What follows belongs to an exercise in optimizing a design on an open flow for small area and a short achievable clock period; a production flow would make more cautious choices. Where RTL was checked, it was by simulation tests only, not by an equivalence proof against the original. The series may have gaps, and a smaller design here may also do less where the tests do not look. No functional check of the RTL was part of runs 3 to 9. Power figures rest on the tool's default switching activity, not on a simulated workload.

## flow/design.v

```verilog
module Val2gen (
    input         m,
    input         I,
    input  [31:0] Val_RM,
    input  [11:0] imm,
    input  [11:0] shift_operand,
    output reg [31:0] Val2
);
wire [4:0]  rot_amt  = {imm[11:8], 1'b0};
wire [63:0] rot_imm  = {24'b0, imm[7:0], 24'b0, imm[7:0]} >> rot_amt;
wire [4:0]  sh_amt   = shift_operand[11:7];
wire [63:0] rot_rm   = {Val_RM, Val_RM} >> sh_amt;
always @(*) begin
    if (m)
        Val2 = {20'b0, imm};
    else if (I)
        Val2 = rot_imm[31:0];
    else begin
        case (shift_operand[6:5])
            2'b00: Val2 = Val_RM << sh_amt;
            2'b01: Val2 = Val_RM >> sh_amt;
            2'b10: Val2 = $signed(Val_RM) >>> sh_amt;
            default: Val2 = rot_rm[31:0];
        endcase
    end
end
endmodule
module ALU (input [3:0] ALU_Comnd,
            input [31:0] Val1,Val2,
            input C,
            output reg [31:0] ALU_out,
            output [3:0] SR);
reg V1, C1;
wire N1, Z1;
assign SR = {Z1, C1, N1, V1};
assign N1 = ALU_out[31];
assign Z1 = |ALU_out ? 1'b0:1'b1;
parameter [3:0] MOV=4'b0001,MVN=4'b1001,ADD=4'b0010,ADC=4'b0011,         SUB=4'b0100,AND=4'b0110,SBC=4'b0101,
                ORR=4'b0111,EOR=4'b1000,CMP=4'b0100,TST=4'b0110,LDR=4'b0010,STR=4'b0010;
always @(ALU_Comnd,Val1,Val2,C) begin
    C1 = 1'b0; V1 = 1'b0;
    case (ALU_Comnd)
    MOV:  ALU_out = Val2;
    MVN:  ALU_out = ~Val2;
    ADD:  begin {C1, ALU_out} = Val1+Val2;
                    V1 = (Val1[31] ~^ Val2[31]) & (ALU_out[31] ^ Val1[31]);
    end
    ADC:  begin {C1, ALU_out} = Val1+Val2+C; V1 = (Val1[31] ~^ Val2[31]) & (ALU_out[31] ^ Val1[31]);end
    SUB:  begin {C1, ALU_out} = Val1-Val2; V1 = (Val1[31] ^ Val2[31]) & (ALU_out[31] ^ Val1[31]);end
    SBC:  begin {C1, ALU_out} = Val1-Val2-(!C); V1 = (Val1[31] ^ Val2[31]) & (ALU_out[31] ^ Val1[31]);end
    AND:  ALU_out = Val1&Val2;
    ORR:  ALU_out = Val1|Val2;
    EOR:  ALU_out = Val1^Val2;
    CMP:  begin {C1, ALU_out} = Val1-Val2; V1 = (Val1[31] ^ Val2[31]) &     (ALU_out[31] ^ Val1[31]);end
    TST:  ALU_out = Val1&Val2;
    LDR:  ALU_out = Val1+Val2;
    STR:  ALU_out = Val1+Val2;
        default: ALU_out=32'b0;
    endcase 
end
endmodule
module EXE_stage(
                input [31:0] PC,
                input MEM_R_EN,
                input MEM_W_EN,
                input [3:0] EXE_CMD,
                input S, 
                input I,
                input [31:0] Val_RN,
                input [31:0] Val_RM,
                input [11:0] imm,
                input [11:0] shift_operand,
                input signed [23:0] signed_immed_24,
                input [3:0] status,
                output wire [31:0] BranchAddr,
                output [3:0] status_out,
                output wire [31:0] ALU_out
                );
wire [31:0] Val2;
            Val2gen val2gen_instance (
                                      .m(MEM_R_EN|MEM_W_EN),
                                      .I(I),
                                      .Val_RM(Val_RM),
                                      .imm(imm),
                                      .shift_operand(shift_operand),
                                      .Val2(Val2)
                                     );
assign BranchAddr = PC + {signed_immed_24[23], signed_immed_24[23],
                          signed_immed_24[23], signed_immed_24[23],
                          signed_immed_24[23], signed_immed_24[23],
                          signed_immed_24, 2'b00};
            ALU alu_instance(
                             .ALU_Comnd(EXE_CMD),
                             .Val1(Val_RN), 
                             .Val2(Val2),
                             .C(status[2]),
                             .ALU_out(ALU_out),
                             .SR(status_out)
                            );
endmodule
module arm_exe (
    input             clk,
    input             rst,
    input      [31:0] PC,
    input             MEM_R_EN,
    input             MEM_W_EN,
    input      [3:0]  EXE_CMD,
    input             I,
    input      [31:0] Val_RN,
    input      [31:0] Val_RM,
    input      [11:0] imm,
    input      [11:0] shift_operand,
    input      [23:0] signed_immed_24,
    input      [3:0]  status,
    output reg [31:0] BranchAddr,
    output reg [3:0]  status_out,
    output reg [31:0] ALU_out
);
wire [31:0] branch_w, alu_w;
wire [3:0]  status_w;
EXE_stage exe (
    .PC(PC), .MEM_R_EN(MEM_R_EN), .MEM_W_EN(MEM_W_EN), .EXE_CMD(EXE_CMD),
    .S(1'b0), .I(I), .Val_RN(Val_RN), .Val_RM(Val_RM), .imm(imm),
    .shift_operand(shift_operand), .signed_immed_24(signed_immed_24),
    .status(status), .BranchAddr(branch_w), .status_out(status_w),
    .ALU_out(alu_w)
);
always @(posedge clk or posedge rst) begin
    if (rst) begin
        BranchAddr <= 32'b0;
        status_out <= 4'b0;
        ALU_out    <= 32'b0;
    end else begin
        BranchAddr <= branch_w;
        status_out <= status_w;
        ALU_out    <= alu_w;
    end
end
endmodule
```

## flow/run.sh

```bash
#!/bin/bash
# synth_recipe.tcl (not shown) runs the flow's synth.tcl, then flattens the netlist and writes it again
# the make line also repeats each setting of config.mk as NAME=value (left out here)
make -C /OpenROAD-flow-scripts/flow DESIGN_CONFIG=/design/flow/config.mk WORK_HOME=/design/flow/orfs CLKGATE_MAP_FILE= SYNTH_SCRIPT=/design/flow/synth_recipe.tcl finish
```

## flow/config.mk

```make
export PLATFORM = sky130hd
export DESIGN_NAME = arm_exe
export DESIGN_NICKNAME = arm_exe
export VERILOG_FILES = /design/flow/design.v
export SDC_FILE = /design/flow/constraint.sdc
export NUM_CORES = 4
export LEC_CHECK = 0
export CAP_MARGIN = 20
export CORE_MARGIN = 2
export CORE_UTILIZATION = 40
export PLACE_DENSITY = 0.6
export SLEW_MARGIN = 20
```

## flow/constraint.sdc

```tcl
create_clock -name core_clock -period 10.0 [get_ports {clk}]
set_input_delay 2.0000 -clock core_clock [delete_from_list [all_inputs] [get_ports {clk}]]
set_output_delay 2.0000 -clock core_clock [all_outputs]
set_load 0.01 [all_outputs]
```

run_1/met3.png
(2 px per um)
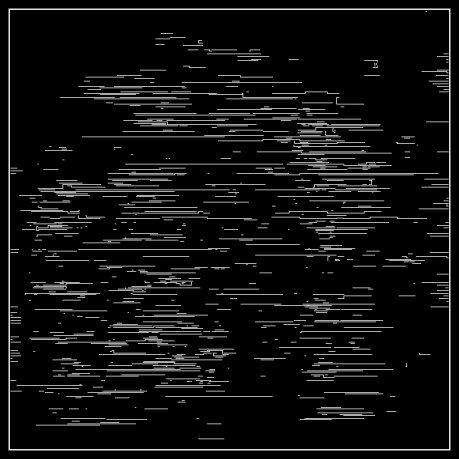
share of all routed wire: 8.9%
nets with wire on the layer: 474

run_1/zoom.png
Region (90, 134) to (130, 174) um. Cells in grey, sequential cells in the stronger grey; small squares are vias.
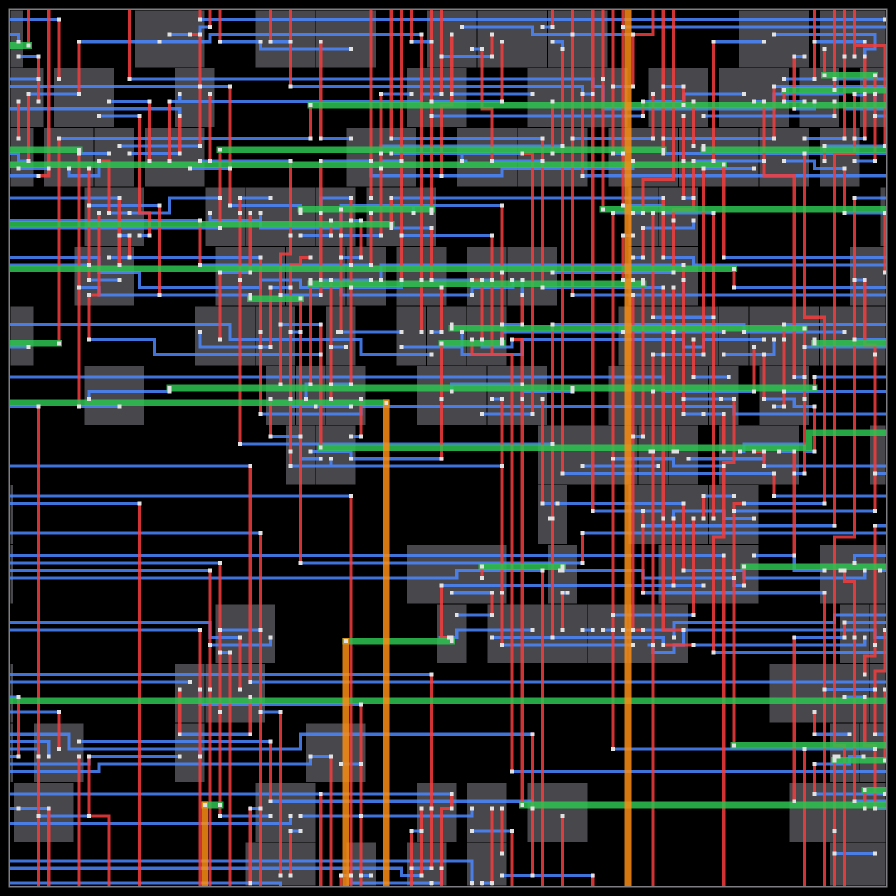
legend:
  blue:
    layer: met1
  red:
    layer: met2
  green:
    layer: met3
  orange:
    layer: met4
cells with their middle in the window: 100
most frequent: buf_4 (11), o21ai_0 (10)
sequential cells in the window: 0

run_1/port_nets.png
(2 px per um)
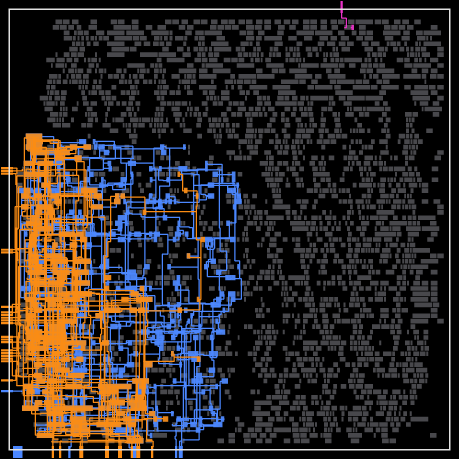
legend:
  magenta:
    port: rst
    bits: 1
    direction: input
    edge: top
    end_cells: 1
    wire: 12.4 um
  orange:
    port: Val_RM
    bits: 32
    direction: input
    edge: 20 left, 12 bottom
    end_cells: 155
    wire: 7460 um
  blue:
    port: shift_operand
    bits: 12
    direction: input
    edge: 11 bottom, 1 left
    end_cells: 413
    wire: 6130 um

==> results.py, run 1 <==
metrics = {
    "worst_hold_path": {
        "holdPathStages": 1,
        "whs_endpoint": "BranchAddr[0]",
        "hp-class": "in -> reg",
        "min_from": "PC[0]",
    },
    "synthesis": {
        "synth_ff_type": "dfrtp_1",
        "syn_area_um2": 18600,
        "synth_mux_area_share_pct": 15.1,
        "synth-async-reset-ratio_pct": 100,
        "synth_top_area_cell": "dfrtp_1",
        "synth.area.top_cells": "dfrtp_1 (9.0%), ha_1 (8.8%), mux4_2 (6.4%)",
        "syn_avg_cell_area_um2": 7.49,
        "syn_nets": 2771,
        "synthCells": 2480,
        "synth_compound_area_share_pct": 29.0,
        "synthSimpleGateAreaFrac_pct": 24.4,
        "synth_top_area_share_pct": 9.03,
        "netlist_top_cells_count": "nand2_1 (208), nor2_1 (203), a21oi_1 (142)",
        "synth_seq_cells": 67,
        "synth.distinct_cells": 119,
        "synthXorXnorAreaFrac_pct": 5.42,
        "synth-edff-count": 0,
        "synth.most_common_cell": "nand2_1",
        "post_synth_fa_ha_maj_area_fraction_pct": 9.15,
        "synth_top_family_by_area": "compound AO/OA/AOI/OAI gates",
        "yosysSeqAreaShare_pct": 9.03,
        "yosysWarnings": 3,
    },
    "placement": {
        "placed_area_um2": 22100,
        "gp_congestion": 1.08,
        "pre_cts_slack_ns": 0.348,
        "dp_hpwl_mm": 73.5,
        "port_buffers": 216,
        "place_inst": 3303,
    },
    "worst_setup_path": {
        "worstPathBufferInverterCount": 5,
        "arrival_ns": 9.87,
        "crit_family": "compound AO/OA/AOI/OAI gates",
        "cp_slowest_stage_delay_ns": 0.82,
        "crit_path_start": "Val_RM[13]",
        "critPathKind": "in -> reg",
        "cp-endpoint": "status_out[3]",
        "cp-start-kind": "primary input",
        "cp_max_fo": 13,
        "cpMaxStageDelayCell": "clkdlybuf4s50_1",
        "cp_common_cell": "mux2i_1",
        "critPathCaptureType": "flip-flop",
        "required_ns": 10.26,
        "path_depth": 25,
    },
    "grt": {
        "grt_use_total_pct": 37.4,
        "grt_start_max_net_pins": 68,
        "antenna_found_initial": 3,
        "grt_overflow": 0,
        "grt_pass1_vias": 21066,
        "grt_pass1_wl_mm": 135,
    },
    "run": {
        "max-cap-violations": 0,
    },
    "routing": {
        "num_vias": 22271,
        "drtIter0Drc": 2585,
        "avgRoutedWirePerCell_um": 27.7,
        "wl_mm": 91.9,
        "drcViolationCount": 0,
        "drt_pass1_iterations": 6,
        "via_per_inst": 6.71,
        "postRouteAntennaNets": 0,
    },
    "power": {
        "p_per_area_nw_per_um2": 96.3,
        "p_leak_uw": 0.00919,
        "max-vdd-ir-drop_mv": 0.0751,
    },
    "clock_network": {
        "clk_pin_slew_ns": 0.06,
        "cts_made_buffers": 9,
        "cts_buffer_depth": 2,
        "cts_tree": "done",
        "cts_resized": 0,
        "cts_setup_buffers": 0,
        "clockRootBuffer": "clkbuf_16",
        "htreeDepth": 3,
        "cts_sinks": 67,
        "holdBufCountCts": 0,
    },
    "timing": {
        "worst_pin_slew_ns": 1.17,
        "final_hold_viol_count": 0,
        "max_freq_mhz": 104,
        "fin_tns_setup_ns": 0,
        "fin_crit_sh_pct": 96.1,
        "setup_violations": 0,
        "slew_viol_final": 0,
        "slew_headroom_pct": 21.5,
        "post-route-worst-setup-slack_ns": 0.385,
        "rsz0062_at_grt": "no",
        "layout_min_cycle_time_ns": 9.61,
    },
    "floorplanning": {
        "num_rows": 78,
        "coreArea_um2": 45600,
        "start_util_pct": 40.8,
        "design.die.area_um2": 48200,
        "die_h_um": 219,
        "tap_cells": 600,
        "io_pins": 225,
    },
    "layout": {
        "largestRegisters": "BranchAddr (32), ALU_out (31), status_out (4)",
        "numSequentialCells": 67,
        "multi_input_area_um2": 15500,
        "final-clk-cell-share_pct": 1.36,
        "drive_above_1_share_pct": 14.5,
        "fin_cells": 3317,
        "buf_share_pct": 16.8,
        "fillCellCount": 4543,
        "multi_input_area_share_pct": 68.9,
        "nonClockInverterCount": 125,
        "n_all_buffers": 425,
        "diodes": 0,
        "fin_area_um2": 22400,
        "syn2layout_area_growth_pct": 20.9,
        "clock_buffers": 9,
        "largest_reg_flops": 32,
        "largest_cell_class": "multi-input combinational cells",
        "seqCellArea_um2": 1680,
        "post-route-util_pct": 49.3,
        "comb.multi_input.count": 2086,
        "nNetsFinal": 3005,
        "seq_area_share_pct": 7.47,
        "top_register": "BranchAddr",
    },
    "outcome": {
        "status": "no timing/DRC/antenna violations",
    },
}
[run 1: report_power, final]
group          switching (uW)  internal (uW)
sequential               12.9            317
clock                     139            215
combinational             871            607
total                    1020           1140
[run 1: metal layers]
metal / part of all wire, % / global-route usage, %
met5: 0.045 / 0
met4: 5.5 / 18.0
met2: 45 / 60.0
met3: 8.9 / 4.93
met1: 41 / 49.5
[run 1: placed cells by master (no fill, tap or decap), types with 52 or more instances in the layout]
| cell | netlist | layout |
|---|---|---|
| buf_4 | 10 | 206 |
| a21oi_1 | 142 | 142 |
| nand3_1 | 77 | 77 |
| o211ai_1 | 52 | 52 |
| o21ai_0 | 135 | 135 |
| xnor2_1 | 84 | 84 |
| mux4_2 | 53 | 53 |
| dfrtp_1 | 67 | 67 |
| nor3_1 | 75 | 75 |
| inv_1 | 121 | 120 |
| clkdlybuf4s50_1 | 0 | 211 |
| nand2_1 | 208 | 208 |
| ha_1 | 131 | 131 |
| mux2i_1 | 96 | 96 |
| nor2_1 | 203 | 203 |
[run 1: metrics by stage]
stage,power [uW],hold slack (ns)
finish,2160,2.09
global route,2270,2.09
CTS,2130,2.08
detailed placement,1770,2.45
global placement,1750,2.45
floorplan,1190,2.03
## Run 2: files that changed since run 1, shown whole
==> flow/design.v <==
module Val2gen (
    input         m,
    input         I,
    input  [31:0] Val_RM,
    input  [11:0] imm,
    input  [11:0] shift_operand,
    output [31:0] Val2
);
wire [4:0] n   = shift_operand[11:7];
wire [1:0] st  = shift_operand[6:5];
wire       sh  = ~(m | I);
wire       lsl = sh & (st == 2'b00);
wire       rsh = sh & (st[1] ^ st[0]);       
wire       asr = sh & (st == 2'b10);
wire [4:0] nn  = {n[4] ^ (|n[3:0]), n[3] ^ (|n[2:0]), n[2] ^ (|n[1:0]),
                  n[1] ^ n[0], n[0]};
wire [4:0] amt = m ? 5'd0 : I ? {imm[11:8], 1'b0} : lsl ? nn : n;
wire [31:0] d  = m ? {20'b0, imm} : I ? {24'b0, imm[7:0]} : Val_RM;
wire [31:0] r1 = amt[0] ? {d[0],      d[31:1]}   : d;
wire [31:0] r2 = amt[1] ? {r1[1:0],   r1[31:2]}  : r1;
wire [31:0] r3 = amt[2] ? {r2[3:0],   r2[31:4]}  : r2;
wire [31:0] r4 = amt[3] ? {r3[7:0],   r3[31:8]}  : r3;
wire [31:0] r5 = amt[4] ? {r4[15:0],  r4[31:16]} : r4;
wire [31:0] lo;
wire        fill = asr & Val_RM[31];
genvar i;
generate
    for (i = 0; i < 32; i = i + 1) begin : g_mask
        assign lo[i] = n > i;
        wire drop = (lsl & lo[i]) | (rsh & lo[31-i]);
        assign Val2[i] = drop ? fill : r5[i];
    end
endgenerate
endmodule
module ALU (input [3:0] ALU_Comnd,
            input [31:0] Val1, Val2,
            input C,
            output [31:0] ALU_out,
            output [3:0] SR);
wire [3:0] cmd = ALU_Comnd;
wire add   = cmd == 4'b0010;
wire adc   = cmd == 4'b0011;
wire sub   = cmd == 4'b0100;
wire sbc   = cmd == 4'b0101;
wire arith = add | adc | sub | sbc;
wire neg   = sub | sbc;
wire pos   = add | adc;
wire cin   = ((adc | sbc) & C) | sub;
reg [3:0] t;
always @(*) begin
    case (cmd)
    4'b0001: t = 4'b1010;            
    4'b1001: t = 4'b0101;            
    4'b0010, 4'b0011,
    4'b1000: t = 4'b0110;            
    4'b0100, 4'b0101: t = 4'b1001;   
    4'b0110: t = 4'b1000;            
    4'b0111: t = 4'b1110;            
    default: t = 4'b0000;
    endcase
end
wire [31:0] A = Val1, B = Val2;
wire [31:0] X, g, k;
genvar i;
generate
    for (i = 0; i < 32; i = i + 1) begin : g_bit
        assign X[i] = t[{A[i], B[i]}];
        assign g[i] = A[i] & ((B[i] & pos) | (~B[i] & neg));
        assign k[i] = (A[i] & arith) | (B[i] & pos) | (~B[i] & neg);
    end
endgenerate
wire [32:0] c;       
prefix_carry #(.N(32)) pc (.g(g), .k(k), .cin(cin), .c(c));
assign ALU_out = X ^ c[31:0];
wire [31:0] zb = ~(X ^ {k[30:0], cin});
wire Z1 = &zb;
wire N1 = ALU_out[31];
wire C1 = c[32] ^ neg;
wire V1 = arith & ~(A[31] ^ B[31] ^ neg) & (A[31] ^ c[31]);
assign SR = {Z1, C1, N1, V1};
endmodule
module prefix_carry #(parameter N = 32) (
    input  [N-1:0] g, k,
    input          cin,
    output [N:0]   c
);
localparam L = 5;   
wire [N*(L+1)-1:0] G, K;
genvar l, i;
generate
    for (i = 0; i < N; i = i + 1) begin : g_l0
        if (i == 0) begin : g_c
            assign G[0] = g[0] | (k[0] & cin);
            assign K[0] = 1'b0;
        end else begin : g_n
            assign G[i] = g[i];
            assign K[i] = k[i];
        end
    end
    for (l = 1; l <= L; l = l + 1) begin : g_lv
        for (i = 0; i < N; i = i + 1) begin : g_b
            if (i >= (1 << (l-1))) begin : g_op
                assign G[l*N+i] = G[(l-1)*N+i] | (K[(l-1)*N+i] & G[(l-1)*N+i-(1<<(l-1))]);
                assign K[l*N+i] = K[(l-1)*N+i] & K[(l-1)*N+i-(1<<(l-1))];
            end else begin : g_pass
                assign G[l*N+i] = G[(l-1)*N+i];
                assign K[l*N+i] = K[(l-1)*N+i];
            end
        end
    end
endgenerate
assign c = {G[L*N +: N], cin};
endmodule
module EXE_stage(
                input [31:0] PC,
                input MEM_R_EN,
                input MEM_W_EN,
                input [3:0] EXE_CMD,
                input S,
                input I,
                input [31:0] Val_RN,
                input [31:0] Val_RM,
                input [11:0] imm,
                input [11:0] shift_operand,
                input signed [23:0] signed_immed_24,
                input [3:0] status,
                output wire [31:0] BranchAddr,
                output [3:0] status_out,
                output wire [31:0] ALU_out
                );
wire [31:0] Val2;
            Val2gen val2gen_instance (
                                      .m(MEM_R_EN|MEM_W_EN),
                                      .I(I),
                                      .Val_RM(Val_RM),
                                      .imm(imm),
                                      .shift_operand(shift_operand),
                                      .Val2(Val2)
                                     );
assign BranchAddr[1:0]  = PC[1:0];
assign BranchAddr[31:2] = PC[31:2] + {{6{signed_immed_24[23]}}, signed_immed_24};
            ALU alu_instance(
                             .ALU_Comnd(EXE_CMD),
                             .Val1(Val_RN),
                             .Val2(Val2),
                             .C(status[2]),
                             .ALU_out(ALU_out),
                             .SR(status_out)
                            );
endmodule
module arm_exe (
    input             clk,
    input             rst,
    input      [31:0] PC,
    input             MEM_R_EN,
    input             MEM_W_EN,
    input      [3:0]  EXE_CMD,
    input             I,
    input      [31:0] Val_RN,
    input      [31:0] Val_RM,
    input      [11:0] imm,
    input      [11:0] shift_operand,
    input      [23:0] signed_immed_24,
    input      [3:0]  status,
    output reg [31:0] BranchAddr,
    output reg [3:0]  status_out,
    output reg [31:0] ALU_out
);
wire [31:0] branch_w, alu_w;
wire [3:0]  status_w;
EXE_stage exe (
    .PC(PC), .MEM_R_EN(MEM_R_EN), .MEM_W_EN(MEM_W_EN), .EXE_CMD(EXE_CMD),
    .S(1'b0), .I(I), .Val_RN(Val_RN), .Val_RM(Val_RM), .imm(imm),
    .shift_operand(shift_operand), .signed_immed_24(signed_immed_24),
    .status(status), .BranchAddr(branch_w), .status_out(status_w),
    .ALU_out(alu_w)
);
always @(posedge clk or posedge rst) begin
    if (rst) begin
        BranchAddr <= 32'b0;
        status_out <= 4'b0;
        ALU_out    <= 32'b0;
    end else begin
        BranchAddr <= branch_w;
        status_out <= status_w;
        ALU_out    <= alu_w;
    end
end
endmodule
run_2/registers.png
(2 px per um)
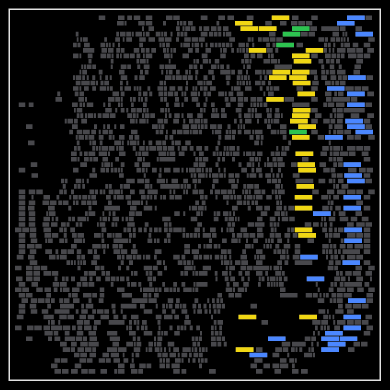
legend:
  green:
    signal: status_out
    sequential_cells: 4
    where: top right
  blue:
    signal: BranchAddr
    sequential_cells: 32
    where: a vertical strip on the right
  yellow:
    signal: ALU_out
    sequential_cells: 31

run_2/zoom.png
Region (72, 109) to (112, 149) um. Cells in grey, sequential cells in the stronger grey; small squares are vias.
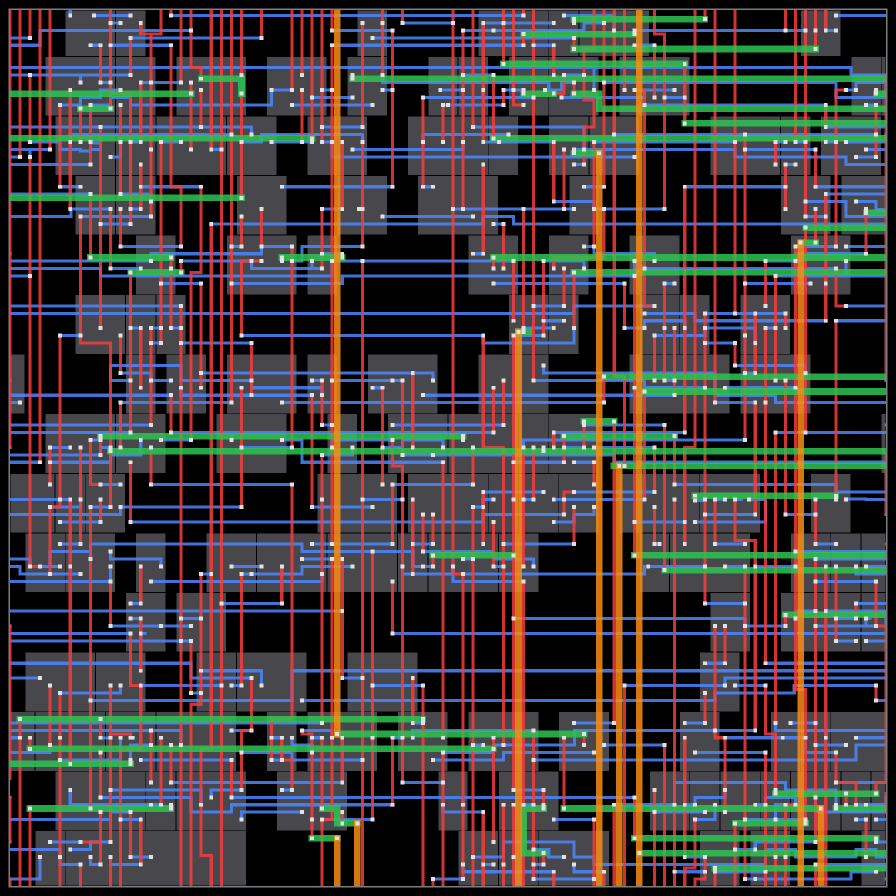

run_2/met3.png
(2 px per um)
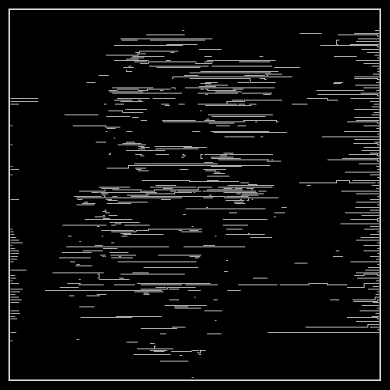
WL final: 50.4 mm
detailed-route via count: 14689
GRT met3 Usage: 4.78%

run_2/final_worst_path.png
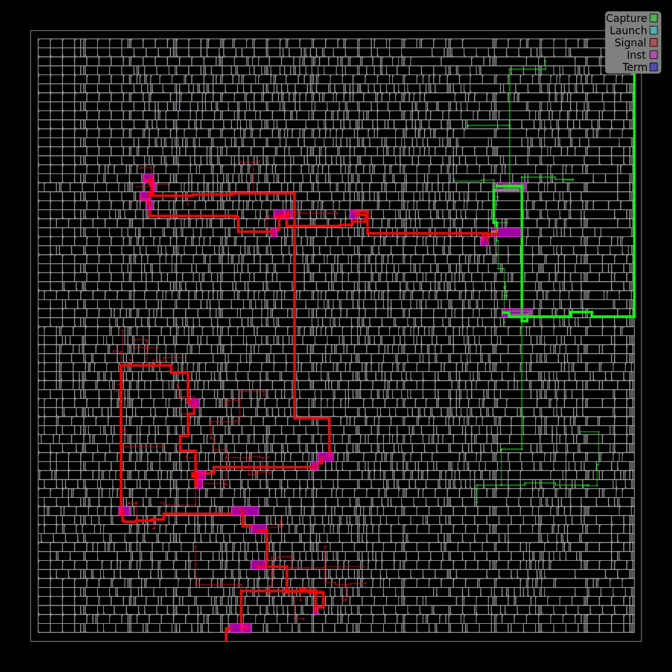
Final Util: 48.2%
setup ws final: 1.93 ns

==> run 2 against run 1 <==
- sequential share of layout area increased by 3.3 points
- flip-flop and latch count did not move
- synthesized area down 30%
- setup slack better by 1.5 ns
==> results.py, run 2 <==
metrics = {
    "layout": {
        "nNetsFinal": 2107,
        "largest_reg_flops": 32,
        "largestRegisters": "BranchAddr (32), ALU_out (31), status_out (4)",
        "layout_common_cells": "clkdlybuf4s50_1 (214), nor2_1 (181), nand2_1 (141), o21ai_0 (122), a21oi_1 (113)",
        "syn2layout_area_growth_pct": 19.4,
        "mostFrequentLayoutCell": "clkdlybuf4s50_1",
        "fillCellCount": 3269,
        "top_register": "BranchAddr",
        "drive_above_1_share_pct": 8.03,
    },
    "synthesis": {
        "synth-async-reset-ratio_pct": 100,
        "syn_nets": 1983,
        "synth_ff_type": "dfrtp_1",
        "synth_mux_area_share_pct": 9.08,
        "synth-edff-count": 0,
        "synth.area.top_cells": "dfrtp_1 (13%), mux2i_1 (6.4%), nor2_1 (5.3%)",
        "synth.most_common_cell": "nor2_1",
        "syn_avg_cell_area_um2": 7.31,
        "synth_top_area_cell": "dfrtp_1",
        "yosysWarnings": 2,
        "synthSimpleGateAreaFrac_pct": 22.9,
        "yosysSeqAreaShare_pct": 12.8,
        "synth_compound_area_share_pct": 33.7,
        "synthCells": 1789,
        "synth.distinct_cells": 113,
        "synthXorXnorAreaFrac_pct": 7.71,
        "synth_seq_cells": 67,
        "synth_top_area_share_pct": 12.8,
        "syn_area_um2": 13100,
        "netlist_top_cells_count": "nor2_1 (185), nand2_1 (141), o21ai_0 (122)",
        "synth_top_family_by_area": "compound AO/OA/AOI/OAI gates",
        "post_synth_fa_ha_maj_area_fraction_pct": 6.59,
    },
    "grt": {
        "grt_use_total_pct": 28.9,
        "grt_start_max_net_pins": 68,
        "grt_pass1_vias": 13351,
        "antenna_found_initial": 1,
        "grt_overflow": 0,
        "grt_pass1_wl_mm": 77.1,
    },
    "power": {
        "pg_seq_uw": 334,
        "max-vdd-ir-drop_mv": 0.0866,
        "switching_share_pct": 41.8,
        "p_per_area_nw_per_um2": 102,
        "pwr-share-seq_pct": 20.9,
        "p_comb_share_pct": 58.8,
        "pwr.group.clock_uw": 324,
        "comb_cell_power_uw": 939,
        "p_leak_uw": 0.00593,
        "power.switching_uw": 668,
        "top_power_group": "combinational logic",
        "power.share.clock_pct": 20.3,
        "intPower_uw": 930,
    },
    "worst_setup_path": {
        "critPathCaptureType": "flip-flop",
        "cp-endpoint": "status_out[3]",
        "crit_path_start": "shift_operand[8]",
        "critPathKind": "in -> reg",
        "crit_family": "compound AO/OA/AOI/OAI gates",
        "required_ns": 10.24,
        "cp_slowest_stage_delay_ns": 0.64,
        "path_depth": 21,
        "crit_chain": "clkdlybuf4s50_1 -> buf_4 -> inv_1 -> ha_1 -> ha_1 -> mux2i_4 -> a211o_1 -> buf_4 -> a21oi_1 -> a22oi_1 -> nand3_1 -> a31oi_2 -> nor2_1 -> o31a_1 -> o22a_1 -> o21ai_0 -> nand3_1 -> o22a_1 -> nor4_1 -> nand4_1 -> nor4_1",
        "cp-start-kind": "primary input",
        "arrival_ns": 8.31,
        "cp_max_fo": 21,
        "worstPathBufferInverterCount": 4,
        "cpMaxStageDelayCell": "a211o_1",
    },
    "placement": {
        "gp_congestion": 0.994,
        "pre_cts_slack_ns": 1.73,
        "port_buffers": 216,
        "dp_hpwl_mm": 38.3,
    },
    "routing": {
        "via_per_inst": 6.22,
        "drtIter0Drc": 1661,
        "avgRoutedWirePerCell_um": 21.4,
        "postRouteAntennaNets": 0,
        "drt_pass1_iterations": 6,
        "drcViolationCount": 0,
    },
    "worst_hold_path": {
        "whs_endpoint": "BranchAddr[1]",
        "holdPathStages": 1,
        "hp-class": "in -> reg",
        "min_from": "PC[1]",
    },
    "clock_network": {
        "cts_resized": 0,
        "clk_pin_slew_ns": 0.06,
        "cts_buffer_depth": 2,
        "holdBufCountCts": 0,
        "htreeDepth": 3,
        "cts_made_buffers": 9,
        "cts_sinks": 67,
        "clockRootBuffer": "clkbuf_16",
        "cts_tree": "done",
        "cts_setup_buffers": 0,
    },
    "floorplanning": {
        "num_rows": 66,
        "die_x_um": 185,
        "coreArea_um2": 32400,
        "design.die.area_um2": 34100,
        "io_pins": 225,
        "start_util_pct": 40.4,
        "die_h_um": 185,
    },
    "timing": {
        "hold-worst-slack_ns": 2.10,
        "final_hold_viol_count": 0,
        "rsz0062_at_grt": "no",
        "max_freq_mhz": 124,
        "worst_pin_slew_ns": 1.25,
        "fin_crit_sh_pct": 80.7,
        "slew_viol_final": 0,
        "fin_tns_setup_ns": 0,
        "layout_min_cycle_time_ns": 8.07,
        "setup_violations": 0,
        "slew_headroom_pct": 16.6,
    },
    "run": {
        "max-cap-violations": 0,
    },
    "outcome": {
        "status": "no timing/DRC/antenna violations",
    },
}
==> run 2: cell types whose count changed after synthesis, sizes merged, moves of 22 or more <==
cell,delta
a21oi,-27
buf,-24
clkbuf,-44
ha,-95
inv,-65
maj3,+39
mux2,-22
mux4,-57
nand2,-66
nand2b,-27
==> run 2: final cells by class <==
cell class | instances | area, um2 | area share (%)
inverter | 57 | 214 | 1.37
antenna | 1 | 2.50 | 0.0160
multi-input combinational | 1531 | 10500 | 67.1
tap | 442 | 553 | 3.54
timing repair buffer | 247 | 2380 | 15.3
sequential | 67 | 1680 | 10.7
clock inverter | 6 | 72.6 | 0.465
clock buffer | 10 | 239 | 1.53
==> run 2: per-layer routing <==
metal | track usage [%] | share of wire [%]
met1 | 39.3 | 43
met3 | 4.78 | 10
met2 | 46.0 | 44
met5 | 0 | 0
met4 | 9.84 | 3.4
==> run 2: per-stage QoR <==
step | util, % | cells | total power (uW) | instance area [um2]
after floorplan | - | 1789 | 929 | 13100
after global placement | 47.2 | 2344 | 1250 | 15300
after detailed placement | 47.2 | 2344 | 1260 | 15300
after CTS | 48.2 | 2360 | 1590 | 15600
after global routing | 48.2 | 2361 | 1700 | 15600
final | 48.2 | 2361 | 1600 | 15600
==> run 3: a larger rewrite; changed files in full <==
removed: flow/run.sh
==> flow/design.v <==
module Val2gen (
    input         m,
    input         I,
    input  [31:0] Val_RM,
    input  [11:0] imm,
    input  [11:0] shift_operand,
    output [31:0] Val2
);
wire [4:0] n   = shift_operand[11:7];
wire [1:0] st  = shift_operand[6:5];
wire       sh  = ~(m | I);
wire       lsl = sh & (st == 2'b00);
wire       ror = sh & (st == 2'b11);
wire       asr = sh & (st == 2'b10);
wire       rm_lo = sh & ~lsl;           
wire [31:0] imx = {24'b0, imm[7:0]};
wire [30:0] hi;
wire [31:0] lo;
genvar i;
generate
    for (i = 0; i < 31; i = i + 1) begin : g_hi
        assign hi[i] = (ror & Val_RM[i]) | (asr & Val_RM[31]) | (lsl & Val_RM[i+1]) | (I & imx[i]);
    end
    for (i = 0; i < 32; i = i + 1) begin : g_lo
        if (i < 8)
            assign lo[i] = (rm_lo & Val_RM[i]) | (~sh & imm[i]);
        else if (i < 12)
            assign lo[i] = (rm_lo & Val_RM[i]) | (m & imm[i]);
        else if (i < 31)
            assign lo[i] = rm_lo & Val_RM[i];
        else
            assign lo[i] = (rm_lo & Val_RM[31]) | (lsl & Val_RM[0]);
    end
endgenerate
wire [4:0] k = m ? 5'd0 : I ? {imm[11:8], 1'b0} : lsl ? ~n : n;
wire [62:0] s0 = {hi, lo};
wire [46:0] s4 = k[4] ? s0[62:16] : s0[46:0];
wire [38:0] s3 = k[3] ? s4[46:8]  : s4[38:0];
wire [34:0] s2 = k[2] ? s3[38:4]  : s3[34:0];
wire [32:0] s1 = k[1] ? s2[34:2]  : s2[32:0];
assign Val2    = k[0] ? s1[32:1]  : s1[31:0];
endmodule
module ALU (input [3:0] ALU_Comnd,
            input [31:0] Val1, Val2,
            input C,
            output [31:0] ALU_out,
            output [3:0] SR);
wire [3:0] cmd = ALU_Comnd;
wire add   = cmd == 4'b0010;
wire adc   = cmd == 4'b0011;
wire sub   = cmd == 4'b0100;
wire sbc   = cmd == 4'b0101;
wire arith = add | adc | sub | sbc;
wire neg   = sub | sbc;
wire pos   = add | adc;
wire cin   = ((adc | sbc) & C) | sub;
reg [3:0] t;
always @(*) begin
    case (cmd)
    4'b0001: t = 4'b1010;            
    4'b1001: t = 4'b0101;            
    4'b0010, 4'b0011,
    4'b1000: t = 4'b0110;            
    4'b0100, 4'b0101: t = 4'b1001;   
    4'b0110: t = 4'b1000;            
    4'b0111: t = 4'b1110;            
    default: t = 4'b0000;
    endcase
end
wire [31:0] A = Val1, B = Val2;
wire [31:0] X, g, k;
genvar i;
generate
    for (i = 0; i < 32; i = i + 1) begin : g_bit
        assign X[i] = t[{A[i], B[i]}];
        assign g[i] = A[i] & ((B[i] & pos) | (~B[i] & neg));
        assign k[i] = (A[i] & arith) | (B[i] & pos) | (~B[i] & neg);
    end
endgenerate
wire [32:0] c;       
prefix_carry #(.N(32), .TYPE(1)) pc (.g(g), .k(k), .cin(cin), .c(c));
assign ALU_out = X ^ c[31:0];
wire [31:0] zb = ~(X ^ {k[30:0], cin});
wire Z1 = &zb;
wire N1 = ALU_out[31];
wire C1 = c[32] ^ neg;
wire V1 = arith & ~(A[31] ^ B[31] ^ neg) & (A[31] ^ c[31]);
assign SR = {Z1, C1, N1, V1};
endmodule
module prefix_carry #(parameter N = 32, parameter TYPE = 1) (
    input  [N-1:0] g, k,
    input          cin,
    output [N:0]   c
);
localparam L = 5;    
localparam S = 2*L;
wire [N*(S+1)-1:0] G, K;
genvar s, i;
generate
    for (i = 0; i < N; i = i + 1) begin : g_l0
        if (i == 0) begin : g_c
            assign G[0] = g[0] | (k[0] & cin);
            assign K[0] = 1'b0;
        end else begin : g_n
            assign G[i] = g[i];
            assign K[i] = k[i];
        end
    end
    for (s = 1; s <= S; s = s + 1) begin : g_st
        for (i = 0; i < N; i = i + 1) begin : g_b
            localparam integer J =
                (TYPE == 0) ? ((s <= L && i >= (1 << (s-1))) ? i - (1 << (s-1)) : -1) :
                (TYPE == 1) ? ((s <= L && ((i >> (s-1)) & 1)) ? ((i >> (s-1)) << (s-1)) - 1 : -1) :
                (TYPE == 2) ? ((s <= L) ? ((((i + 1) % (1 << s)) == 0) ? i - (1 << (s-1)) : -1)
                                        : ((s < S && ((i + 1) % (1 << (S-s))) == (1 << (S-s-1)) && i >= (1 << (S-s)))
                                              ? i - (1 << (S-s-1)) : -1)) :
                      ((s <= L) ? (((i % 2) == 1 && i >= (1 << (s-1))) ? i - (1 << (s-1)) : -1)
                            : ((s == L+1 && (i % 2) == 0 && i > 0) ? i - 1 : -1));
            if (J >= 0) begin : g_op
                assign G[s*N+i] = G[(s-1)*N+i] | (K[(s-1)*N+i] & G[(s-1)*N+J]);
                assign K[s*N+i] = K[(s-1)*N+i] & K[(s-1)*N+J];
            end else begin : g_pass
                assign G[s*N+i] = G[(s-1)*N+i];
                assign K[s*N+i] = K[(s-1)*N+i];
            end
        end
    end
endgenerate
assign c = {G[S*N +: N], cin};
endmodule
module EXE_stage(
                input [31:0] PC,
                input MEM_R_EN,
                input MEM_W_EN,
                input [3:0] EXE_CMD,
                input S,
                input I,
                input [31:0] Val_RN,
                input [31:0] Val_RM,
                input [11:0] imm,
                input [11:0] shift_operand,
                input signed [23:0] signed_immed_24,
                input [3:0] status,
                output wire [31:0] BranchAddr,
                output [3:0] status_out,
                output wire [31:0] ALU_out
                );
wire [31:0] Val2;
            Val2gen val2gen_instance (
                                      .m(MEM_R_EN|MEM_W_EN),
                                      .I(I),
                                      .Val_RM(Val_RM),
                                      .imm(imm),
                                      .shift_operand(shift_operand),
                                      .Val2(Val2)
                                     );
assign BranchAddr[1:0]  = PC[1:0];
assign BranchAddr[31:2] = PC[31:2] + {{6{signed_immed_24[23]}}, signed_immed_24};
            ALU alu_instance(
                             .ALU_Comnd(EXE_CMD),
                             .Val1(Val_RN),
                             .Val2(Val2),
                             .C(status[2]),
                             .ALU_out(ALU_out),
                             .SR(status_out)
                            );
endmodule
module arm_exe (
    input             clk,
    input             rst,
    input      [31:0] PC,
    input             MEM_R_EN,
    input             MEM_W_EN,
    input      [3:0]  EXE_CMD,
    input             I,
    input      [31:0] Val_RN,
    input      [31:0] Val_RM,
    input      [11:0] imm,
    input      [11:0] shift_operand,
    input      [23:0] signed_immed_24,
    input      [3:0]  status,
    output reg [31:0] BranchAddr,
    output reg [3:0]  status_out,
    output reg [31:0] ALU_out
);
wire [31:0] branch_w, alu_w;
wire [3:0]  status_w;
EXE_stage exe (
    .PC(PC), .MEM_R_EN(MEM_R_EN), .MEM_W_EN(MEM_W_EN), .EXE_CMD(EXE_CMD),
    .S(1'b0), .I(I), .Val_RN(Val_RN), .Val_RM(Val_RM), .imm(imm),
    .shift_operand(shift_operand), .signed_immed_24(signed_immed_24),
    .status(status), .BranchAddr(branch_w), .status_out(status_w),
    .ALU_out(alu_w)
);
always @(posedge clk or posedge rst) begin
    if (rst) begin
        BranchAddr <= 32'b0;
        status_out <= 4'b0;
        ALU_out    <= 32'b0;
    end else begin
        BranchAddr <= branch_w;
        status_out <= status_w;
        ALU_out    <= alu_w;
    end
end
endmodule
==> flow/flow/run.sh <==
#!/bin/bash
# Own layout flow: the standard ORFS flow (standard.sh) with two changes:
#  - synthesis maps with the ABC script in flow/abc.script (an area-oriented
#    mapping; OpenROAD's repair steps buffer and size the netlist later),
#  - the port buffers that global placement inserts are buf_1 cells.
# Everything else (synthesis script, floorplan, power grid, tap cells,
# placement, CTS, routing) is the standard flow. Each tool's output goes
# to the ORFS logs under orfs/logs; make's own output to flow_make.log.
set -euo pipefail
W=$(pwd)
rm -rf "$W/own_scripts"
cp -r "$FLOW_HOME/scripts" "$W/own_scripts"
cp "$W/flow/abc.script" "$W/own_scripts/abc_area.script"
export SCRIPTS_DIR="$W/own_scripts"
export BUFFER_PORTS_ARGS="-buffer_cell sky130_fd_sc_hd__buf_1"
bash "$W/standard.sh" > "$W/flow_make.log" 2>&1
==> flow/flow/abc.script <==
strash
&get -n
&fraig -x
&put
scorr
dc2
dretime
strash
&get -n
&dch -f
&nf
&put
==> flow/standard.sh <==
#!/bin/bash
# synth_recipe.tcl (not shown) runs the flow's synth.tcl, then flattens the netlist and writes it again
# the make line also repeats each setting of config.mk as NAME=value (left out here)
make -C /OpenROAD-flow-scripts/flow DESIGN_CONFIG=/design/flow/config.mk WORK_HOME=/design/flow/orfs CLKGATE_MAP_FILE= SYNTH_SCRIPT=/design/flow/synth_recipe.tcl "${@:-finish}"
==> flow/config.mk <==
export PLATFORM = sky130hd
export DESIGN_NAME = arm_exe
export DESIGN_NICKNAME = arm_exe
export VERILOG_FILES = /design/flow/design.v
export SDC_FILE = /design/flow/constraint.sdc
export NUM_CORES = 4
export LEC_CHECK = 0
export ABC_AREA = 1
export CAP_MARGIN = 20
export CORE_MARGIN = 2
export CORE_UTILIZATION = 40
export PLACE_DENSITY = 0.6
export SLEW_MARGIN = 20
run_3/final_worst_path.png
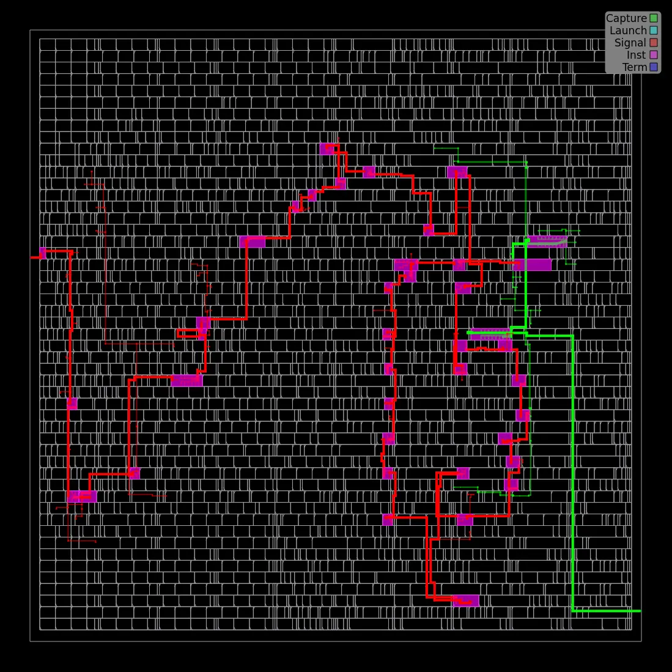
post-route insts no fill: 1524
setup ws final: 0.390 ns
Setup TNS: 0 ns
Final Util: 53.4%
Final min period: 9.61 ns

run_3/met3.png
(3 px per um)
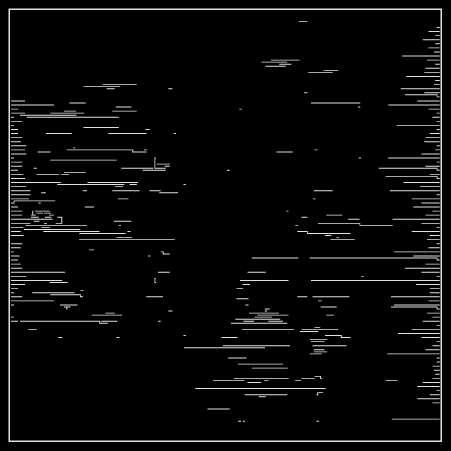
GRT met3 Usage: 3.63%
WL final: 27.4 mm
detailed-route via count: 8730

run_3/port_nets.png
(4 px per um)
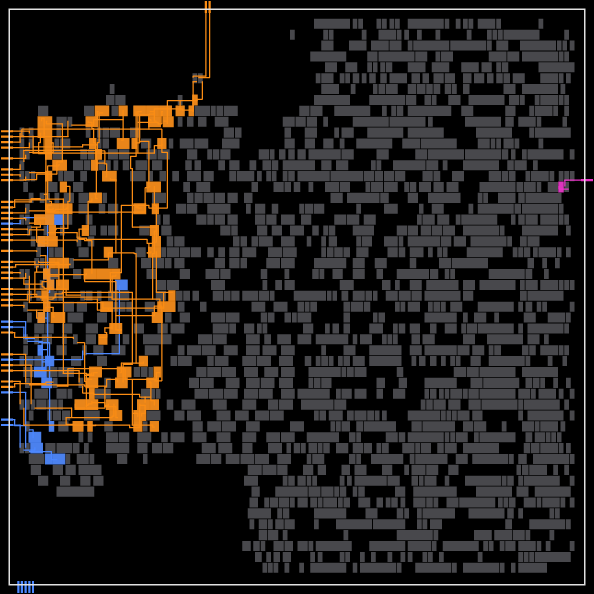
legend:
  orange:
    port: Val_RM
    bits: 32
    direction: input
    edge: 30 left, 2 top
    end_cells: 79
    wire: 1600 um
  magenta:
    port: rst
    bits: 1
    direction: input
    edge: right
    end_cells: 1
    wire: 8.90 um
  blue:
    port: shift_operand
    bits: 12
    direction: input
    edge: 7 left, 5 bottom
    end_cells: 16
    wire: 198 um

run_3/zoom.png
Region (52, 80) to (92, 120) um. Cells in grey, sequential cells in the stronger grey; small squares are vias.
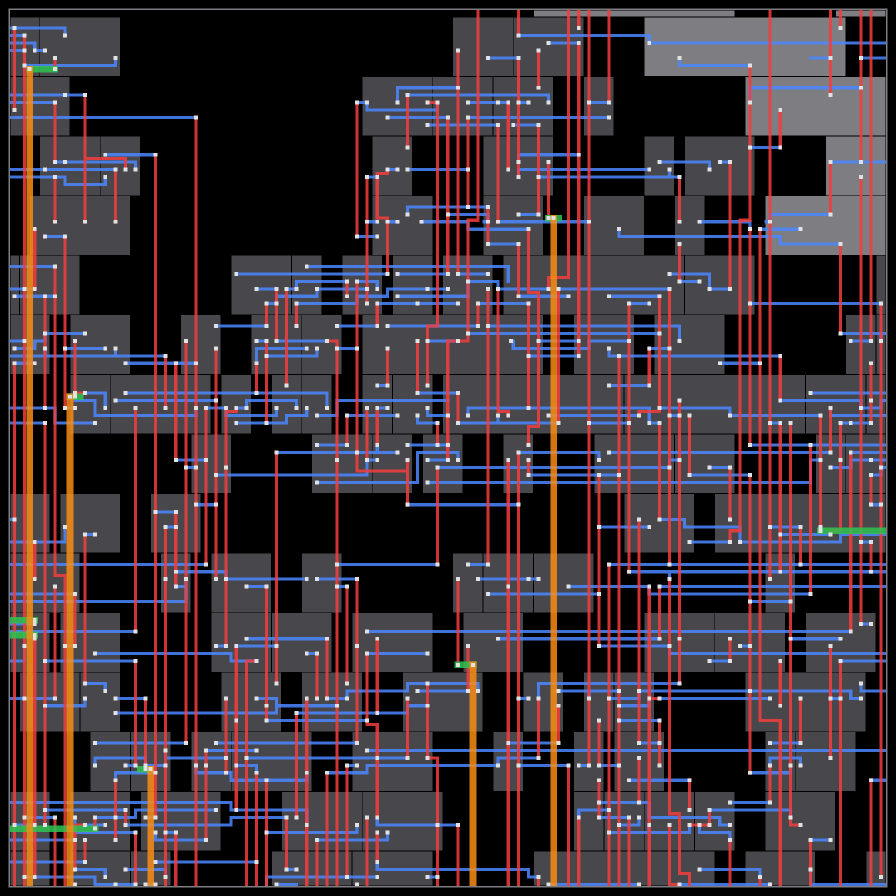

==> run 3 against run 2 <==
- still clean on timing, DRC and antenna
- global-route usage fell by 2.9 points
- final cell count fell by 35%
- clock power barely moved
- combinational power fell by 41%
- flip-flop and latch count did not move
- first-iteration DRC count fell by 65%
- largest cell class unchanged
- largest power group unchanged
==> results.py, run 3 <==
metrics = {
    "outcome": {
        "status": "no timing/DRC/antenna violations",
    },
    "synthesis": {
        "synth.most_common_cell": "o21ai_0",
        "synthSimpleGateAreaFrac_pct": 14.6,
        "synth-async-reset-ratio_pct": 100,
        "synth_top_area_cell": "dfrtp_1",
        "synth_ff_type": "dfrtp_1",
        "synth.area.top_cells": "dfrtp_1 (22%), mux2i_1 (12%), mux4_2 (9.3%)",
        "synthCells": 904,
        "yosysWarnings": 2,
        "syn_area_um2": 7790,
        "synth-edff-count": 0,
        "synthXorXnorAreaFrac_pct": 10.6,
        "post_synth_fa_ha_maj_area_fraction_pct": 4.92,
        "synth_mux_area_share_pct": 21.9,
        "synth_top_area_share_pct": 21.5,
        "syn_nets": 1091,
        "synth_seq_cells": 67,
        "netlist_top_cells_count": "o21ai_0 (94), mux2i_1 (92), nand2_1 (88)",
        "synth_top_family_by_area": "compound AO/OA/AOI/OAI gates",
        "yosysSeqAreaShare_pct": 21.5,
        "syn_avg_cell_area_um2": 8.61,
        "synth.distinct_cells": 54,
        "synth_compound_area_share_pct": 25.2,
    },
    "grt": {
        "grtUsageMet2_pct": 45.9,
        "grt_use_total_pct": 26.0,
        "grt-busiest-layer": "met2",
        "grt_pass1_vias": 8271,
        "antenna_found_initial": 0,
        "grt_overflow": 0,
        "grt_util_met1_pct": 31.3,
        "grt_pass1_wl_mm": 42.5,
        "grt_start_max_net_pins": 68,
    },
    "placement": {
        "pre_cts_slack_ns": -0.142,
        "port_buffers": 216,
        "place_inst": 1501,
        "dp_hpwl_mm": 21.9,
        "gp_congestion": 0.949,
    },
    "clock_network": {
        "cts_tree": "done",
        "cts_buffer_depth": 2,
        "cts_made_buffers": 9,
        "clockRootBuffer": "clkbuf_16",
        "htreeDepth": 3,
        "clk_pin_slew_ns": 0.05,
        "cts_sinks": 67,
        "holdBufCountCts": 0,
    },
    "power": {
        "p_comb_share_pct": 45.4,
        "p_per_area_nw_per_um2": 118,
        "p_leak_uw": 0.00437,
        "power.switching_uw": 439,
        "pwr-share-seq_pct": 27.7,
        "max-vdd-ir-drop_mv": 0.0973,
        "power.share.clock_pct": 26.9,
        "p_total_uw": 1210,
        "intPower_uw": 772,
        "switching_share_pct": 36.3,
    },
    "worst_setup_path": {
        "path_depth": 38,
        "cp_max_fo": 8,
        "critPathKind": "in -> reg",
        "cp_common_cell": "a22o_1",
        "cp-endpoint": "status_out[0]",
        "cpMaxStageDelayCell": "o311ai_0",
        "cp_slowest_stage_delay_ns": 0.56,
        "critPathCaptureType": "flip-flop",
        "cp-start-kind": "primary input",
        "required_ns": 10.26,
        "crit_path_start": "shift_operand[5]",
        "arrival_ns": 9.87,
        "crit_family": "compound AO/OA/AOI/OAI gates",
        "worstPathBufferInverterCount": 8,
    },
    "routing": {
        "maxUsedRoutingLayer": "met4",
        "drcViolationCount": 0,
        "drtIter0Drc": 584,
        "via_per_inst": 5.73,
        "avgRoutedWirePerCell_um": 18.0,
        "wl_met1_mm": 11.0,
        "route.met2.wl_mm": 13.2,
        "wl_met3_mm": 2.00,
        "drt_pass1_iterations": 8,
        "postRouteAntennaNets": 0,
    },
    "worst_hold_path": {
        "min_from": "PC[1]",
        "hp-class": "in -> reg",
        "holdPathStages": 1,
        "whs_endpoint": "BranchAddr[1]",
    },
    "layout": {
        "fillCellCount": 1869,
        "layout_common_cells": "buf_1 (216), buf_4 (121), mux2i_1 (92), o21ai_0 (88), nand2_1 (87)",
        "top_register": "BranchAddr",
        "diodes": 0,
        "largestRegisters": "BranchAddr (32), ALU_out (31), status_out (4)",
        "drive_above_1_share_pct": 15.0,
        "mostFrequentLayoutCell": "buf_1",
        "nNetsFinal": 1441,
        "largest_reg_flops": 32,
        "syn2layout_area_growth_pct": 32.2,
    },
    "run": {
        "max-cap-violations": 0,
    },
    "floorplanning": {
        "coreArea_um2": 19300,
        "design.die.area_um2": 20600,
        "num_rows": 51,
        "io_pins": 225,
        "die_h_um": 144,
        "start_util_pct": 40.4,
        "die_x_um": 144,
    },
    "timing": {
        "fin_crit_sh_pct": 96.1,
        "hold-worst-slack_ns": 1.78,
        "max_freq_mhz": 104,
        "final_hold_viol_count": 0,
        "slew_headroom_pct": 34.2,
        "setup_violations": 0,
        "slew_viol_final": 0,
        "worst_pin_slew_ns": 0.984,
        "rsz0062_at_grt": "no",
    },
}
==> run 3: changes by cell type after synthesis, moves of 26 or more <==
cell and change:
xnor2_1 -32, a21oi_1 -53, nand2_1 -53, nor2_1 -104, nand3_1 -29, a211oi_1 -32
clkbuf_1 -69, inv_1 -56, nor3_1 -52, mux4_2 +31, o22ai_1 -30, and2_1 -26
maj3_1 -39, o21ai_0 -28
==> run 3: per-stage QoR <==
step / area [um2] / util [%]
final: 10300 / 53.4
after floorplan: 7830 / -
after global routing: 10300 / 53.4
after CTS: 10200 / 52.8
after detailed placement: 9870 / 51.2
after global placement: 9870 / 51.2
==> run 3: layout make-up <==
type	count	area, um2	area share, %
Clock buffer	11	233	2.26
Clock inverter	5	77.6	0.753
Inverter	24	90.1	0.875
Multi-Input combinational cell	813	6140	59.6
Sequential cell	67	1680	16.3
Tap cell	265	332	3.22
Timing Repair Buffer	339	1750	17.0
==> run 3: timing repair <==
item,in CTS,in global routing
gates resized for setup,0,18
setup endpoints to repair,0,3
buffers inserted,0,6
==> run 3: power groups by stage <==
stage                     registers, uW  clock network, uW  logic, uW
final                               335                325        550
after global routing                342                346        602
after CTS                           336                333        540
after detailed placement            340                  0        537
after global placement              340                  0        534
after floorplan                     369                  0        304
--- run 4 (diff from run 3) ---
==> flow/flow/abc.script (replaced) <==
strash
&get -n
&dch
&nf
&put
run_4/port_nets.png
(4 px per um)
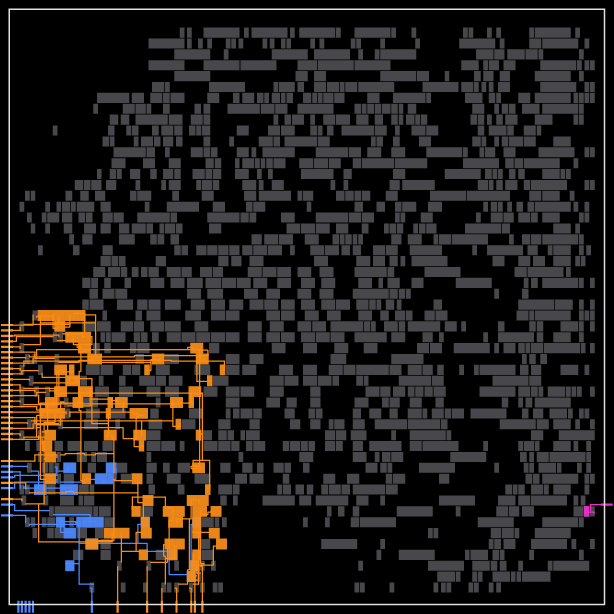
legend:
  magenta:
    port: rst
    bits: 1
    direction: input
    edge: right
    end_cells: 1
    wire: 7.00 um
  orange:
    port: Val_RM
    bits: 32
    direction: input
    edge: 25 left, 7 bottom
    end_cells: 73
    wire: 1290 um
  blue:
    port: shift_operand
    bits: 12
    direction: input
    edge: 6 bottom, 6 left
    end_cells: 19
    wire: 217 um
I/O Buffers: 216
Ports: 225

run_4/zoom.png
Region (54, 84) to (94, 124) um. Cells in grey, sequential cells in the stronger grey; small squares are vias.
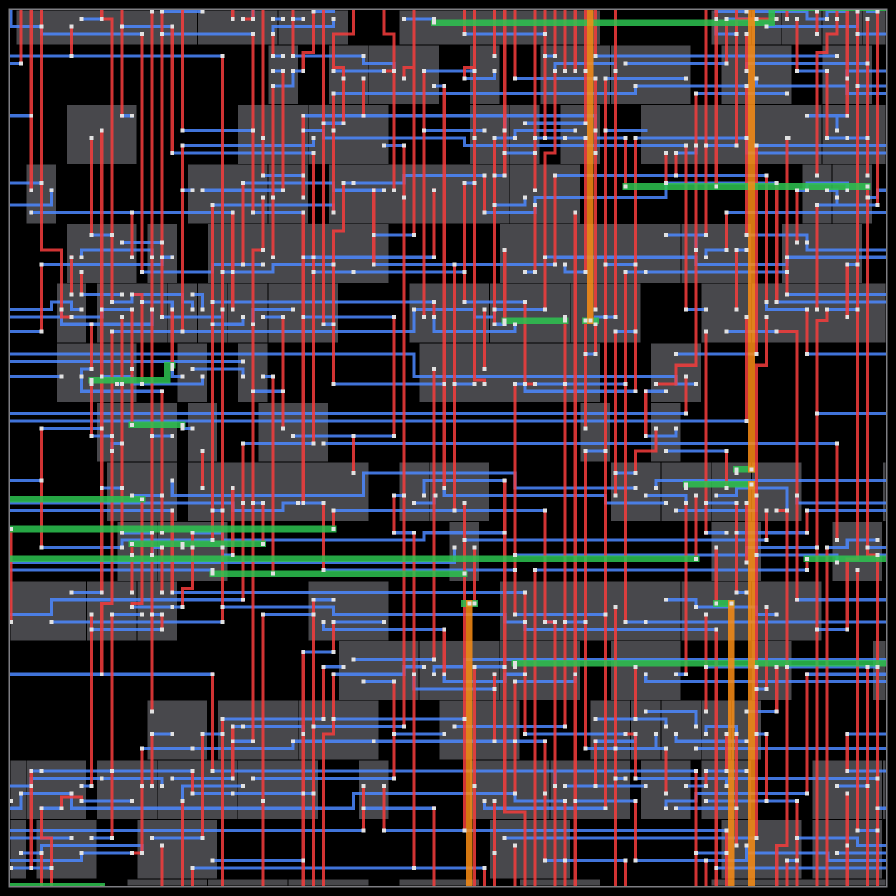
legend:
  blue:
    layer: met1
  orange:
    layer: met4
  red:
    layer: met2
  green:
    layer: met3
most frequent: mux2i_1 (21), xor2_1 (13)
sequential cells in the window: 0
cells with their middle in the window: 106

run_4/registers.png
(2 px per um)
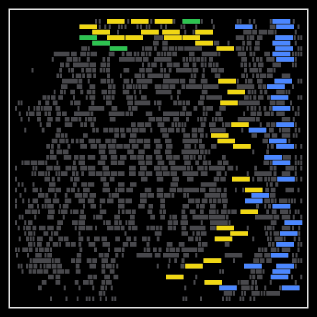
legend:
  yellow:
    signal: ALU_out
    sequential_cells: 31
  green:
    signal: status_out
    sequential_cells: 4
  blue:
    signal: BranchAddr
    sequential_cells: 32
    where: a vertical strip on the right
Seq group: 335 uW
sequential cell area: 1680 um2

run_4/final_worst_path.png
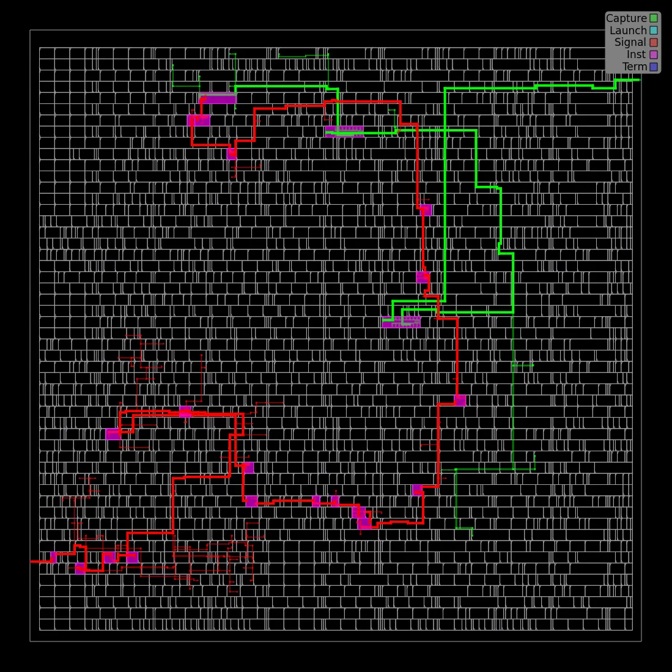
Final min period: 8.41 ns
Final Util: 49.2%
setup ws final: 1.59 ns
post-route insts no fill: 1450

==> run 4 against run 3 <==
- sequential share of layout area grew 0.46 points
- final cell count is 4.9% lower
- worst hold slack got worse by 0.0033 ns
- total power fell by 6.0%
- synthesized area grew 7.2%
- non-clock buffer count down 98
- die area rose by 7.0%
==> results.py, run 4 <==
metrics = {
    "synthesis": {
        "synth.area.top_cells": "dfrtp_1 (20%), mux2i_1 (16%), mux4_2 (8.6%)",
        "synth_compound_area_share_pct": 25.2,
        "synthCells": 924,
        "yosysSeqAreaShare_pct": 20.1,
        "yosysWarnings": 2,
        "synth_ff_type": "dfrtp_1",
        "synth.most_common_cell": "mux2i_1",
        "synthSimpleGateAreaFrac_pct": 12.5,
        "synth-edff-count": 0,
        "synth_seq_cells": 67,
        "synth_mux_area_share_pct": 26.7,
        "post_synth_fa_ha_maj_area_fraction_pct": 4.59,
        "netlist_top_cells_count": "mux2i_1 (136), nand2_1 (80), o21ai_0 (75)",
        "synth_top_family_by_area": "multiplexers",
        "synth.distinct_cells": 60,
        "syn_area_um2": 8350,
        "synth_top_area_share_pct": 20.1,
    },
    "layout": {
        "multi_input_area_um2": 6630,
        "nonClockInverterCount": 19,
        "fillCellCount": 2071,
        "multi_input_area_share_pct": 66.2,
        "largestRegisters": "BranchAddr (32), ALU_out (31), status_out (4)",
        "syn2layout_area_growth_pct": 20.0,
        "final-clk-cell-share_pct": 3.02,
        "n_all_buffers": 241,
        "nNetsFinal": 1362,
        "clock_buffers": 10,
        "layout_common_cells": "buf_1 (216), mux2i_1 (136), nand2_1 (80), o21ai_0 (72), dfrtp_1 (67)",
        "buf_share_pct": 9.97,
        "largest_cell_class": "multi-input combinational cells",
    },
    "clock_network": {
        "clk_pin_slew_ns": 0.06,
        "cts_setup_buffers": 0,
        "cts_made_buffers": 9,
        "cts_tree": "done",
        "cts_buffer_depth": 2,
        "htreeDepth": 3,
        "cts_sinks": 67,
        "holdBufCountCts": 0,
        "clockRootBuffer": "clkbuf_16",
        "cts_resized": 0,
    },
    "routing": {
        "wl_mm": 27.6,
        "wl_met3_mm": 1.76,
        "maxUsedRoutingLayer": "met4",
        "drt_pass1_iterations": 5,
        "postRouteAntennaNets": 0,
        "drcViolationCount": 0,
        "num_vias": 8659,
        "via_per_inst": 5.97,
        "drtIter0Drc": 658,
        "route.met2.wl_mm": 12.6,
    },
    "worst_setup_path": {
        "cp-start-kind": "primary input",
        "required_ns": 10.24,
        "path_depth": 19,
        "crit_family": "compound AO/OA/AOI/OAI gates",
        "crit_path_start": "I",
        "arrival_ns": 8.65,
        "cp_slowest_stage_delay_ns": 0.65,
        "cpMaxStageDelayCell": "or3_1",
        "critPathKind": "in -> reg",
        "cp-endpoint": "status_out[0]",
    },
    "grt": {
        "grt-busiest-layer": "met2",
        "grt_start_max_net_pins": 68,
        "grt_util_met1_pct": 33.6,
        "grt_use_met3_pct": 3.47,
        "grtUsageMet2_pct": 39.7,
        "antenna_found_initial": 0,
        "grt_overflow": 0,
        "grt_pass1_wl_mm": 43.3,
    },
    "power": {
        "p_per_area_nw_per_um2": 114,
        "pwr.group.clock_uw": 322,
        "top_power_group": "combinational logic",
        "intPower_uw": 709,
        "power.share.clock_pct": 28.3,
        "switching_share_pct": 37.7,
        "pwr-share-seq_pct": 29.4,
        "p_comb_share_pct": 42.3,
        "max-vdd-ir-drop_mv": 0.0689,
    },
    "placement": {
        "dp_hpwl_mm": 21.4,
        "gp_congestion": 0.958,
    },
    "worst_hold_path": {
        "holdPathStages": 1,
        "hp-class": "in -> reg",
        "whs_endpoint": "BranchAddr[1]",
    },
    "timing": {
        "setup_violations": 0,
        "fin_tns_setup_ns": 0,
        "slew_viol_final": 0,
        "slew_headroom_pct": 11.0,
        "rsz0062_at_grt": "no",
        "fin_crit_sh_pct": 84.1,
        "max_freq_mhz": 119,
    },
    "floorplanning": {
        "num_rows": 52,
        "start_util_pct": 41.0,
        "design.die.area_um2": 22000,
        "coreArea_um2": 20400,
        "tap_cells": 270,
    },
    "run": {
        "max-cap-violations": 0,
    },
    "outcome": {
        "status": "no timing/DRC/antenna violations",
    },
}
## run 4: cell count changes after synthesis, sizes merged, moves of 7 or more
cell | before | now
o211ai | 13 | 20
o21ai | 94 | 75
nor2 | 81 | 44
a22o | 9 | 0
and3 | 2 | 12
mux2i | 92 | 136
a211oi | 6 | 15
mux2 | 6 | 13
a31oi | 18 | 7
nand2 | 88 | 80
nand3 | 31 | 14
or3 | 4 | 11
o221ai | 3 | 12
## run 4: cells by family (layout without fill, tap and decap cells)
logic type,Yosys count,in the layout
XOR/XNOR,95,95
adder cells (fa/ha/maj),30,30
flip-flops,67,67
AND/OR/NAND/NOR,221,221
multiplexers,181,181
buffers and inverters,20,276
AO/OA/AOI/OAI,310,310
## run 4: stage by stage
stage | hold WS (ns) | total power, uW | instance area [um2] | worst slack [ns] | utilization, %
floorplan | 2.03 | 658 | 8350 | 0.332 | -
global placement | 2.11 | 816 | 9700 | 1.41 | 47.6
detailed placement | 2.11 | 818 | 9700 | 1.37 | 47.6
CTS | 1.76 | 1150 | 10000 | 1.73 | 49.1
global route | 1.76 | 1210 | 10000 | 1.02 | 49.2
finish | 1.78 | 1140 | 10000 | 1.59 | 49.2
--- run 5 (diff from run 4) ---
==> flow/flow/abc.script (replaced) <==
strash
&get -n
&dch -f
&nf
&put
buffer -c
upsize -c
dnsize -c
run_5/final_worst_path.png
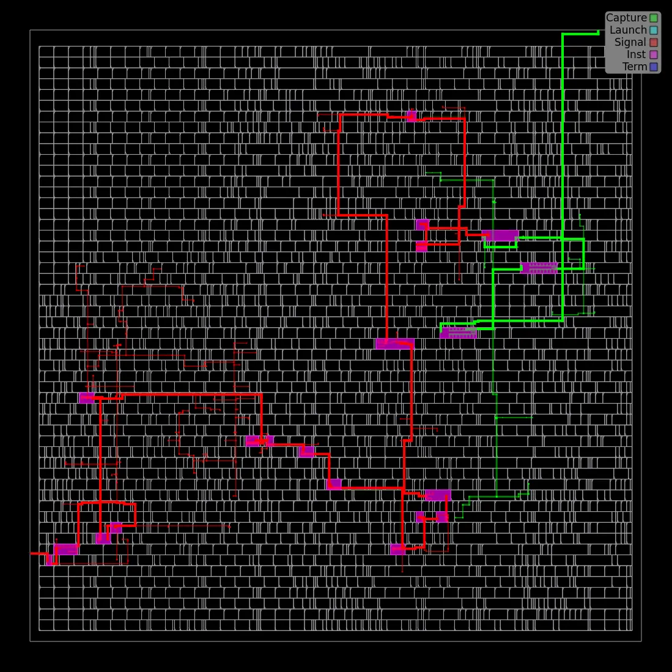
post-route insts no fill: 1452
Final Util: 46.6%
Final min period: 7.36 ns
setup ws final: 2.64 ns

run_5/registers.png
(2 px per um)
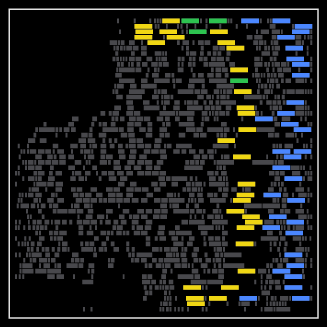
register share of the cell area: 16.4%

run_5/port_nets.png
(4 px per um)
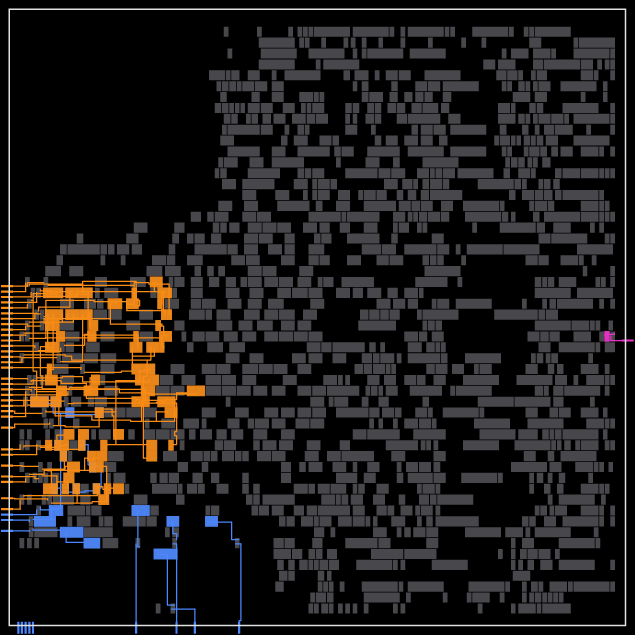

run_5/met3.png
(3 px per um)
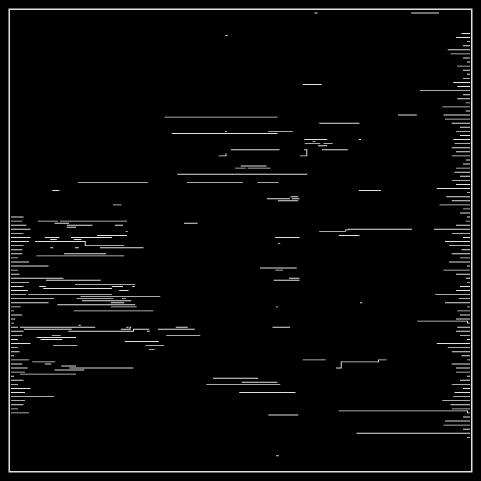
longest straight run: 43.0 um
share of all routed wire: 7.0%
detailed-route via count: 8552
GRT met3 Usage: 2.65%
WL final: 26.5 mm

==> run 5 against run 4 <==
- still clean
- global-route usage fell by 2.7 points
- first-iteration DRC count fell by 9.7%
- sequential power barely moved
==> results.py, run 5 <==
metrics = {
    "clock_network": {
        "cts_made_buffers": 9,
        "cts_buffer_depth": 2,
        "clockRootBuffer": "clkbuf_16",
        "clk_pin_slew_ns": 0.05,
        "cts_resized": 0,
        "holdBufCountCts": 0,
        "cts_sinks": 67,
        "htreeDepth": 3,
        "cts_setup_buffers": 0,
        "cts_tree": "done",
    },
    "timing": {
        "final_hold_viol_count": 0,
        "slew_headroom_pct": 28.6,
        "setup_violations": 0,
        "max_freq_mhz": 136,
        "worst_pin_slew_ns": 1.07,
        "fin_tns_setup_ns": 0,
        "rsz0062_at_grt": "no",
        "slew_viol_final": 0,
        "fin_crit_sh_pct": 73.6,
        "hold-worst-slack_ns": 1.77,
    },
    "power": {
        "power.share.clock_pct": 29.2,
        "p_total_uw": 1180,
        "p_per_area_nw_per_um2": 115,
        "max-vdd-ir-drop_mv": 0.0711,
        "p_leak_uw": 0.00396,
        "pwr.group.clock_uw": 343,
        "intPower_uw": 750,
        "power.switching_uw": 426,
        "comb_cell_power_uw": 498,
        "pwr-share-seq_pct": 28.5,
        "pg_seq_uw": 335,
        "top_power_group": "combinational logic",
        "p_comb_share_pct": 42.3,
        "switching_share_pct": 36.2,
    },
    "routing": {
        "via_per_inst": 5.89,
        "postRouteAntennaNets": 0,
        "drtIter0Drc": 594,
        "drcViolationCount": 0,
        "drt_pass1_iterations": 5,
        "avgRoutedWirePerCell_um": 18.3,
    },
    "synthesis": {
        "synth_seq_cells": 67,
        "synthCells": 993,
        "synth_ff_type": "dfrtp_1",
        "netlist_top_cells_count": "mux2i_1 (143), nand2_1 (93), a21oi_1 (68)",
        "synth.area.top_cells": "dfrtp_1 (19%), mux2i_1 (16%), mux4_2 (8.0%)",
        "syn_nets": 1180,
        "synth_top_area_cell": "dfrtp_1",
        "synth-edff-count": 0,
        "post_synth_fa_ha_maj_area_fraction_pct": 4.27,
        "synth_top_area_share_pct": 18.7,
        "syn_avg_cell_area_um2": 9.03,
        "synth_mux_area_share_pct": 27.5,
        "synth.distinct_cells": 86,
        "synth.most_common_cell": "mux2i_1",
        "synth_top_family_by_area": "multiplexers",
        "synth-async-reset-ratio_pct": 100,
        "syn_area_um2": 8960,
        "synthXorXnorAreaFrac_pct": 9.17,
        "yosysSeqAreaShare_pct": 18.7,
        "synthSimpleGateAreaFrac_pct": 13.5,
        "synth_compound_area_share_pct": 21.8,
        "yosysWarnings": 2,
    },
    "worst_setup_path": {
        "cp_max_fo": 41,
        "cp_slowest_stage_delay_ns": 0.85,
        "crit_chain": "buf_1 -> nor3_4 -> a21o_1 -> o31a_2 -> mux2i_1 -> a221oi_1 -> a21oi_1 -> mux2i_1 -> mux2i_1 -> mux2i_1 -> o21ai_0 -> or4_1 -> o211a_4 -> o221ai_4 -> nand2_2 -> a22oi_1 -> xnor2_1",
        "cpMaxStageDelayCell": "o31a_2",
        "cp_common_cell": "mux2i_1",
        "crit_family": "compound AO/OA/AOI/OAI gates",
        "worstPathBufferInverterCount": 1,
        "critPathCaptureType": "flip-flop",
        "cp-start-kind": "primary input",
        "required_ns": 10.24,
        "critPathKind": "in -> reg",
        "arrival_ns": 7.59,
    },
    "outcome": {
        "status": "no timing/DRC/antenna violations",
    },
    "grt": {
        "grt_overflow": 0,
        "grt_use_total_pct": 21.8,
        "antenna_found_initial": 0,
        "grt_pass1_vias": 8163,
        "grt_start_max_net_pins": 68,
        "grt_pass1_wl_mm": 42.4,
    },
    "layout": {
        "largest_reg_flops": 32,
        "fin_area_um2": 10200,
        "nNetsFinal": 1354,
        "diodes": 0,
        "largestRegisters": "BranchAddr (32), ALU_out (31), status_out (4)",
        "top_register": "BranchAddr",
        "syn2layout_area_growth_pct": 13.8,
        "layout_common_cells": "buf_1 (216), mux2i_1 (143), nand2_1 (93), a21oi_1 (68), dfrtp_1 (67)",
        "mostFrequentLayoutCell": "buf_1",
        "drive_above_1_share_pct": 10.2,
    },
    "worst_hold_path": {
        "hp-class": "in -> reg",
        "min_from": "PC[1]",
        "holdPathStages": 1,
        "whs_endpoint": "BranchAddr[1]",
    },
    "floorplanning": {
        "num_rows": 54,
        "design.die.area_um2": 23600,
        "die_x_um": 154,
        "start_util_pct": 40.9,
        "coreArea_um2": 21900,
        "die_h_um": 154,
        "io_pins": 225,
    },
    "placement": {
        "gp_congestion": 0.889,
        "place_inst": 1435,
        "pre_cts_slack_ns": 2.07,
        "dp_hpwl_mm": 20.7,
        "port_buffers": 216,
        "placed_area_um2": 9850,
    },
    "run": {
        "max-cap-violations": 0,
    },
}
run 5: cell types whose count changed in the layout (fill, tap and decap cells not counted), sizes merged, moves of 12 or more:
cell,delta
nand2,+14
o21ai,-15
xor2,-20
xnor2,+18
nand3,+12
clkinv,-17
inv,+13
run 5: cells by family after synthesis:
family,count (synthesis)
mux,200
compound gates,281
fa+ha+maj,30
simple gates,238
buf+inv,84
xor+xnor,93
flops,67
run 5: worst max path at each step:
stage | startpoint | to | slack (ns) | cells past startpoint
final | MEM_W_EN | ALU_out[26] | 2.64 | 17
after global routing | MEM_W_EN | status_out[0] | 2.30 | 17
after CTS | I | ALU_out[26] | 2.42 | 17
after detailed placement | I | ALU_out[26] | 2.07 | 17
after global placement | I | status_out[0] | 2.09 | 17
after floorplan | shift_operand[6] | ALU_out[27] | 3.99 | 19
run 5: cell type report:
cell class / count / area, um2
sequential: 67 / 1680
timing repair buffer: 233 / 946
multi-input combinational: 842 / 6840
inverter: 14 / 52.6
clock inverter: 6 / 87.6
tap: 280 / 350
fill: 2178 / 11700
clock buffer: 10 / 239
run 5: routing by layer:
metal	routed length [um]	GRT usage (%)
met3	1850	2.65
met5	0	0
met2	12300	36.1
met4	444	5.24
met1	11900	30.6
--- run 6 (diff from run 5) ---
--- a/flow/config.mk
+++ b/flow/config.mk
@@ -10,4 +10,5 @@
 export CORE_MARGIN = 2
 export CORE_UTILIZATION = 40
 export PLACE_DENSITY = 0.6
+export SETUP_SLACK_MARGIN = 4.5
 export SLEW_MARGIN = 20
run_6/met3.png
(3 px per um)
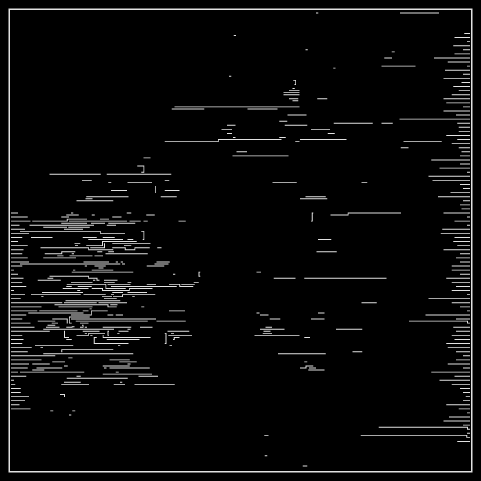
detailed-route via count: 9726
WL final: 32.3 mm
GRT met3 Usage: 3.78%

run_6/final_worst_path.png
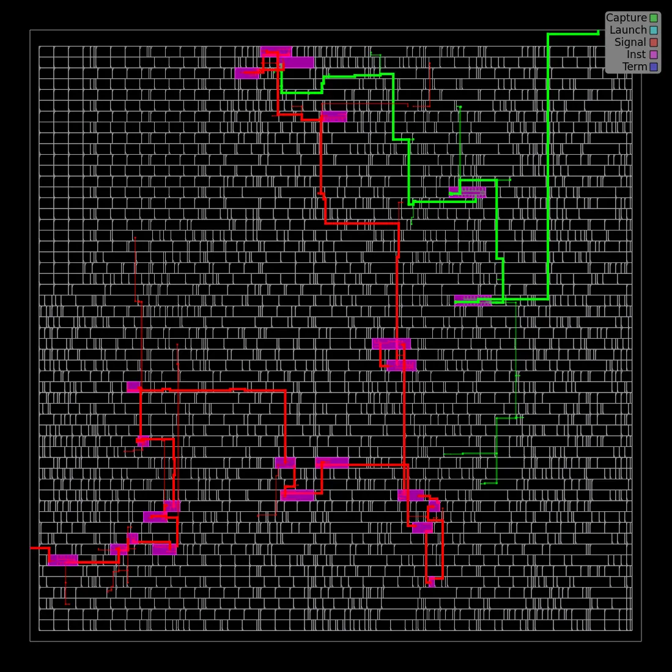
post-route insts no fill: 1586
Final min period: 6.10 ns
setup ws final: 3.90 ns
Final Util: 58.3%

run_6/registers.png
(2 px per um)
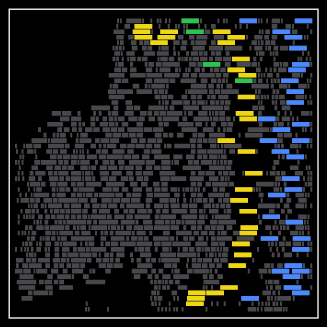
legend:
  green:
    signal: status_out
    sequential_cells: 4
  yellow:
    signal: ALU_out
    sequential_cells: 31
  blue:
    signal: BranchAddr
    sequential_cells: 32
    where: a vertical strip on the right

run_6/port_nets.png
(4 px per um)
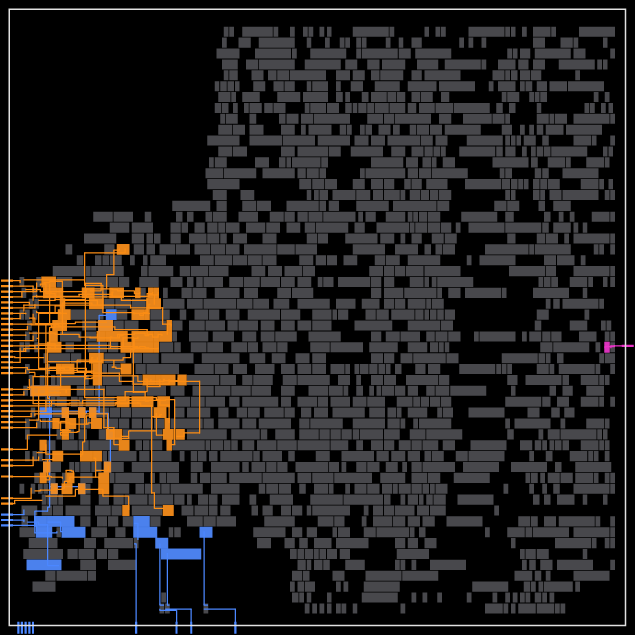

==> run 6 against run 5 <==
- count of clock-buffer cells in the layout is 1 lower
- via count is 14% higher
- sequential share of layout area is 3.3 points lower
==> results.py, run 6 <==
metrics = {
    "worst_setup_path": {
        "critPathKind": "in -> reg",
        "cp-endpoint": "ALU_out[22]",
        "required_ns": 10.26,
        "crit_family": "simple AND/OR/NAND/NOR gates",
        "cpMaxStageDelayCell": "or4_1",
        "critPathCaptureType": "flip-flop",
        "cp-start-kind": "primary input",
        "crit_chain": "buf_12 -> or3_4 -> buf_4 -> nor3_4 -> o311ai_2 -> buf_6 -> buf_4 -> o22a_1 -> mux2i_2 -> mux2i_4 -> mux2i_4 -> mux2i_2 -> nor2_1 -> or4_1 -> o211a_4 -> o221ai_4 -> buf_12 -> nand3_4 -> a31oi_4 -> xnor2_2",
        "path_depth": 20,
        "arrival_ns": 6.36,
        "crit_path_start": "MEM_R_EN",
        "cp_max_fo": 7,
        "worstPathBufferInverterCount": 5,
        "cp_slowest_stage_delay_ns": 0.50,
    },
    "synthesis": {
        "synth_top_area_share_pct": 18.7,
        "syn_nets": 1180,
        "synth.most_common_cell": "mux2i_1",
        "syn_avg_cell_area_um2": 9.03,
        "synth.distinct_cells": 86,
        "synthCells": 993,
        "yosysSeqAreaShare_pct": 18.7,
        "synth-edff-count": 0,
        "synth-async-reset-ratio_pct": 100,
        "netlist_top_cells_count": "mux2i_1 (143), nand2_1 (93), a21oi_1 (68)",
        "synth_seq_cells": 67,
        "yosysWarnings": 2,
        "synth.area.top_cells": "dfrtp_1 (19%), mux2i_1 (16%), mux4_2 (8.0%)",
        "synth_ff_type": "dfrtp_1",
        "syn_area_um2": 8960,
        "synth_top_area_cell": "dfrtp_1",
    },
    "power": {
        "max-vdd-ir-drop_mv": 0.0936,
        "p_leak_uw": 0.00489,
        "p_per_area_nw_per_um2": 105,
    },
    "grt": {
        "grt_start_max_net_pins": 68,
        "grt_pass1_vias": 9252,
        "grt-busiest-layer": "met2",
        "grt_overflow": 0,
        "grt_use_total_pct": 24.5,
        "grtUsageMet2_pct": 42.1,
        "grt_util_met1_pct": 30.9,
        "grt_pass1_wl_mm": 47.7,
        "antenna_found_initial": 0,
    },
    "layout": {
        "multi_input_area_um2": 8150,
        "seqCellArea_um2": 1680,
        "fin_area_um2": 12800,
        "diodes": 0,
        "largestRegisters": "BranchAddr (32), ALU_out (31), status_out (4)",
        "nNetsFinal": 1488,
        "fillCellCount": 1891,
        "layout_common_cells": "buf_1 (211), buf_4 (111), nand2_1 (85), mux2i_1 (73), dfrtp_1 (67)",
        "mostFrequentLayoutCell": "buf_1",
        "drive_above_1_share_pct": 32.2,
        "top_register": "BranchAddr",
        "largest_reg_flops": 32,
        "syn2layout_area_growth_pct": 42.4,
    },
    "worst_hold_path": {
        "holdPathStages": 1,
        "hp-class": "in -> reg",
        "min_from": "PC[0]",
        "whs_endpoint": "BranchAddr[0]",
    },
    "floorplanning": {
        "die_x_um": 154,
        "start_util_pct": 40.9,
        "num_rows": 54,
        "design.die.area_um2": 23600,
        "die_h_um": 154,
        "coreArea_um2": 21900,
        "io_pins": 225,
    },
    "clock_network": {
        "cts_resized": 129,
        "holdBufCountCts": 0,
        "cts_buffer_depth": 2,
        "clockRootBuffer": "clkbuf_16",
        "cts_tree": "done",
        "cts_sinks": 67,
        "cts_setup_buffers": 75,
        "htreeDepth": 3,
        "clk_pin_slew_ns": 0.06,
        "cts_made_buffers": 9,
    },
    "timing": {
        "fin_tns_setup_ns": 0,
        "worst_pin_slew_ns": 0.870,
        "slew_viol_final": 0,
        "max_freq_mhz": 164,
        "final_hold_viol_count": 0,
        "slew_headroom_pct": 42.0,
        "rsz0062_at_grt": "yes",
        "fin_crit_sh_pct": 61.0,
        "setup_violations": 0,
    },
    "placement": {
        "gp_congestion": 0.918,
        "dp_hpwl_mm": 21.0,
        "pre_cts_slack_ns": 2.02,
        "placed_area_um2": 9910,
        "port_buffers": 216,
    },
    "routing": {
        "drcViolationCount": 0,
        "avgRoutedWirePerCell_um": 20.4,
        "postRouteAntennaNets": 0,
        "wl_met3_mm": 2.60,
        "drt_pass1_iterations": 5,
        "maxUsedRoutingLayer": "met4",
        "wl_met1_mm": 12.9,
        "via_per_inst": 6.13,
        "route.met2.wl_mm": 15.2,
        "drtIter0Drc": 676,
    },
    "run": {
        "max-cap-violations": 0,
    },
    "outcome": {
        "status": "no timing/DRC/antenna violations",
    },
}
==> run 6: area by class of cell <==
| cell class | count | area share [%] |
|---|---|---|
| inverter | 14 | 0.431 |
| clock inverter | 7 | 0.774 |
| multi-input combinational | 850 | 63.8 |
| timing repair buffer | 359 | 17.3 |
| sequential | 67 | 13.1 |
| clock buffer | 9 | 1.76 |
| tap | 280 | 2.74 |
==> run 6: metrics by stage <==
stage / instances / total power, uW / utilization (%) / hold WS, ns
after floorplan: 993 / 696 / - / 2.03
after global placement: 1436 / 837 / 45.3 / 2.11
after detailed placement: 1436 / 841 / 45.3 / 2.11
after CTS: 1537 / 1270 / 53.0 / 1.77
after global routing: 1586 / 1400 / 58.3 / 1.77
final: 1586 / 1340 / 58.3 / 1.78
==> run 6: report_power, final <==
part           switching, uW  leakage, uW  total, uW  internal, uW
clock                    127     0.000157        348           221
sequential              13.6     0.000821        335           321
combinational            363      0.00391        655           292
total                    504      0.00489       1340           834
==> run 6: cells by family after synthesis <==
group	Yosys count	share of synthesized area (%)
and+or+nand+nor	238	13.5
adders and majority gates	30	4.27
AOI/OAI and AO/OA	281	21.8
DFF	67	18.7
buffers and inverters	84	5.10
muxes	200	27.5
xor gates and xnor gates	93	9.17
--- run 7 (diff from run 6) ---
--- a/flow/config.mk
+++ b/flow/config.mk
@@ -10,5 +10,5 @@
 export CORE_MARGIN = 2
 export CORE_UTILIZATION = 40
 export PLACE_DENSITY = 0.6
-export SETUP_SLACK_MARGIN = 4.5
+export SETUP_SLACK_MARGIN = 3
 export SLEW_MARGIN = 20
run_7/port_nets.png
(4 px per um)
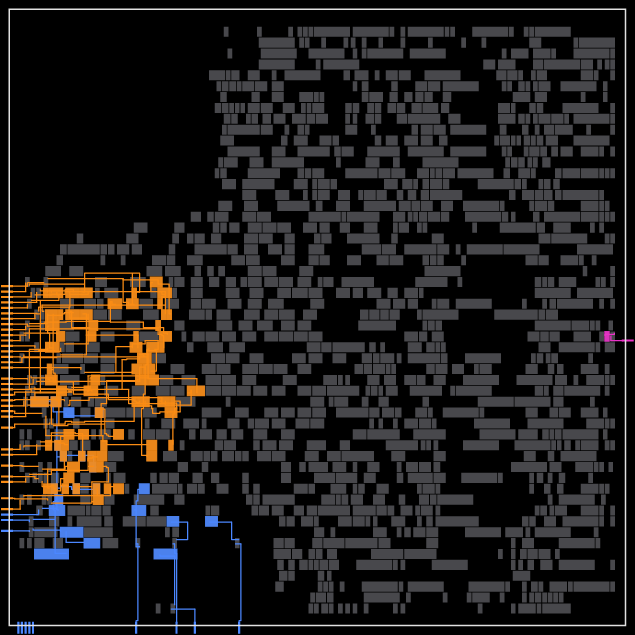
legend:
  blue:
    port: shift_operand
    bits: 12
    direction: input
    edge: 9 bottom, 3 left
    end_cells: 21
    wire: 258 um
  orange:
    port: Val_RM
    bits: 32
    direction: input
    edge: left
    end_cells: 73
    wire: 1340 um
  magenta:
    port: rst
    bits: 1
    direction: input
    edge: right
    end_cells: 1
    wire: 7.20 um

run_7/final_worst_path.png
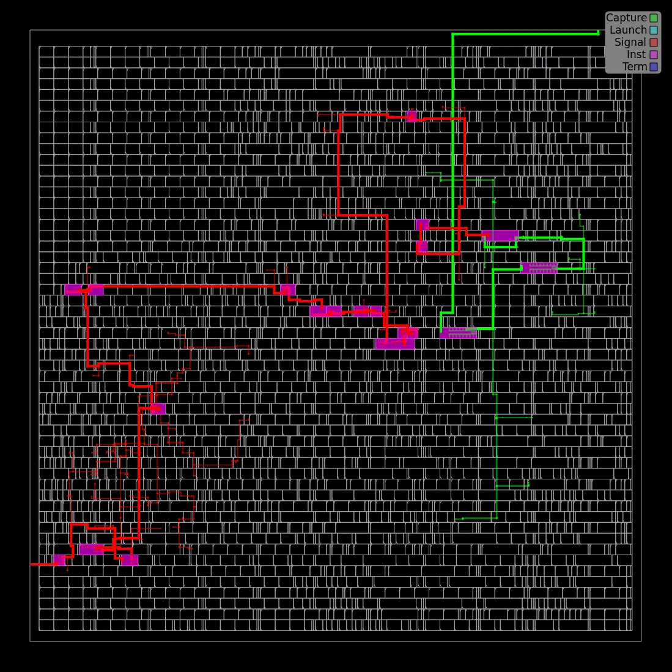
Final Util: 47.4%
post-route insts no fill: 1462
setup ws final: 3.27 ns
Final min period: 6.73 ns

run_7/zoom.png
Region (57, 88) to (97, 128) um. Cells in grey, sequential cells in the stronger grey; small squares are vias.
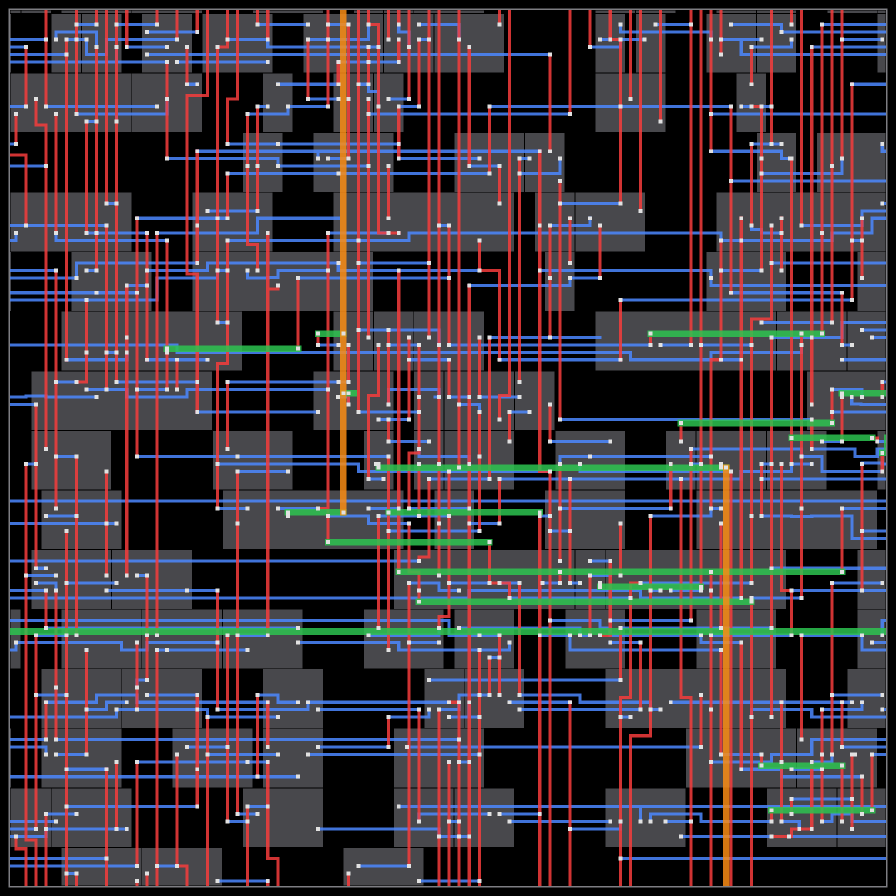
legend:
  blue:
    layer: met1
  orange:
    layer: met4
  red:
    layer: met2
  green:
    layer: met3
sequential cells in the window: 0
cells with their middle in the window: 98
most frequent: mux2i_1 (26), mux4_2 (13), xnor2_1 (9)

run_7/registers.png
(2 px per um)
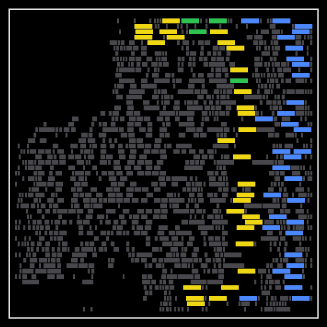
Seq group: 336 uW
register share of the cell area: 16.2%

==> run 7 against run 6 <==
- setup slack got worse by 0.63 ns
- fmax down 9.3%
- synthesized area did not move
- flip-flop and latch count stayed put
- still clean
- largest cell class unchanged
- total power fell by 11%
- sequential share of layout area grew 3.0 points
- highest routed layer unchanged
==> results.py, run 7 <==
metrics = {
    "synthesis": {
        "synth-edff-count": 0,
        "syn_nets": 1180,
        "syn_avg_cell_area_um2": 9.03,
        "yosysWarnings": 2,
        "synth_seq_cells": 67,
        "syn_area_um2": 8960,
        "synth_ff_type": "dfrtp_1",
        "synth.distinct_cells": 86,
        "synth_top_area_share_pct": 18.7,
        "netlist_top_cells_count": "mux2i_1 (143), nand2_1 (93), a21oi_1 (68)",
        "synth.area.top_cells": "dfrtp_1 (19%), mux2i_1 (16%), mux4_2 (8.0%)",
        "yosysSeqAreaShare_pct": 18.7,
    },
    "routing": {
        "route.met2.wl_mm": 13.0,
        "postRouteAntennaNets": 0,
        "maxUsedRoutingLayer": "met4",
        "avgRoutedWirePerCell_um": 19.0,
        "drtIter0Drc": 660,
        "wl_met1_mm": 12.2,
        "via_per_inst": 6.00,
        "drt_pass1_iterations": 6,
    },
    "grt": {
        "grt_use_total_pct": 22.2,
        "grt_pass1_vias": 8228,
        "grt_start_max_net_pins": 68,
        "grt_pass1_wl_mm": 43.0,
        "grtUsageMet2_pct": 36.6,
        "grt_use_met3_pct": 2.71,
    },
    "worst_setup_path": {
        "critPathCaptureType": "flip-flop",
        "cp-start-kind": "primary input",
        "path_depth": 17,
        "worstPathBufferInverterCount": 1,
        "cpMaxStageDelayCell": "or3_4",
        "critPathKind": "in -> reg",
        "cp_max_fo": 25,
        "crit_family": "multiplexers",
        "cp-endpoint": "ALU_out[26]",
    },
    "floorplanning": {
        "start_util_pct": 40.9,
        "die_x_um": 154,
        "die_h_um": 154,
        "num_rows": 54,
        "io_pins": 225,
        "design.die.area_um2": 23600,
    },
    "power": {
        "p_per_area_nw_per_um2": 115,
        "max-vdd-ir-drop_mv": 0.0711,
        "p_total_uw": 1190,
    },
    "outcome": {
        "status": "no timing/DRC/antenna violations",
    },
    "clock_network": {
        "htreeDepth": 3,
        "cts_resized": 10,
        "cts_tree": "done",
        "cts_sinks": 67,
    },
    "timing": {
        "fin_tns_setup_ns": 0,
        "max_freq_mhz": 149,
        "rsz0062_at_grt": "no",
        "slew_viol_final": 0,
        "hold-worst-slack_ns": 1.77,
        "fin_crit_sh_pct": 67.3,
        "final_hold_viol_count": 0,
        "slew_headroom_pct": 29.1,
        "setup_violations": 0,
    },
    "layout": {
        "mostFrequentLayoutCell": "buf_1",
        "syn2layout_area_growth_pct": 15.7,
        "fin_area_um2": 10400,
        "nNetsFinal": 1364,
        "diodes": 0,
        "fillCellCount": 2164,
        "top_register": "BranchAddr",
    },
    "worst_hold_path": {
        "min_from": "PC[1]",
        "hp-class": "in -> reg",
        "whs_endpoint": "BranchAddr[1]",
    },
    "placement": {
        "placed_area_um2": 9850,
        "place_inst": 1435,
        "gp_congestion": 0.889,
    },
    "run": {
        "max-cap-violations": 0,
    },
}
-- run 7: final cells by class --
| type | instances | area share (%) |
|---|---|---|
| repair buffers | 238 | 9.52 |
| well taps | 280 | 3.38 |
| multi-input cells | 847 | 67.3 |
| flip-flops and latches | 67 | 16.2 |
| clock buffers | 10 | 2.30 |
| inverters | 14 | 0.507 |
| clock inverters | 6 | 0.844 |
-- run 7: power breakdown --
| group | internal (uW) | switching, uW | leakage (uW) | total [uW] |
|---|---|---|---|---|
| Sequential | 321 | 14.3 | 0.000821 | 336 |
| Clock | 225 | 118 | 0.000163 | 344 |
| Combinational | 208 | 302 | 0.00304 | 510 |
| Total | 754 | 434 | 0.00402 | 1190 |
-- run 7: cells by family (layout without fill, tap and decap cells) --
| logic type | count (synthesis) | in the layout | synth area share, % |
|---|---|---|---|
| xor gates and xnor gates | 93 | 93 | 9.17 |
| AOI/OAI and AO/OA | 281 | 285 | 21.8 |
| adders and majority gates | 30 | 30 | 4.27 |
| muxes | 200 | 200 | 27.5 |
| DFF | 67 | 67 | 18.7 |
| and+or+nand+nor | 238 | 239 | 13.5 |
| buffers and inverters | 84 | 268 | 5.10 |
--- run 8 (diff from run 7) ---
--- a/flow/config.mk
+++ b/flow/config.mk
@@ -9,6 +9,7 @@
 export CAP_MARGIN = 20
 export CORE_MARGIN = 2
 export CORE_UTILIZATION = 40
+export CTS_BUF_LIST = sky130_fd_sc_hd__clkbuf_4 sky130_fd_sc_hd__clkbuf_8
 export PLACE_DENSITY = 0.6
 export SETUP_SLACK_MARGIN = 3
 export SLEW_MARGIN = 20
run_8/zoom.png
Region (57, 88) to (97, 128) um. Cells in grey, sequential cells in the stronger grey; small squares are vias.
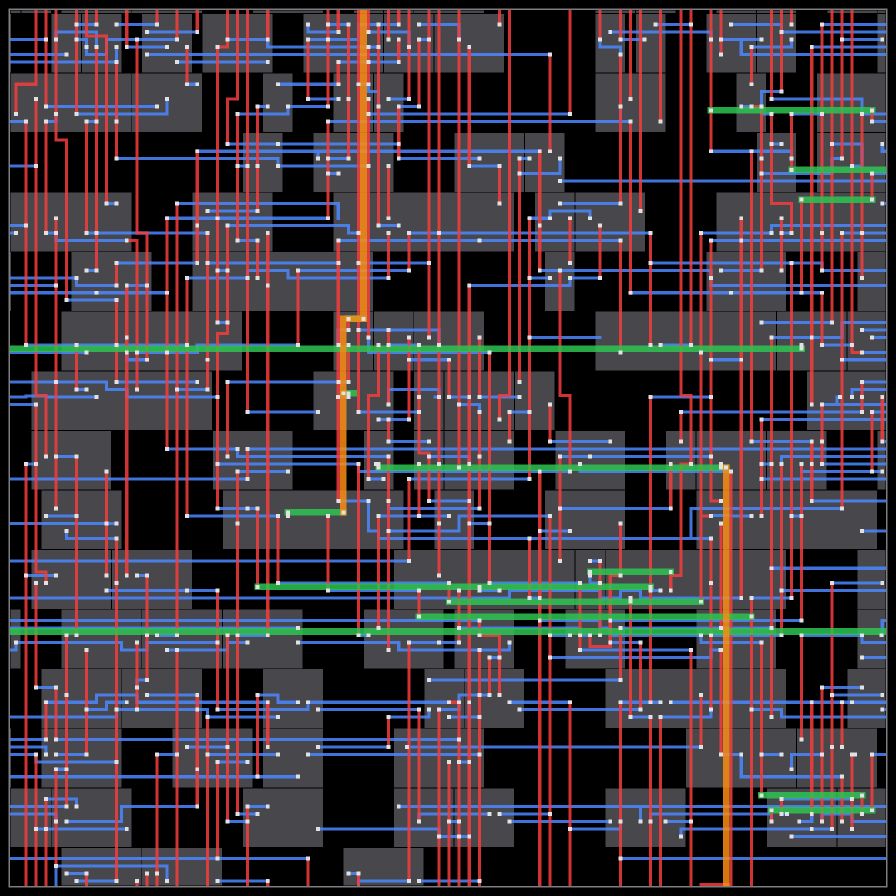

run_8/final_worst_path.png
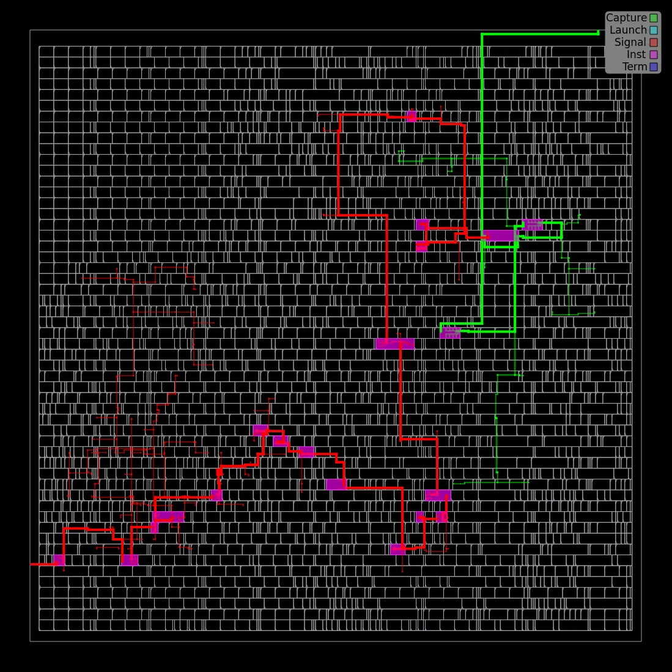
Final Util: 46.7%
setup ws final: 3.32 ns
Final min period: 6.68 ns

run_8/registers.png
(2 px per um)
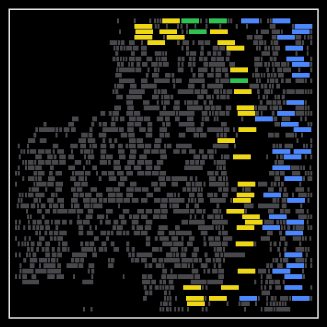
legend:
  green:
    signal: status_out
    sequential_cells: 4
  blue:
    signal: BranchAddr
    sequential_cells: 32
    where: a vertical strip on the right
  yellow:
    signal: ALU_out
    sequential_cells: 31
Seq group: 335 uW
register share of the cell area: 16.4%

run_8/met3.png
(3 px per um)
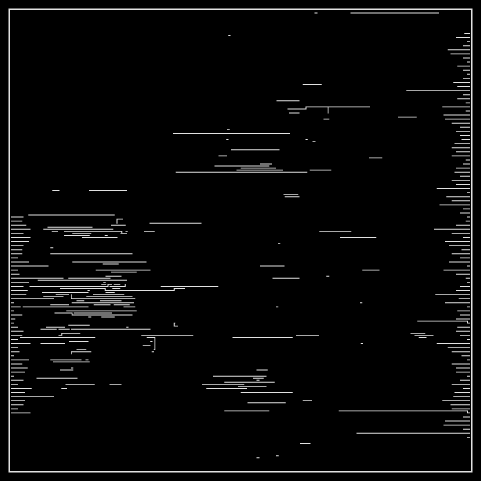
detailed-route via count: 8689
GRT met3 Usage: 2.79%
WL final: 27.1 mm

==> run 8 against run 7 <==
- largest power group unchanged
- still clean on timing, DRC and antenna
- flip-flop and latch count unchanged
- die area is the same
- final cell count down 0.14%
- critical endpoint unchanged
- worst hold slack worse by 0.018 ns
- total power down 7.7%
- utilization shrank 0.64 points
==> results.py, run 8 <==
metrics = {
    "outcome": {
        "status": "no timing/DRC/antenna violations",
    },
    "placement": {
        "pre_cts_slack_ns": 2.07,
        "port_buffers": 216,
        "gp_congestion": 0.889,
        "placed_area_um2": 9850,
        "place_inst": 1435,
        "dp_hpwl_mm": 20.7,
    },
    "timing": {
        "fin_tns_setup_ns": 0,
        "slew_headroom_pct": 29.3,
        "setup_violations": 0,
        "max_freq_mhz": 150,
        "worst_pin_slew_ns": 1.06,
        "slew_viol_final": 0,
        "fin_crit_sh_pct": 66.8,
        "rsz0062_at_grt": "no",
        "final_hold_viol_count": 0,
        "hold-worst-slack_ns": 1.76,
    },
    "worst_setup_path": {
        "arrival_ns": 6.93,
        "cpMaxStageDelayCell": "or3_4",
        "cp_max_fo": 23,
        "crit_chain": "clkbuf_4 -> or3_4 -> nor3_1 -> o311a_4 -> buf_4 -> mux2i_1 -> mux2i_1 -> mux2i_1 -> mux2i_2 -> mux2i_1 -> o21ai_0 -> or4_1 -> o211a_4 -> o221ai_4 -> nand2_2 -> a22oi_1 -> xnor2_1",
        "cp_common_cell": "mux2i_1",
        "cp_slowest_stage_delay_ns": 0.51,
        "critPathCaptureType": "flip-flop",
        "cp-start-kind": "primary input",
        "critPathKind": "in -> reg",
        "required_ns": 10.25,
    },
    "layout": {
        "nNetsFinal": 1362,
        "top_register": "BranchAddr",
        "largest_reg_flops": 32,
        "mostFrequentLayoutCell": "buf_1",
        "layout_common_cells": "buf_1 (214), mux2i_1 (138), nand2_1 (93), a21oi_1 (68), dfrtp_1 (67)",
        "fin_cells": 1460,
        "seqCellArea_um2": 1680,
        "drive_above_1_share_pct": 12.0,
        "syn2layout_area_growth_pct": 14.2,
        "largestRegisters": "BranchAddr (32), ALU_out (31), status_out (4)",
        "multi_input_area_um2": 6950,
        "diodes": 0,
        "fillCellCount": 2184,
        "fin_area_um2": 10200,
    },
    "grt": {
        "grt_use_total_pct": 22.1,
        "grtUsageMet2_pct": 36.2,
        "antenna_found_initial": 0,
        "grt_start_max_net_pins": 68,
        "grt_pass1_wl_mm": 42.9,
        "grt_util_met1_pct": 31.0,
        "grt_pass1_vias": 8204,
        "grt_overflow": 0,
        "grt-busiest-layer": "met2",
    },
    "clock_network": {
        "holdBufCountCts": 0,
        "cts_setup_buffers": 2,
        "htreeDepth": 3,
        "cts_made_buffers": 9,
        "clk_pin_slew_ns": 0.07,
        "cts_sinks": 67,
        "cts_buffer_depth": 2,
        "cts_resized": 9,
        "cts_tree": "done",
        "clockRootBuffer": "clkbuf_8",
    },
    "synthesis": {
        "syn_nets": 1180,
        "synthSimpleGateAreaFrac_pct": 13.5,
        "yosysSeqAreaShare_pct": 18.7,
        "synth_top_family_by_area": "multiplexers",
        "syn_area_um2": 8960,
        "syn_avg_cell_area_um2": 9.03,
        "synth-edff-count": 0,
        "synth_mux_area_share_pct": 27.5,
        "synth_compound_area_share_pct": 21.8,
        "synth.distinct_cells": 86,
        "synthCells": 993,
        "synth_top_area_cell": "dfrtp_1",
        "synth_seq_cells": 67,
        "yosysWarnings": 2,
        "synth.area.top_cells": "dfrtp_1 (19%), mux2i_1 (16%), mux4_2 (8.0%)",
        "post_synth_fa_ha_maj_area_fraction_pct": 4.27,
        "synth_top_area_share_pct": 18.7,
        "synth-async-reset-ratio_pct": 100,
        "synth_ff_type": "dfrtp_1",
        "synth.most_common_cell": "mux2i_1",
        "synthXorXnorAreaFrac_pct": 9.17,
        "netlist_top_cells_count": "mux2i_1 (143), nand2_1 (93), a21oi_1 (68)",
    },
    "power": {
        "p_total_uw": 1100,
        "p_leak_uw": 0.00396,
        "p_per_area_nw_per_um2": 107,
        "max-vdd-ir-drop_mv": 0.0566,
    },
    "routing": {
        "postRouteAntennaNets": 0,
        "avgRoutedWirePerCell_um": 18.6,
        "via_per_inst": 5.95,
        "route.met2.wl_mm": 12.5,
        "drcViolationCount": 0,
        "wl_met1_mm": 12.0,
        "wl_met3_mm": 2.02,
        "drtIter0Drc": 576,
        "drt_pass1_iterations": 6,
        "maxUsedRoutingLayer": "met4",
    },
    "floorplanning": {
        "die_x_um": 154,
        "start_util_pct": 40.9,
        "die_h_um": 154,
        "io_pins": 225,
        "coreArea_um2": 21900,
        "design.die.area_um2": 23600,
        "num_rows": 54,
    },
    "worst_hold_path": {
        "hp-class": "in -> reg",
        "min_from": "PC[1]",
        "holdPathStages": 1,
        "whs_endpoint": "BranchAddr[1]",
    },
    "run": {
        "max-cap-violations": 0,
    },
}
## run 8: worst max-delay path: cells and delay by family
| kind | cells | cell delay [ns] |
|---|---|---|
| compound gates | 5 | 1.52 |
| xor+xnor | 1 | 0.16 |
| buf+inv | 2 | 0.54 |
| mux | 5 | 1.18 |
| simple gates | 4 | 1.51 |
## run 8: worst max-delay path by stage
stage / start / to / slack, ns
global placement: I / status_out[0] / 2.09
CTS: I / ALU_out[26] / 3.03
detailed placement: I / ALU_out[26] / 2.07
floorplan: shift_operand[6] / ALU_out[27] / 3.99
global route: I / status_out[0] / 3.00
finish: I / ALU_out[26] / 3.32
## run 8: power by group
| part | leakage (uW) | internal, uW | switching, uW |
|---|---|---|---|
| logic | 0.00303 | 207 | 299 |
| clock network | 0.000117 | 148 | 109 |
| registers | 0.000821 | 321 | 14.2 |
| total | 0.00396 | 675 | 422 |
## run 8: area by class of cell
class	instances	area share [%]
Multi-Input combinational cell	845	67.9
Tap cell	280	3.42
Timing Repair Buffer	238	9.59
Sequential cell	67	16.4
Clock inverter	6	0.856
Clock buffer	10	1.35
Inverter	14	0.514
--- run 9 (diff from run 8) ---
==> flow/flow/abc.script (replaced) <==
strash
&get -n
&dch
&nf
&put
run_9/final_worst_path.png
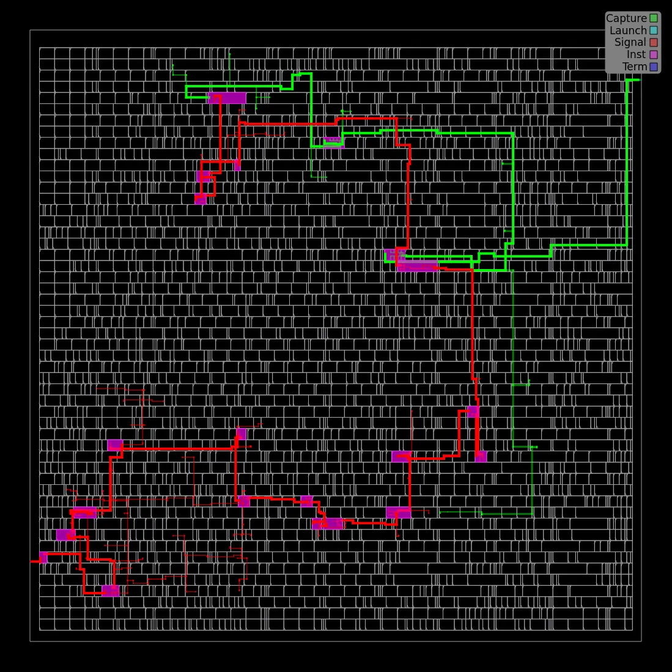
post-route insts no fill: 1465
setup ws final: 3.20 ns

run_9/port_nets.png
(4 px per um)
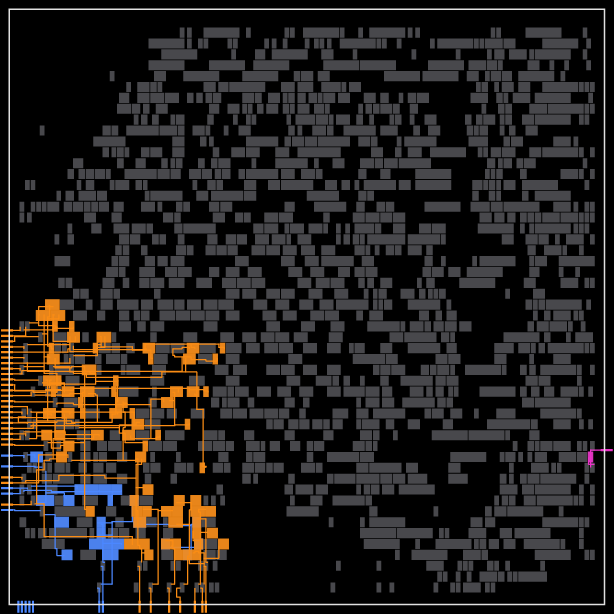
legend:
  magenta:
    port: rst
    bits: 1
    direction: input
    edge: right
    end_cells: 1
    wire: 9.90 um
  blue:
    port: shift_operand
    bits: 12
    direction: input
    edge: 7 bottom, 5 left
    end_cells: 19
    wire: 201 um
  orange:
    port: Val_RM
    bits: 32
    direction: input
    edge: 25 left, 7 bottom
    end_cells: 73
    wire: 1290 um

run_9/registers.png
(2 px per um)
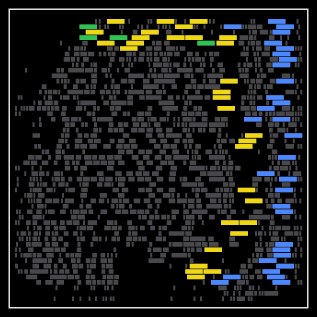
register share of the cell area: 16.4%
Final Util: 50.2%
Seq group: 334 uW

run_9/zoom.png
Region (54, 84) to (94, 124) um. Cells in grey, sequential cells in the stronger grey; small squares are vias.
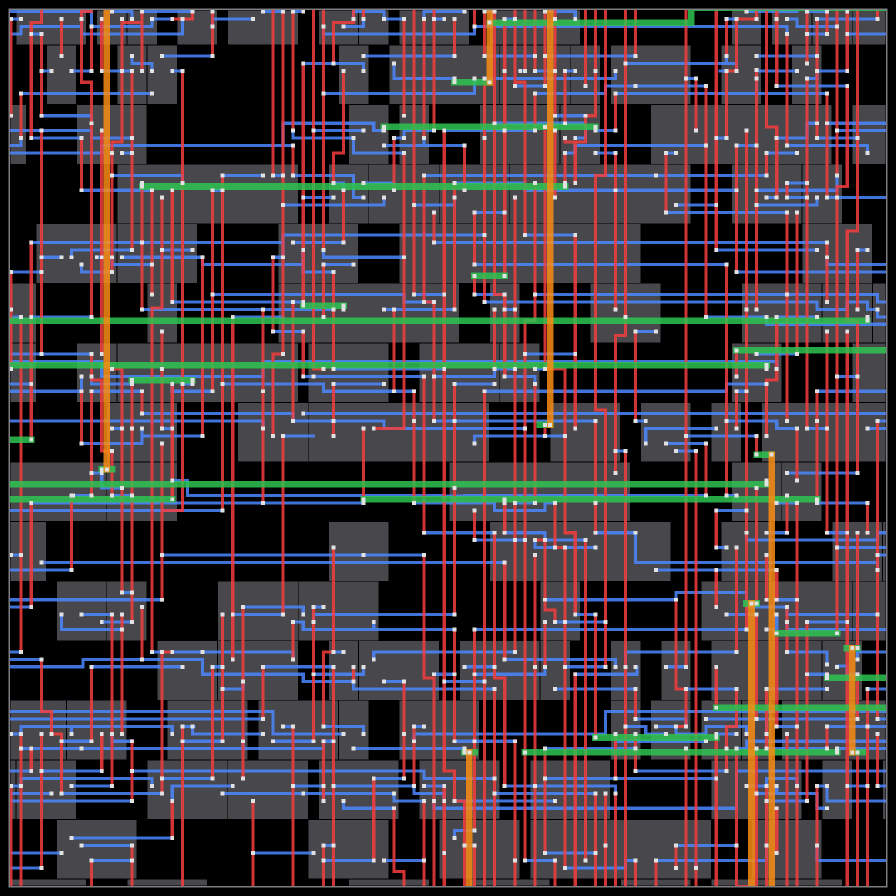
legend:
  green:
    layer: met3
  blue:
    layer: met1
  orange:
    layer: met4
  red:
    layer: met2
most frequent: mux2i_1 (24), nand2_1 (13)
cells with their middle in the window: 114
sequential cells in the window: 0

==> run 9 against run 8 <==
- sequential power about the same
- synthesized cell count decreased by 6.9%
- total power decreased by 1.3%
- first-iteration DRC count increased by 5.2%
- global-route usage increased by 2.5 points
- largest power group unchanged
- cell area about the same
- setup slack got worse by 0.12 ns
- sequential share of layout area about the same
- die area decreased by 6.7%
- worst hold slack got worse by 0.023 ns
==> results.py, run 9 <==
metrics = {
    "outcome": {
        "status": "no timing/DRC/antenna violations",
    },
    "synthesis": {
        "yosysWarnings": 2,
        "synthSimpleGateAreaFrac_pct": 12.5,
        "synth-edff-count": 0,
        "synth.most_common_cell": "mux2i_1",
        "synth_ff_type": "dfrtp_1",
        "synth_top_area_cell": "dfrtp_1",
        "synthCells": 924,
        "netlist_top_cells_count": "mux2i_1 (136), nand2_1 (80), o21ai_0 (75)",
        "syn_area_um2": 8350,
        "synthXorXnorAreaFrac_pct": 9.97,
        "synth.distinct_cells": 60,
        "synth-async-reset-ratio_pct": 100,
        "post_synth_fa_ha_maj_area_fraction_pct": 4.59,
        "syn_nets": 1111,
        "synth_top_area_share_pct": 20.1,
        "synth.area.top_cells": "dfrtp_1 (20%), mux2i_1 (16%), mux4_2 (8.6%)",
        "synth_mux_area_share_pct": 26.7,
        "synth_compound_area_share_pct": 25.2,
        "synth_seq_cells": 67,
        "syn_avg_cell_area_um2": 9.03,
        "synth_top_family_by_area": "multiplexers",
    },
    "layout": {
        "fin_area_um2": 10200,
        "largest_reg_flops": 32,
        "mostFrequentLayoutCell": "buf_1",
        "top_register": "BranchAddr",
        "fillCellCount": 2053,
        "largestRegisters": "BranchAddr (32), ALU_out (31), status_out (4)",
        "nNetsFinal": 1377,
        "diodes": 0,
        "seqCellArea_um2": 1680,
        "syn2layout_area_growth_pct": 22.5,
        "drive_above_1_share_pct": 10.1,
        "layout_common_cells": "buf_1 (216), mux2i_1 (132), nand2_1 (79), dfrtp_1 (67), o21ai_0 (62)",
    },
    "clock_network": {
        "cts_buffer_depth": 2,
        "holdBufCountCts": 0,
        "cts_tree": "done",
        "clk_pin_slew_ns": 0.08,
        "cts_resized": 20,
        "htreeDepth": 3,
        "clockRootBuffer": "clkbuf_8",
        "cts_setup_buffers": 7,
        "cts_sinks": 67,
        "cts_made_buffers": 9,
    },
    "power": {
        "comb_cell_power_uw": 494,
        "p_comb_share_pct": 45.6,
        "top_power_group": "combinational logic",
        "intPower_uw": 658,
        "p_per_area_nw_per_um2": 106,
        "power.switching_uw": 425,
        "p_total_uw": 1080,
        "p_leak_uw": 0.00388,
        "pwr.group.clock_uw": 256,
        "pwr-share-seq_pct": 30.8,
        "switching_share_pct": 39.2,
        "power.share.clock_pct": 23.6,
    },
    "timing": {
        "final_hold_viol_count": 0,
        "slew_viol_final": 0,
        "rsz0062_at_grt": "yes",
        "layout_min_cycle_time_ns": 6.80,
        "slew_headroom_pct": 44.5,
        "max_freq_mhz": 147,
        "fin_tns_setup_ns": 0,
        "worst_pin_slew_ns": 0.833,
        "setup_violations": 0,
        "fin_crit_sh_pct": 68.0,
    },
    "grt": {
        "grt_use_total_pct": 24.7,
        "antenna_found_initial": 0,
        "grt_util_met1_pct": 33.3,
        "grt_pass1_vias": 8406,
        "grt_pass1_wl_mm": 43.5,
        "grt_start_max_net_pins": 68,
        "grtUsageMet2_pct": 41.6,
        "grt_use_met3_pct": 3.50,
        "grt-busiest-layer": "met2",
    },
    "placement": {
        "place_inst": 1434,
        "pre_cts_slack_ns": 1.73,
        "dp_hpwl_mm": 21.6,
        "port_buffers": 216,
        "gp_congestion": 0.966,
    },
    "worst_hold_path": {
        "hp-class": "in -> reg",
    },
    "floorplanning": {
        "num_rows": 52,
        "design.die.area_um2": 22000,
        "coreArea_um2": 20400,
        "start_util_pct": 41.0,
        "die_h_um": 148,
        "io_pins": 225,
        "die_x_um": 148,
    },
    "routing": {
        "wl_met1_mm": 12.4,
        "drt_pass1_iterations": 5,
        "avgRoutedWirePerCell_um": 19.1,
        "postRouteAntennaNets": 0,
        "wl_mm": 27.9,
        "drtIter0Drc": 606,
        "maxUsedRoutingLayer": "met4",
        "wl_met3_mm": 1.80,
        "via_per_inst": 6.03,
        "route.met2.wl_mm": 13.1,
        "drcViolationCount": 0,
    },
    "worst_setup_path": {
        "crit_path_start": "I",
        "arrival_ns": 7.08,
        "critPathKind": "in -> reg",
        "cp-endpoint": "ALU_out[29]",
        "cp-start-kind": "primary input",
        "required_ns": 10.28,
        "critPathCaptureType": "flip-flop",
        "cp_max_fo": 20,
    },
    "run": {
        "max-cap-violations": 0,
    },
}
-- run 9: critical path, cell delays in order --
cell and delay (ns):
buf_2 0.25, or3_4 0.48, o31ai_2 0.30, o21a_4 0.32, mux2i_1 0.43, o22ai_1 0.17
a211oi_1 0.37, a211oi_1 0.12, or3_1 0.38, a31oi_2 0.28, o32ai_2 0.15, a31oi_2 0.29
o211ai_1 0.14, buf_4 0.17, a221oi_4 0.47, nor2_1 0.21, a211oi_1 0.34, xor2_1 0.21
-- run 9: how the worst min path moves through the flow --
stage	from	end	slack [ns]	depth (start not counted)
after floorplan	PC[0]	BranchAddr[0]	2.03	0
after global placement	PC[1]	BranchAddr[1]	2.11	1
after detailed placement	PC[1]	BranchAddr[1]	2.10	1
after CTS	PC[1]	BranchAddr[1]	1.72	1
after global routing	PC[1]	BranchAddr[1]	1.72	1
final	PC[1]	BranchAddr[1]	1.73	1
-- run 9: layout make-up --
type,instances,share of cell area [%]
Timing Repair Buffer,255,10.8
Sequential cell,67,16.4
Clock inverter,7,0.979
Clock buffer,9,1.21
Inverter,19,0.697
Multi-Input combinational cell,838,66.6
Tap cell,270,3.30

-- re-timing with driven ports --
The results above use ideal ports. As a check the final layouts listed here were re-extracted and re-timed, cells and wires unchanged.
Step 1, drivers: a clkbuf_16 drives clk and a buf_2 each remaining input, both assumed.
Step 2 adds t to the input delays and takes it off the output delays; t is the mean of the earliest and latest rising clock arrival at the registers after step 1. Input paths then give back, and output paths get back, about the clock's delay inside the block.
a / b / c = ideal ports / drivers / drivers and shift; a / b = the first two.
run	t, ns	slack for setup (ns)	hold slack, ns
run 1	0.407	0.385 / 0.419 / 0.012	2.088 / 2.061 / 2.468
run 2	0.379	1.931 / 1.952 / 1.573	2.099 / 2.085 / 2.464
run 3	0.358	0.390 / 0.413 / 0.054	1.779 / 1.765 / 2.123
run 4	0.378	1.588 / 1.612 / 1.234	1.775 / 1.755 / 2.133
run 5	0.364	2.643 / 2.664 / 2.300	1.773 / 1.761 / 2.126
run 6	0.364	3.895 / 3.856 / 3.492	1.779 / 1.761 / 2.125
run 7	0.363	3.267 / 3.286 / 2.923	1.774 / 1.762 / 2.125
run 8	0.370	3.320 / 3.332 / 2.962	1.756 / 1.752 / 2.122
run 9	0.393	3.201 / 3.221 / 2.829	1.733 / 1.722 / 2.114
After both steps setup and hold are still met in every run listed. For run 6, which loses most, drivers alone change the setup slack by -0.039 ns; drivers and shift together by -0.403 ns.
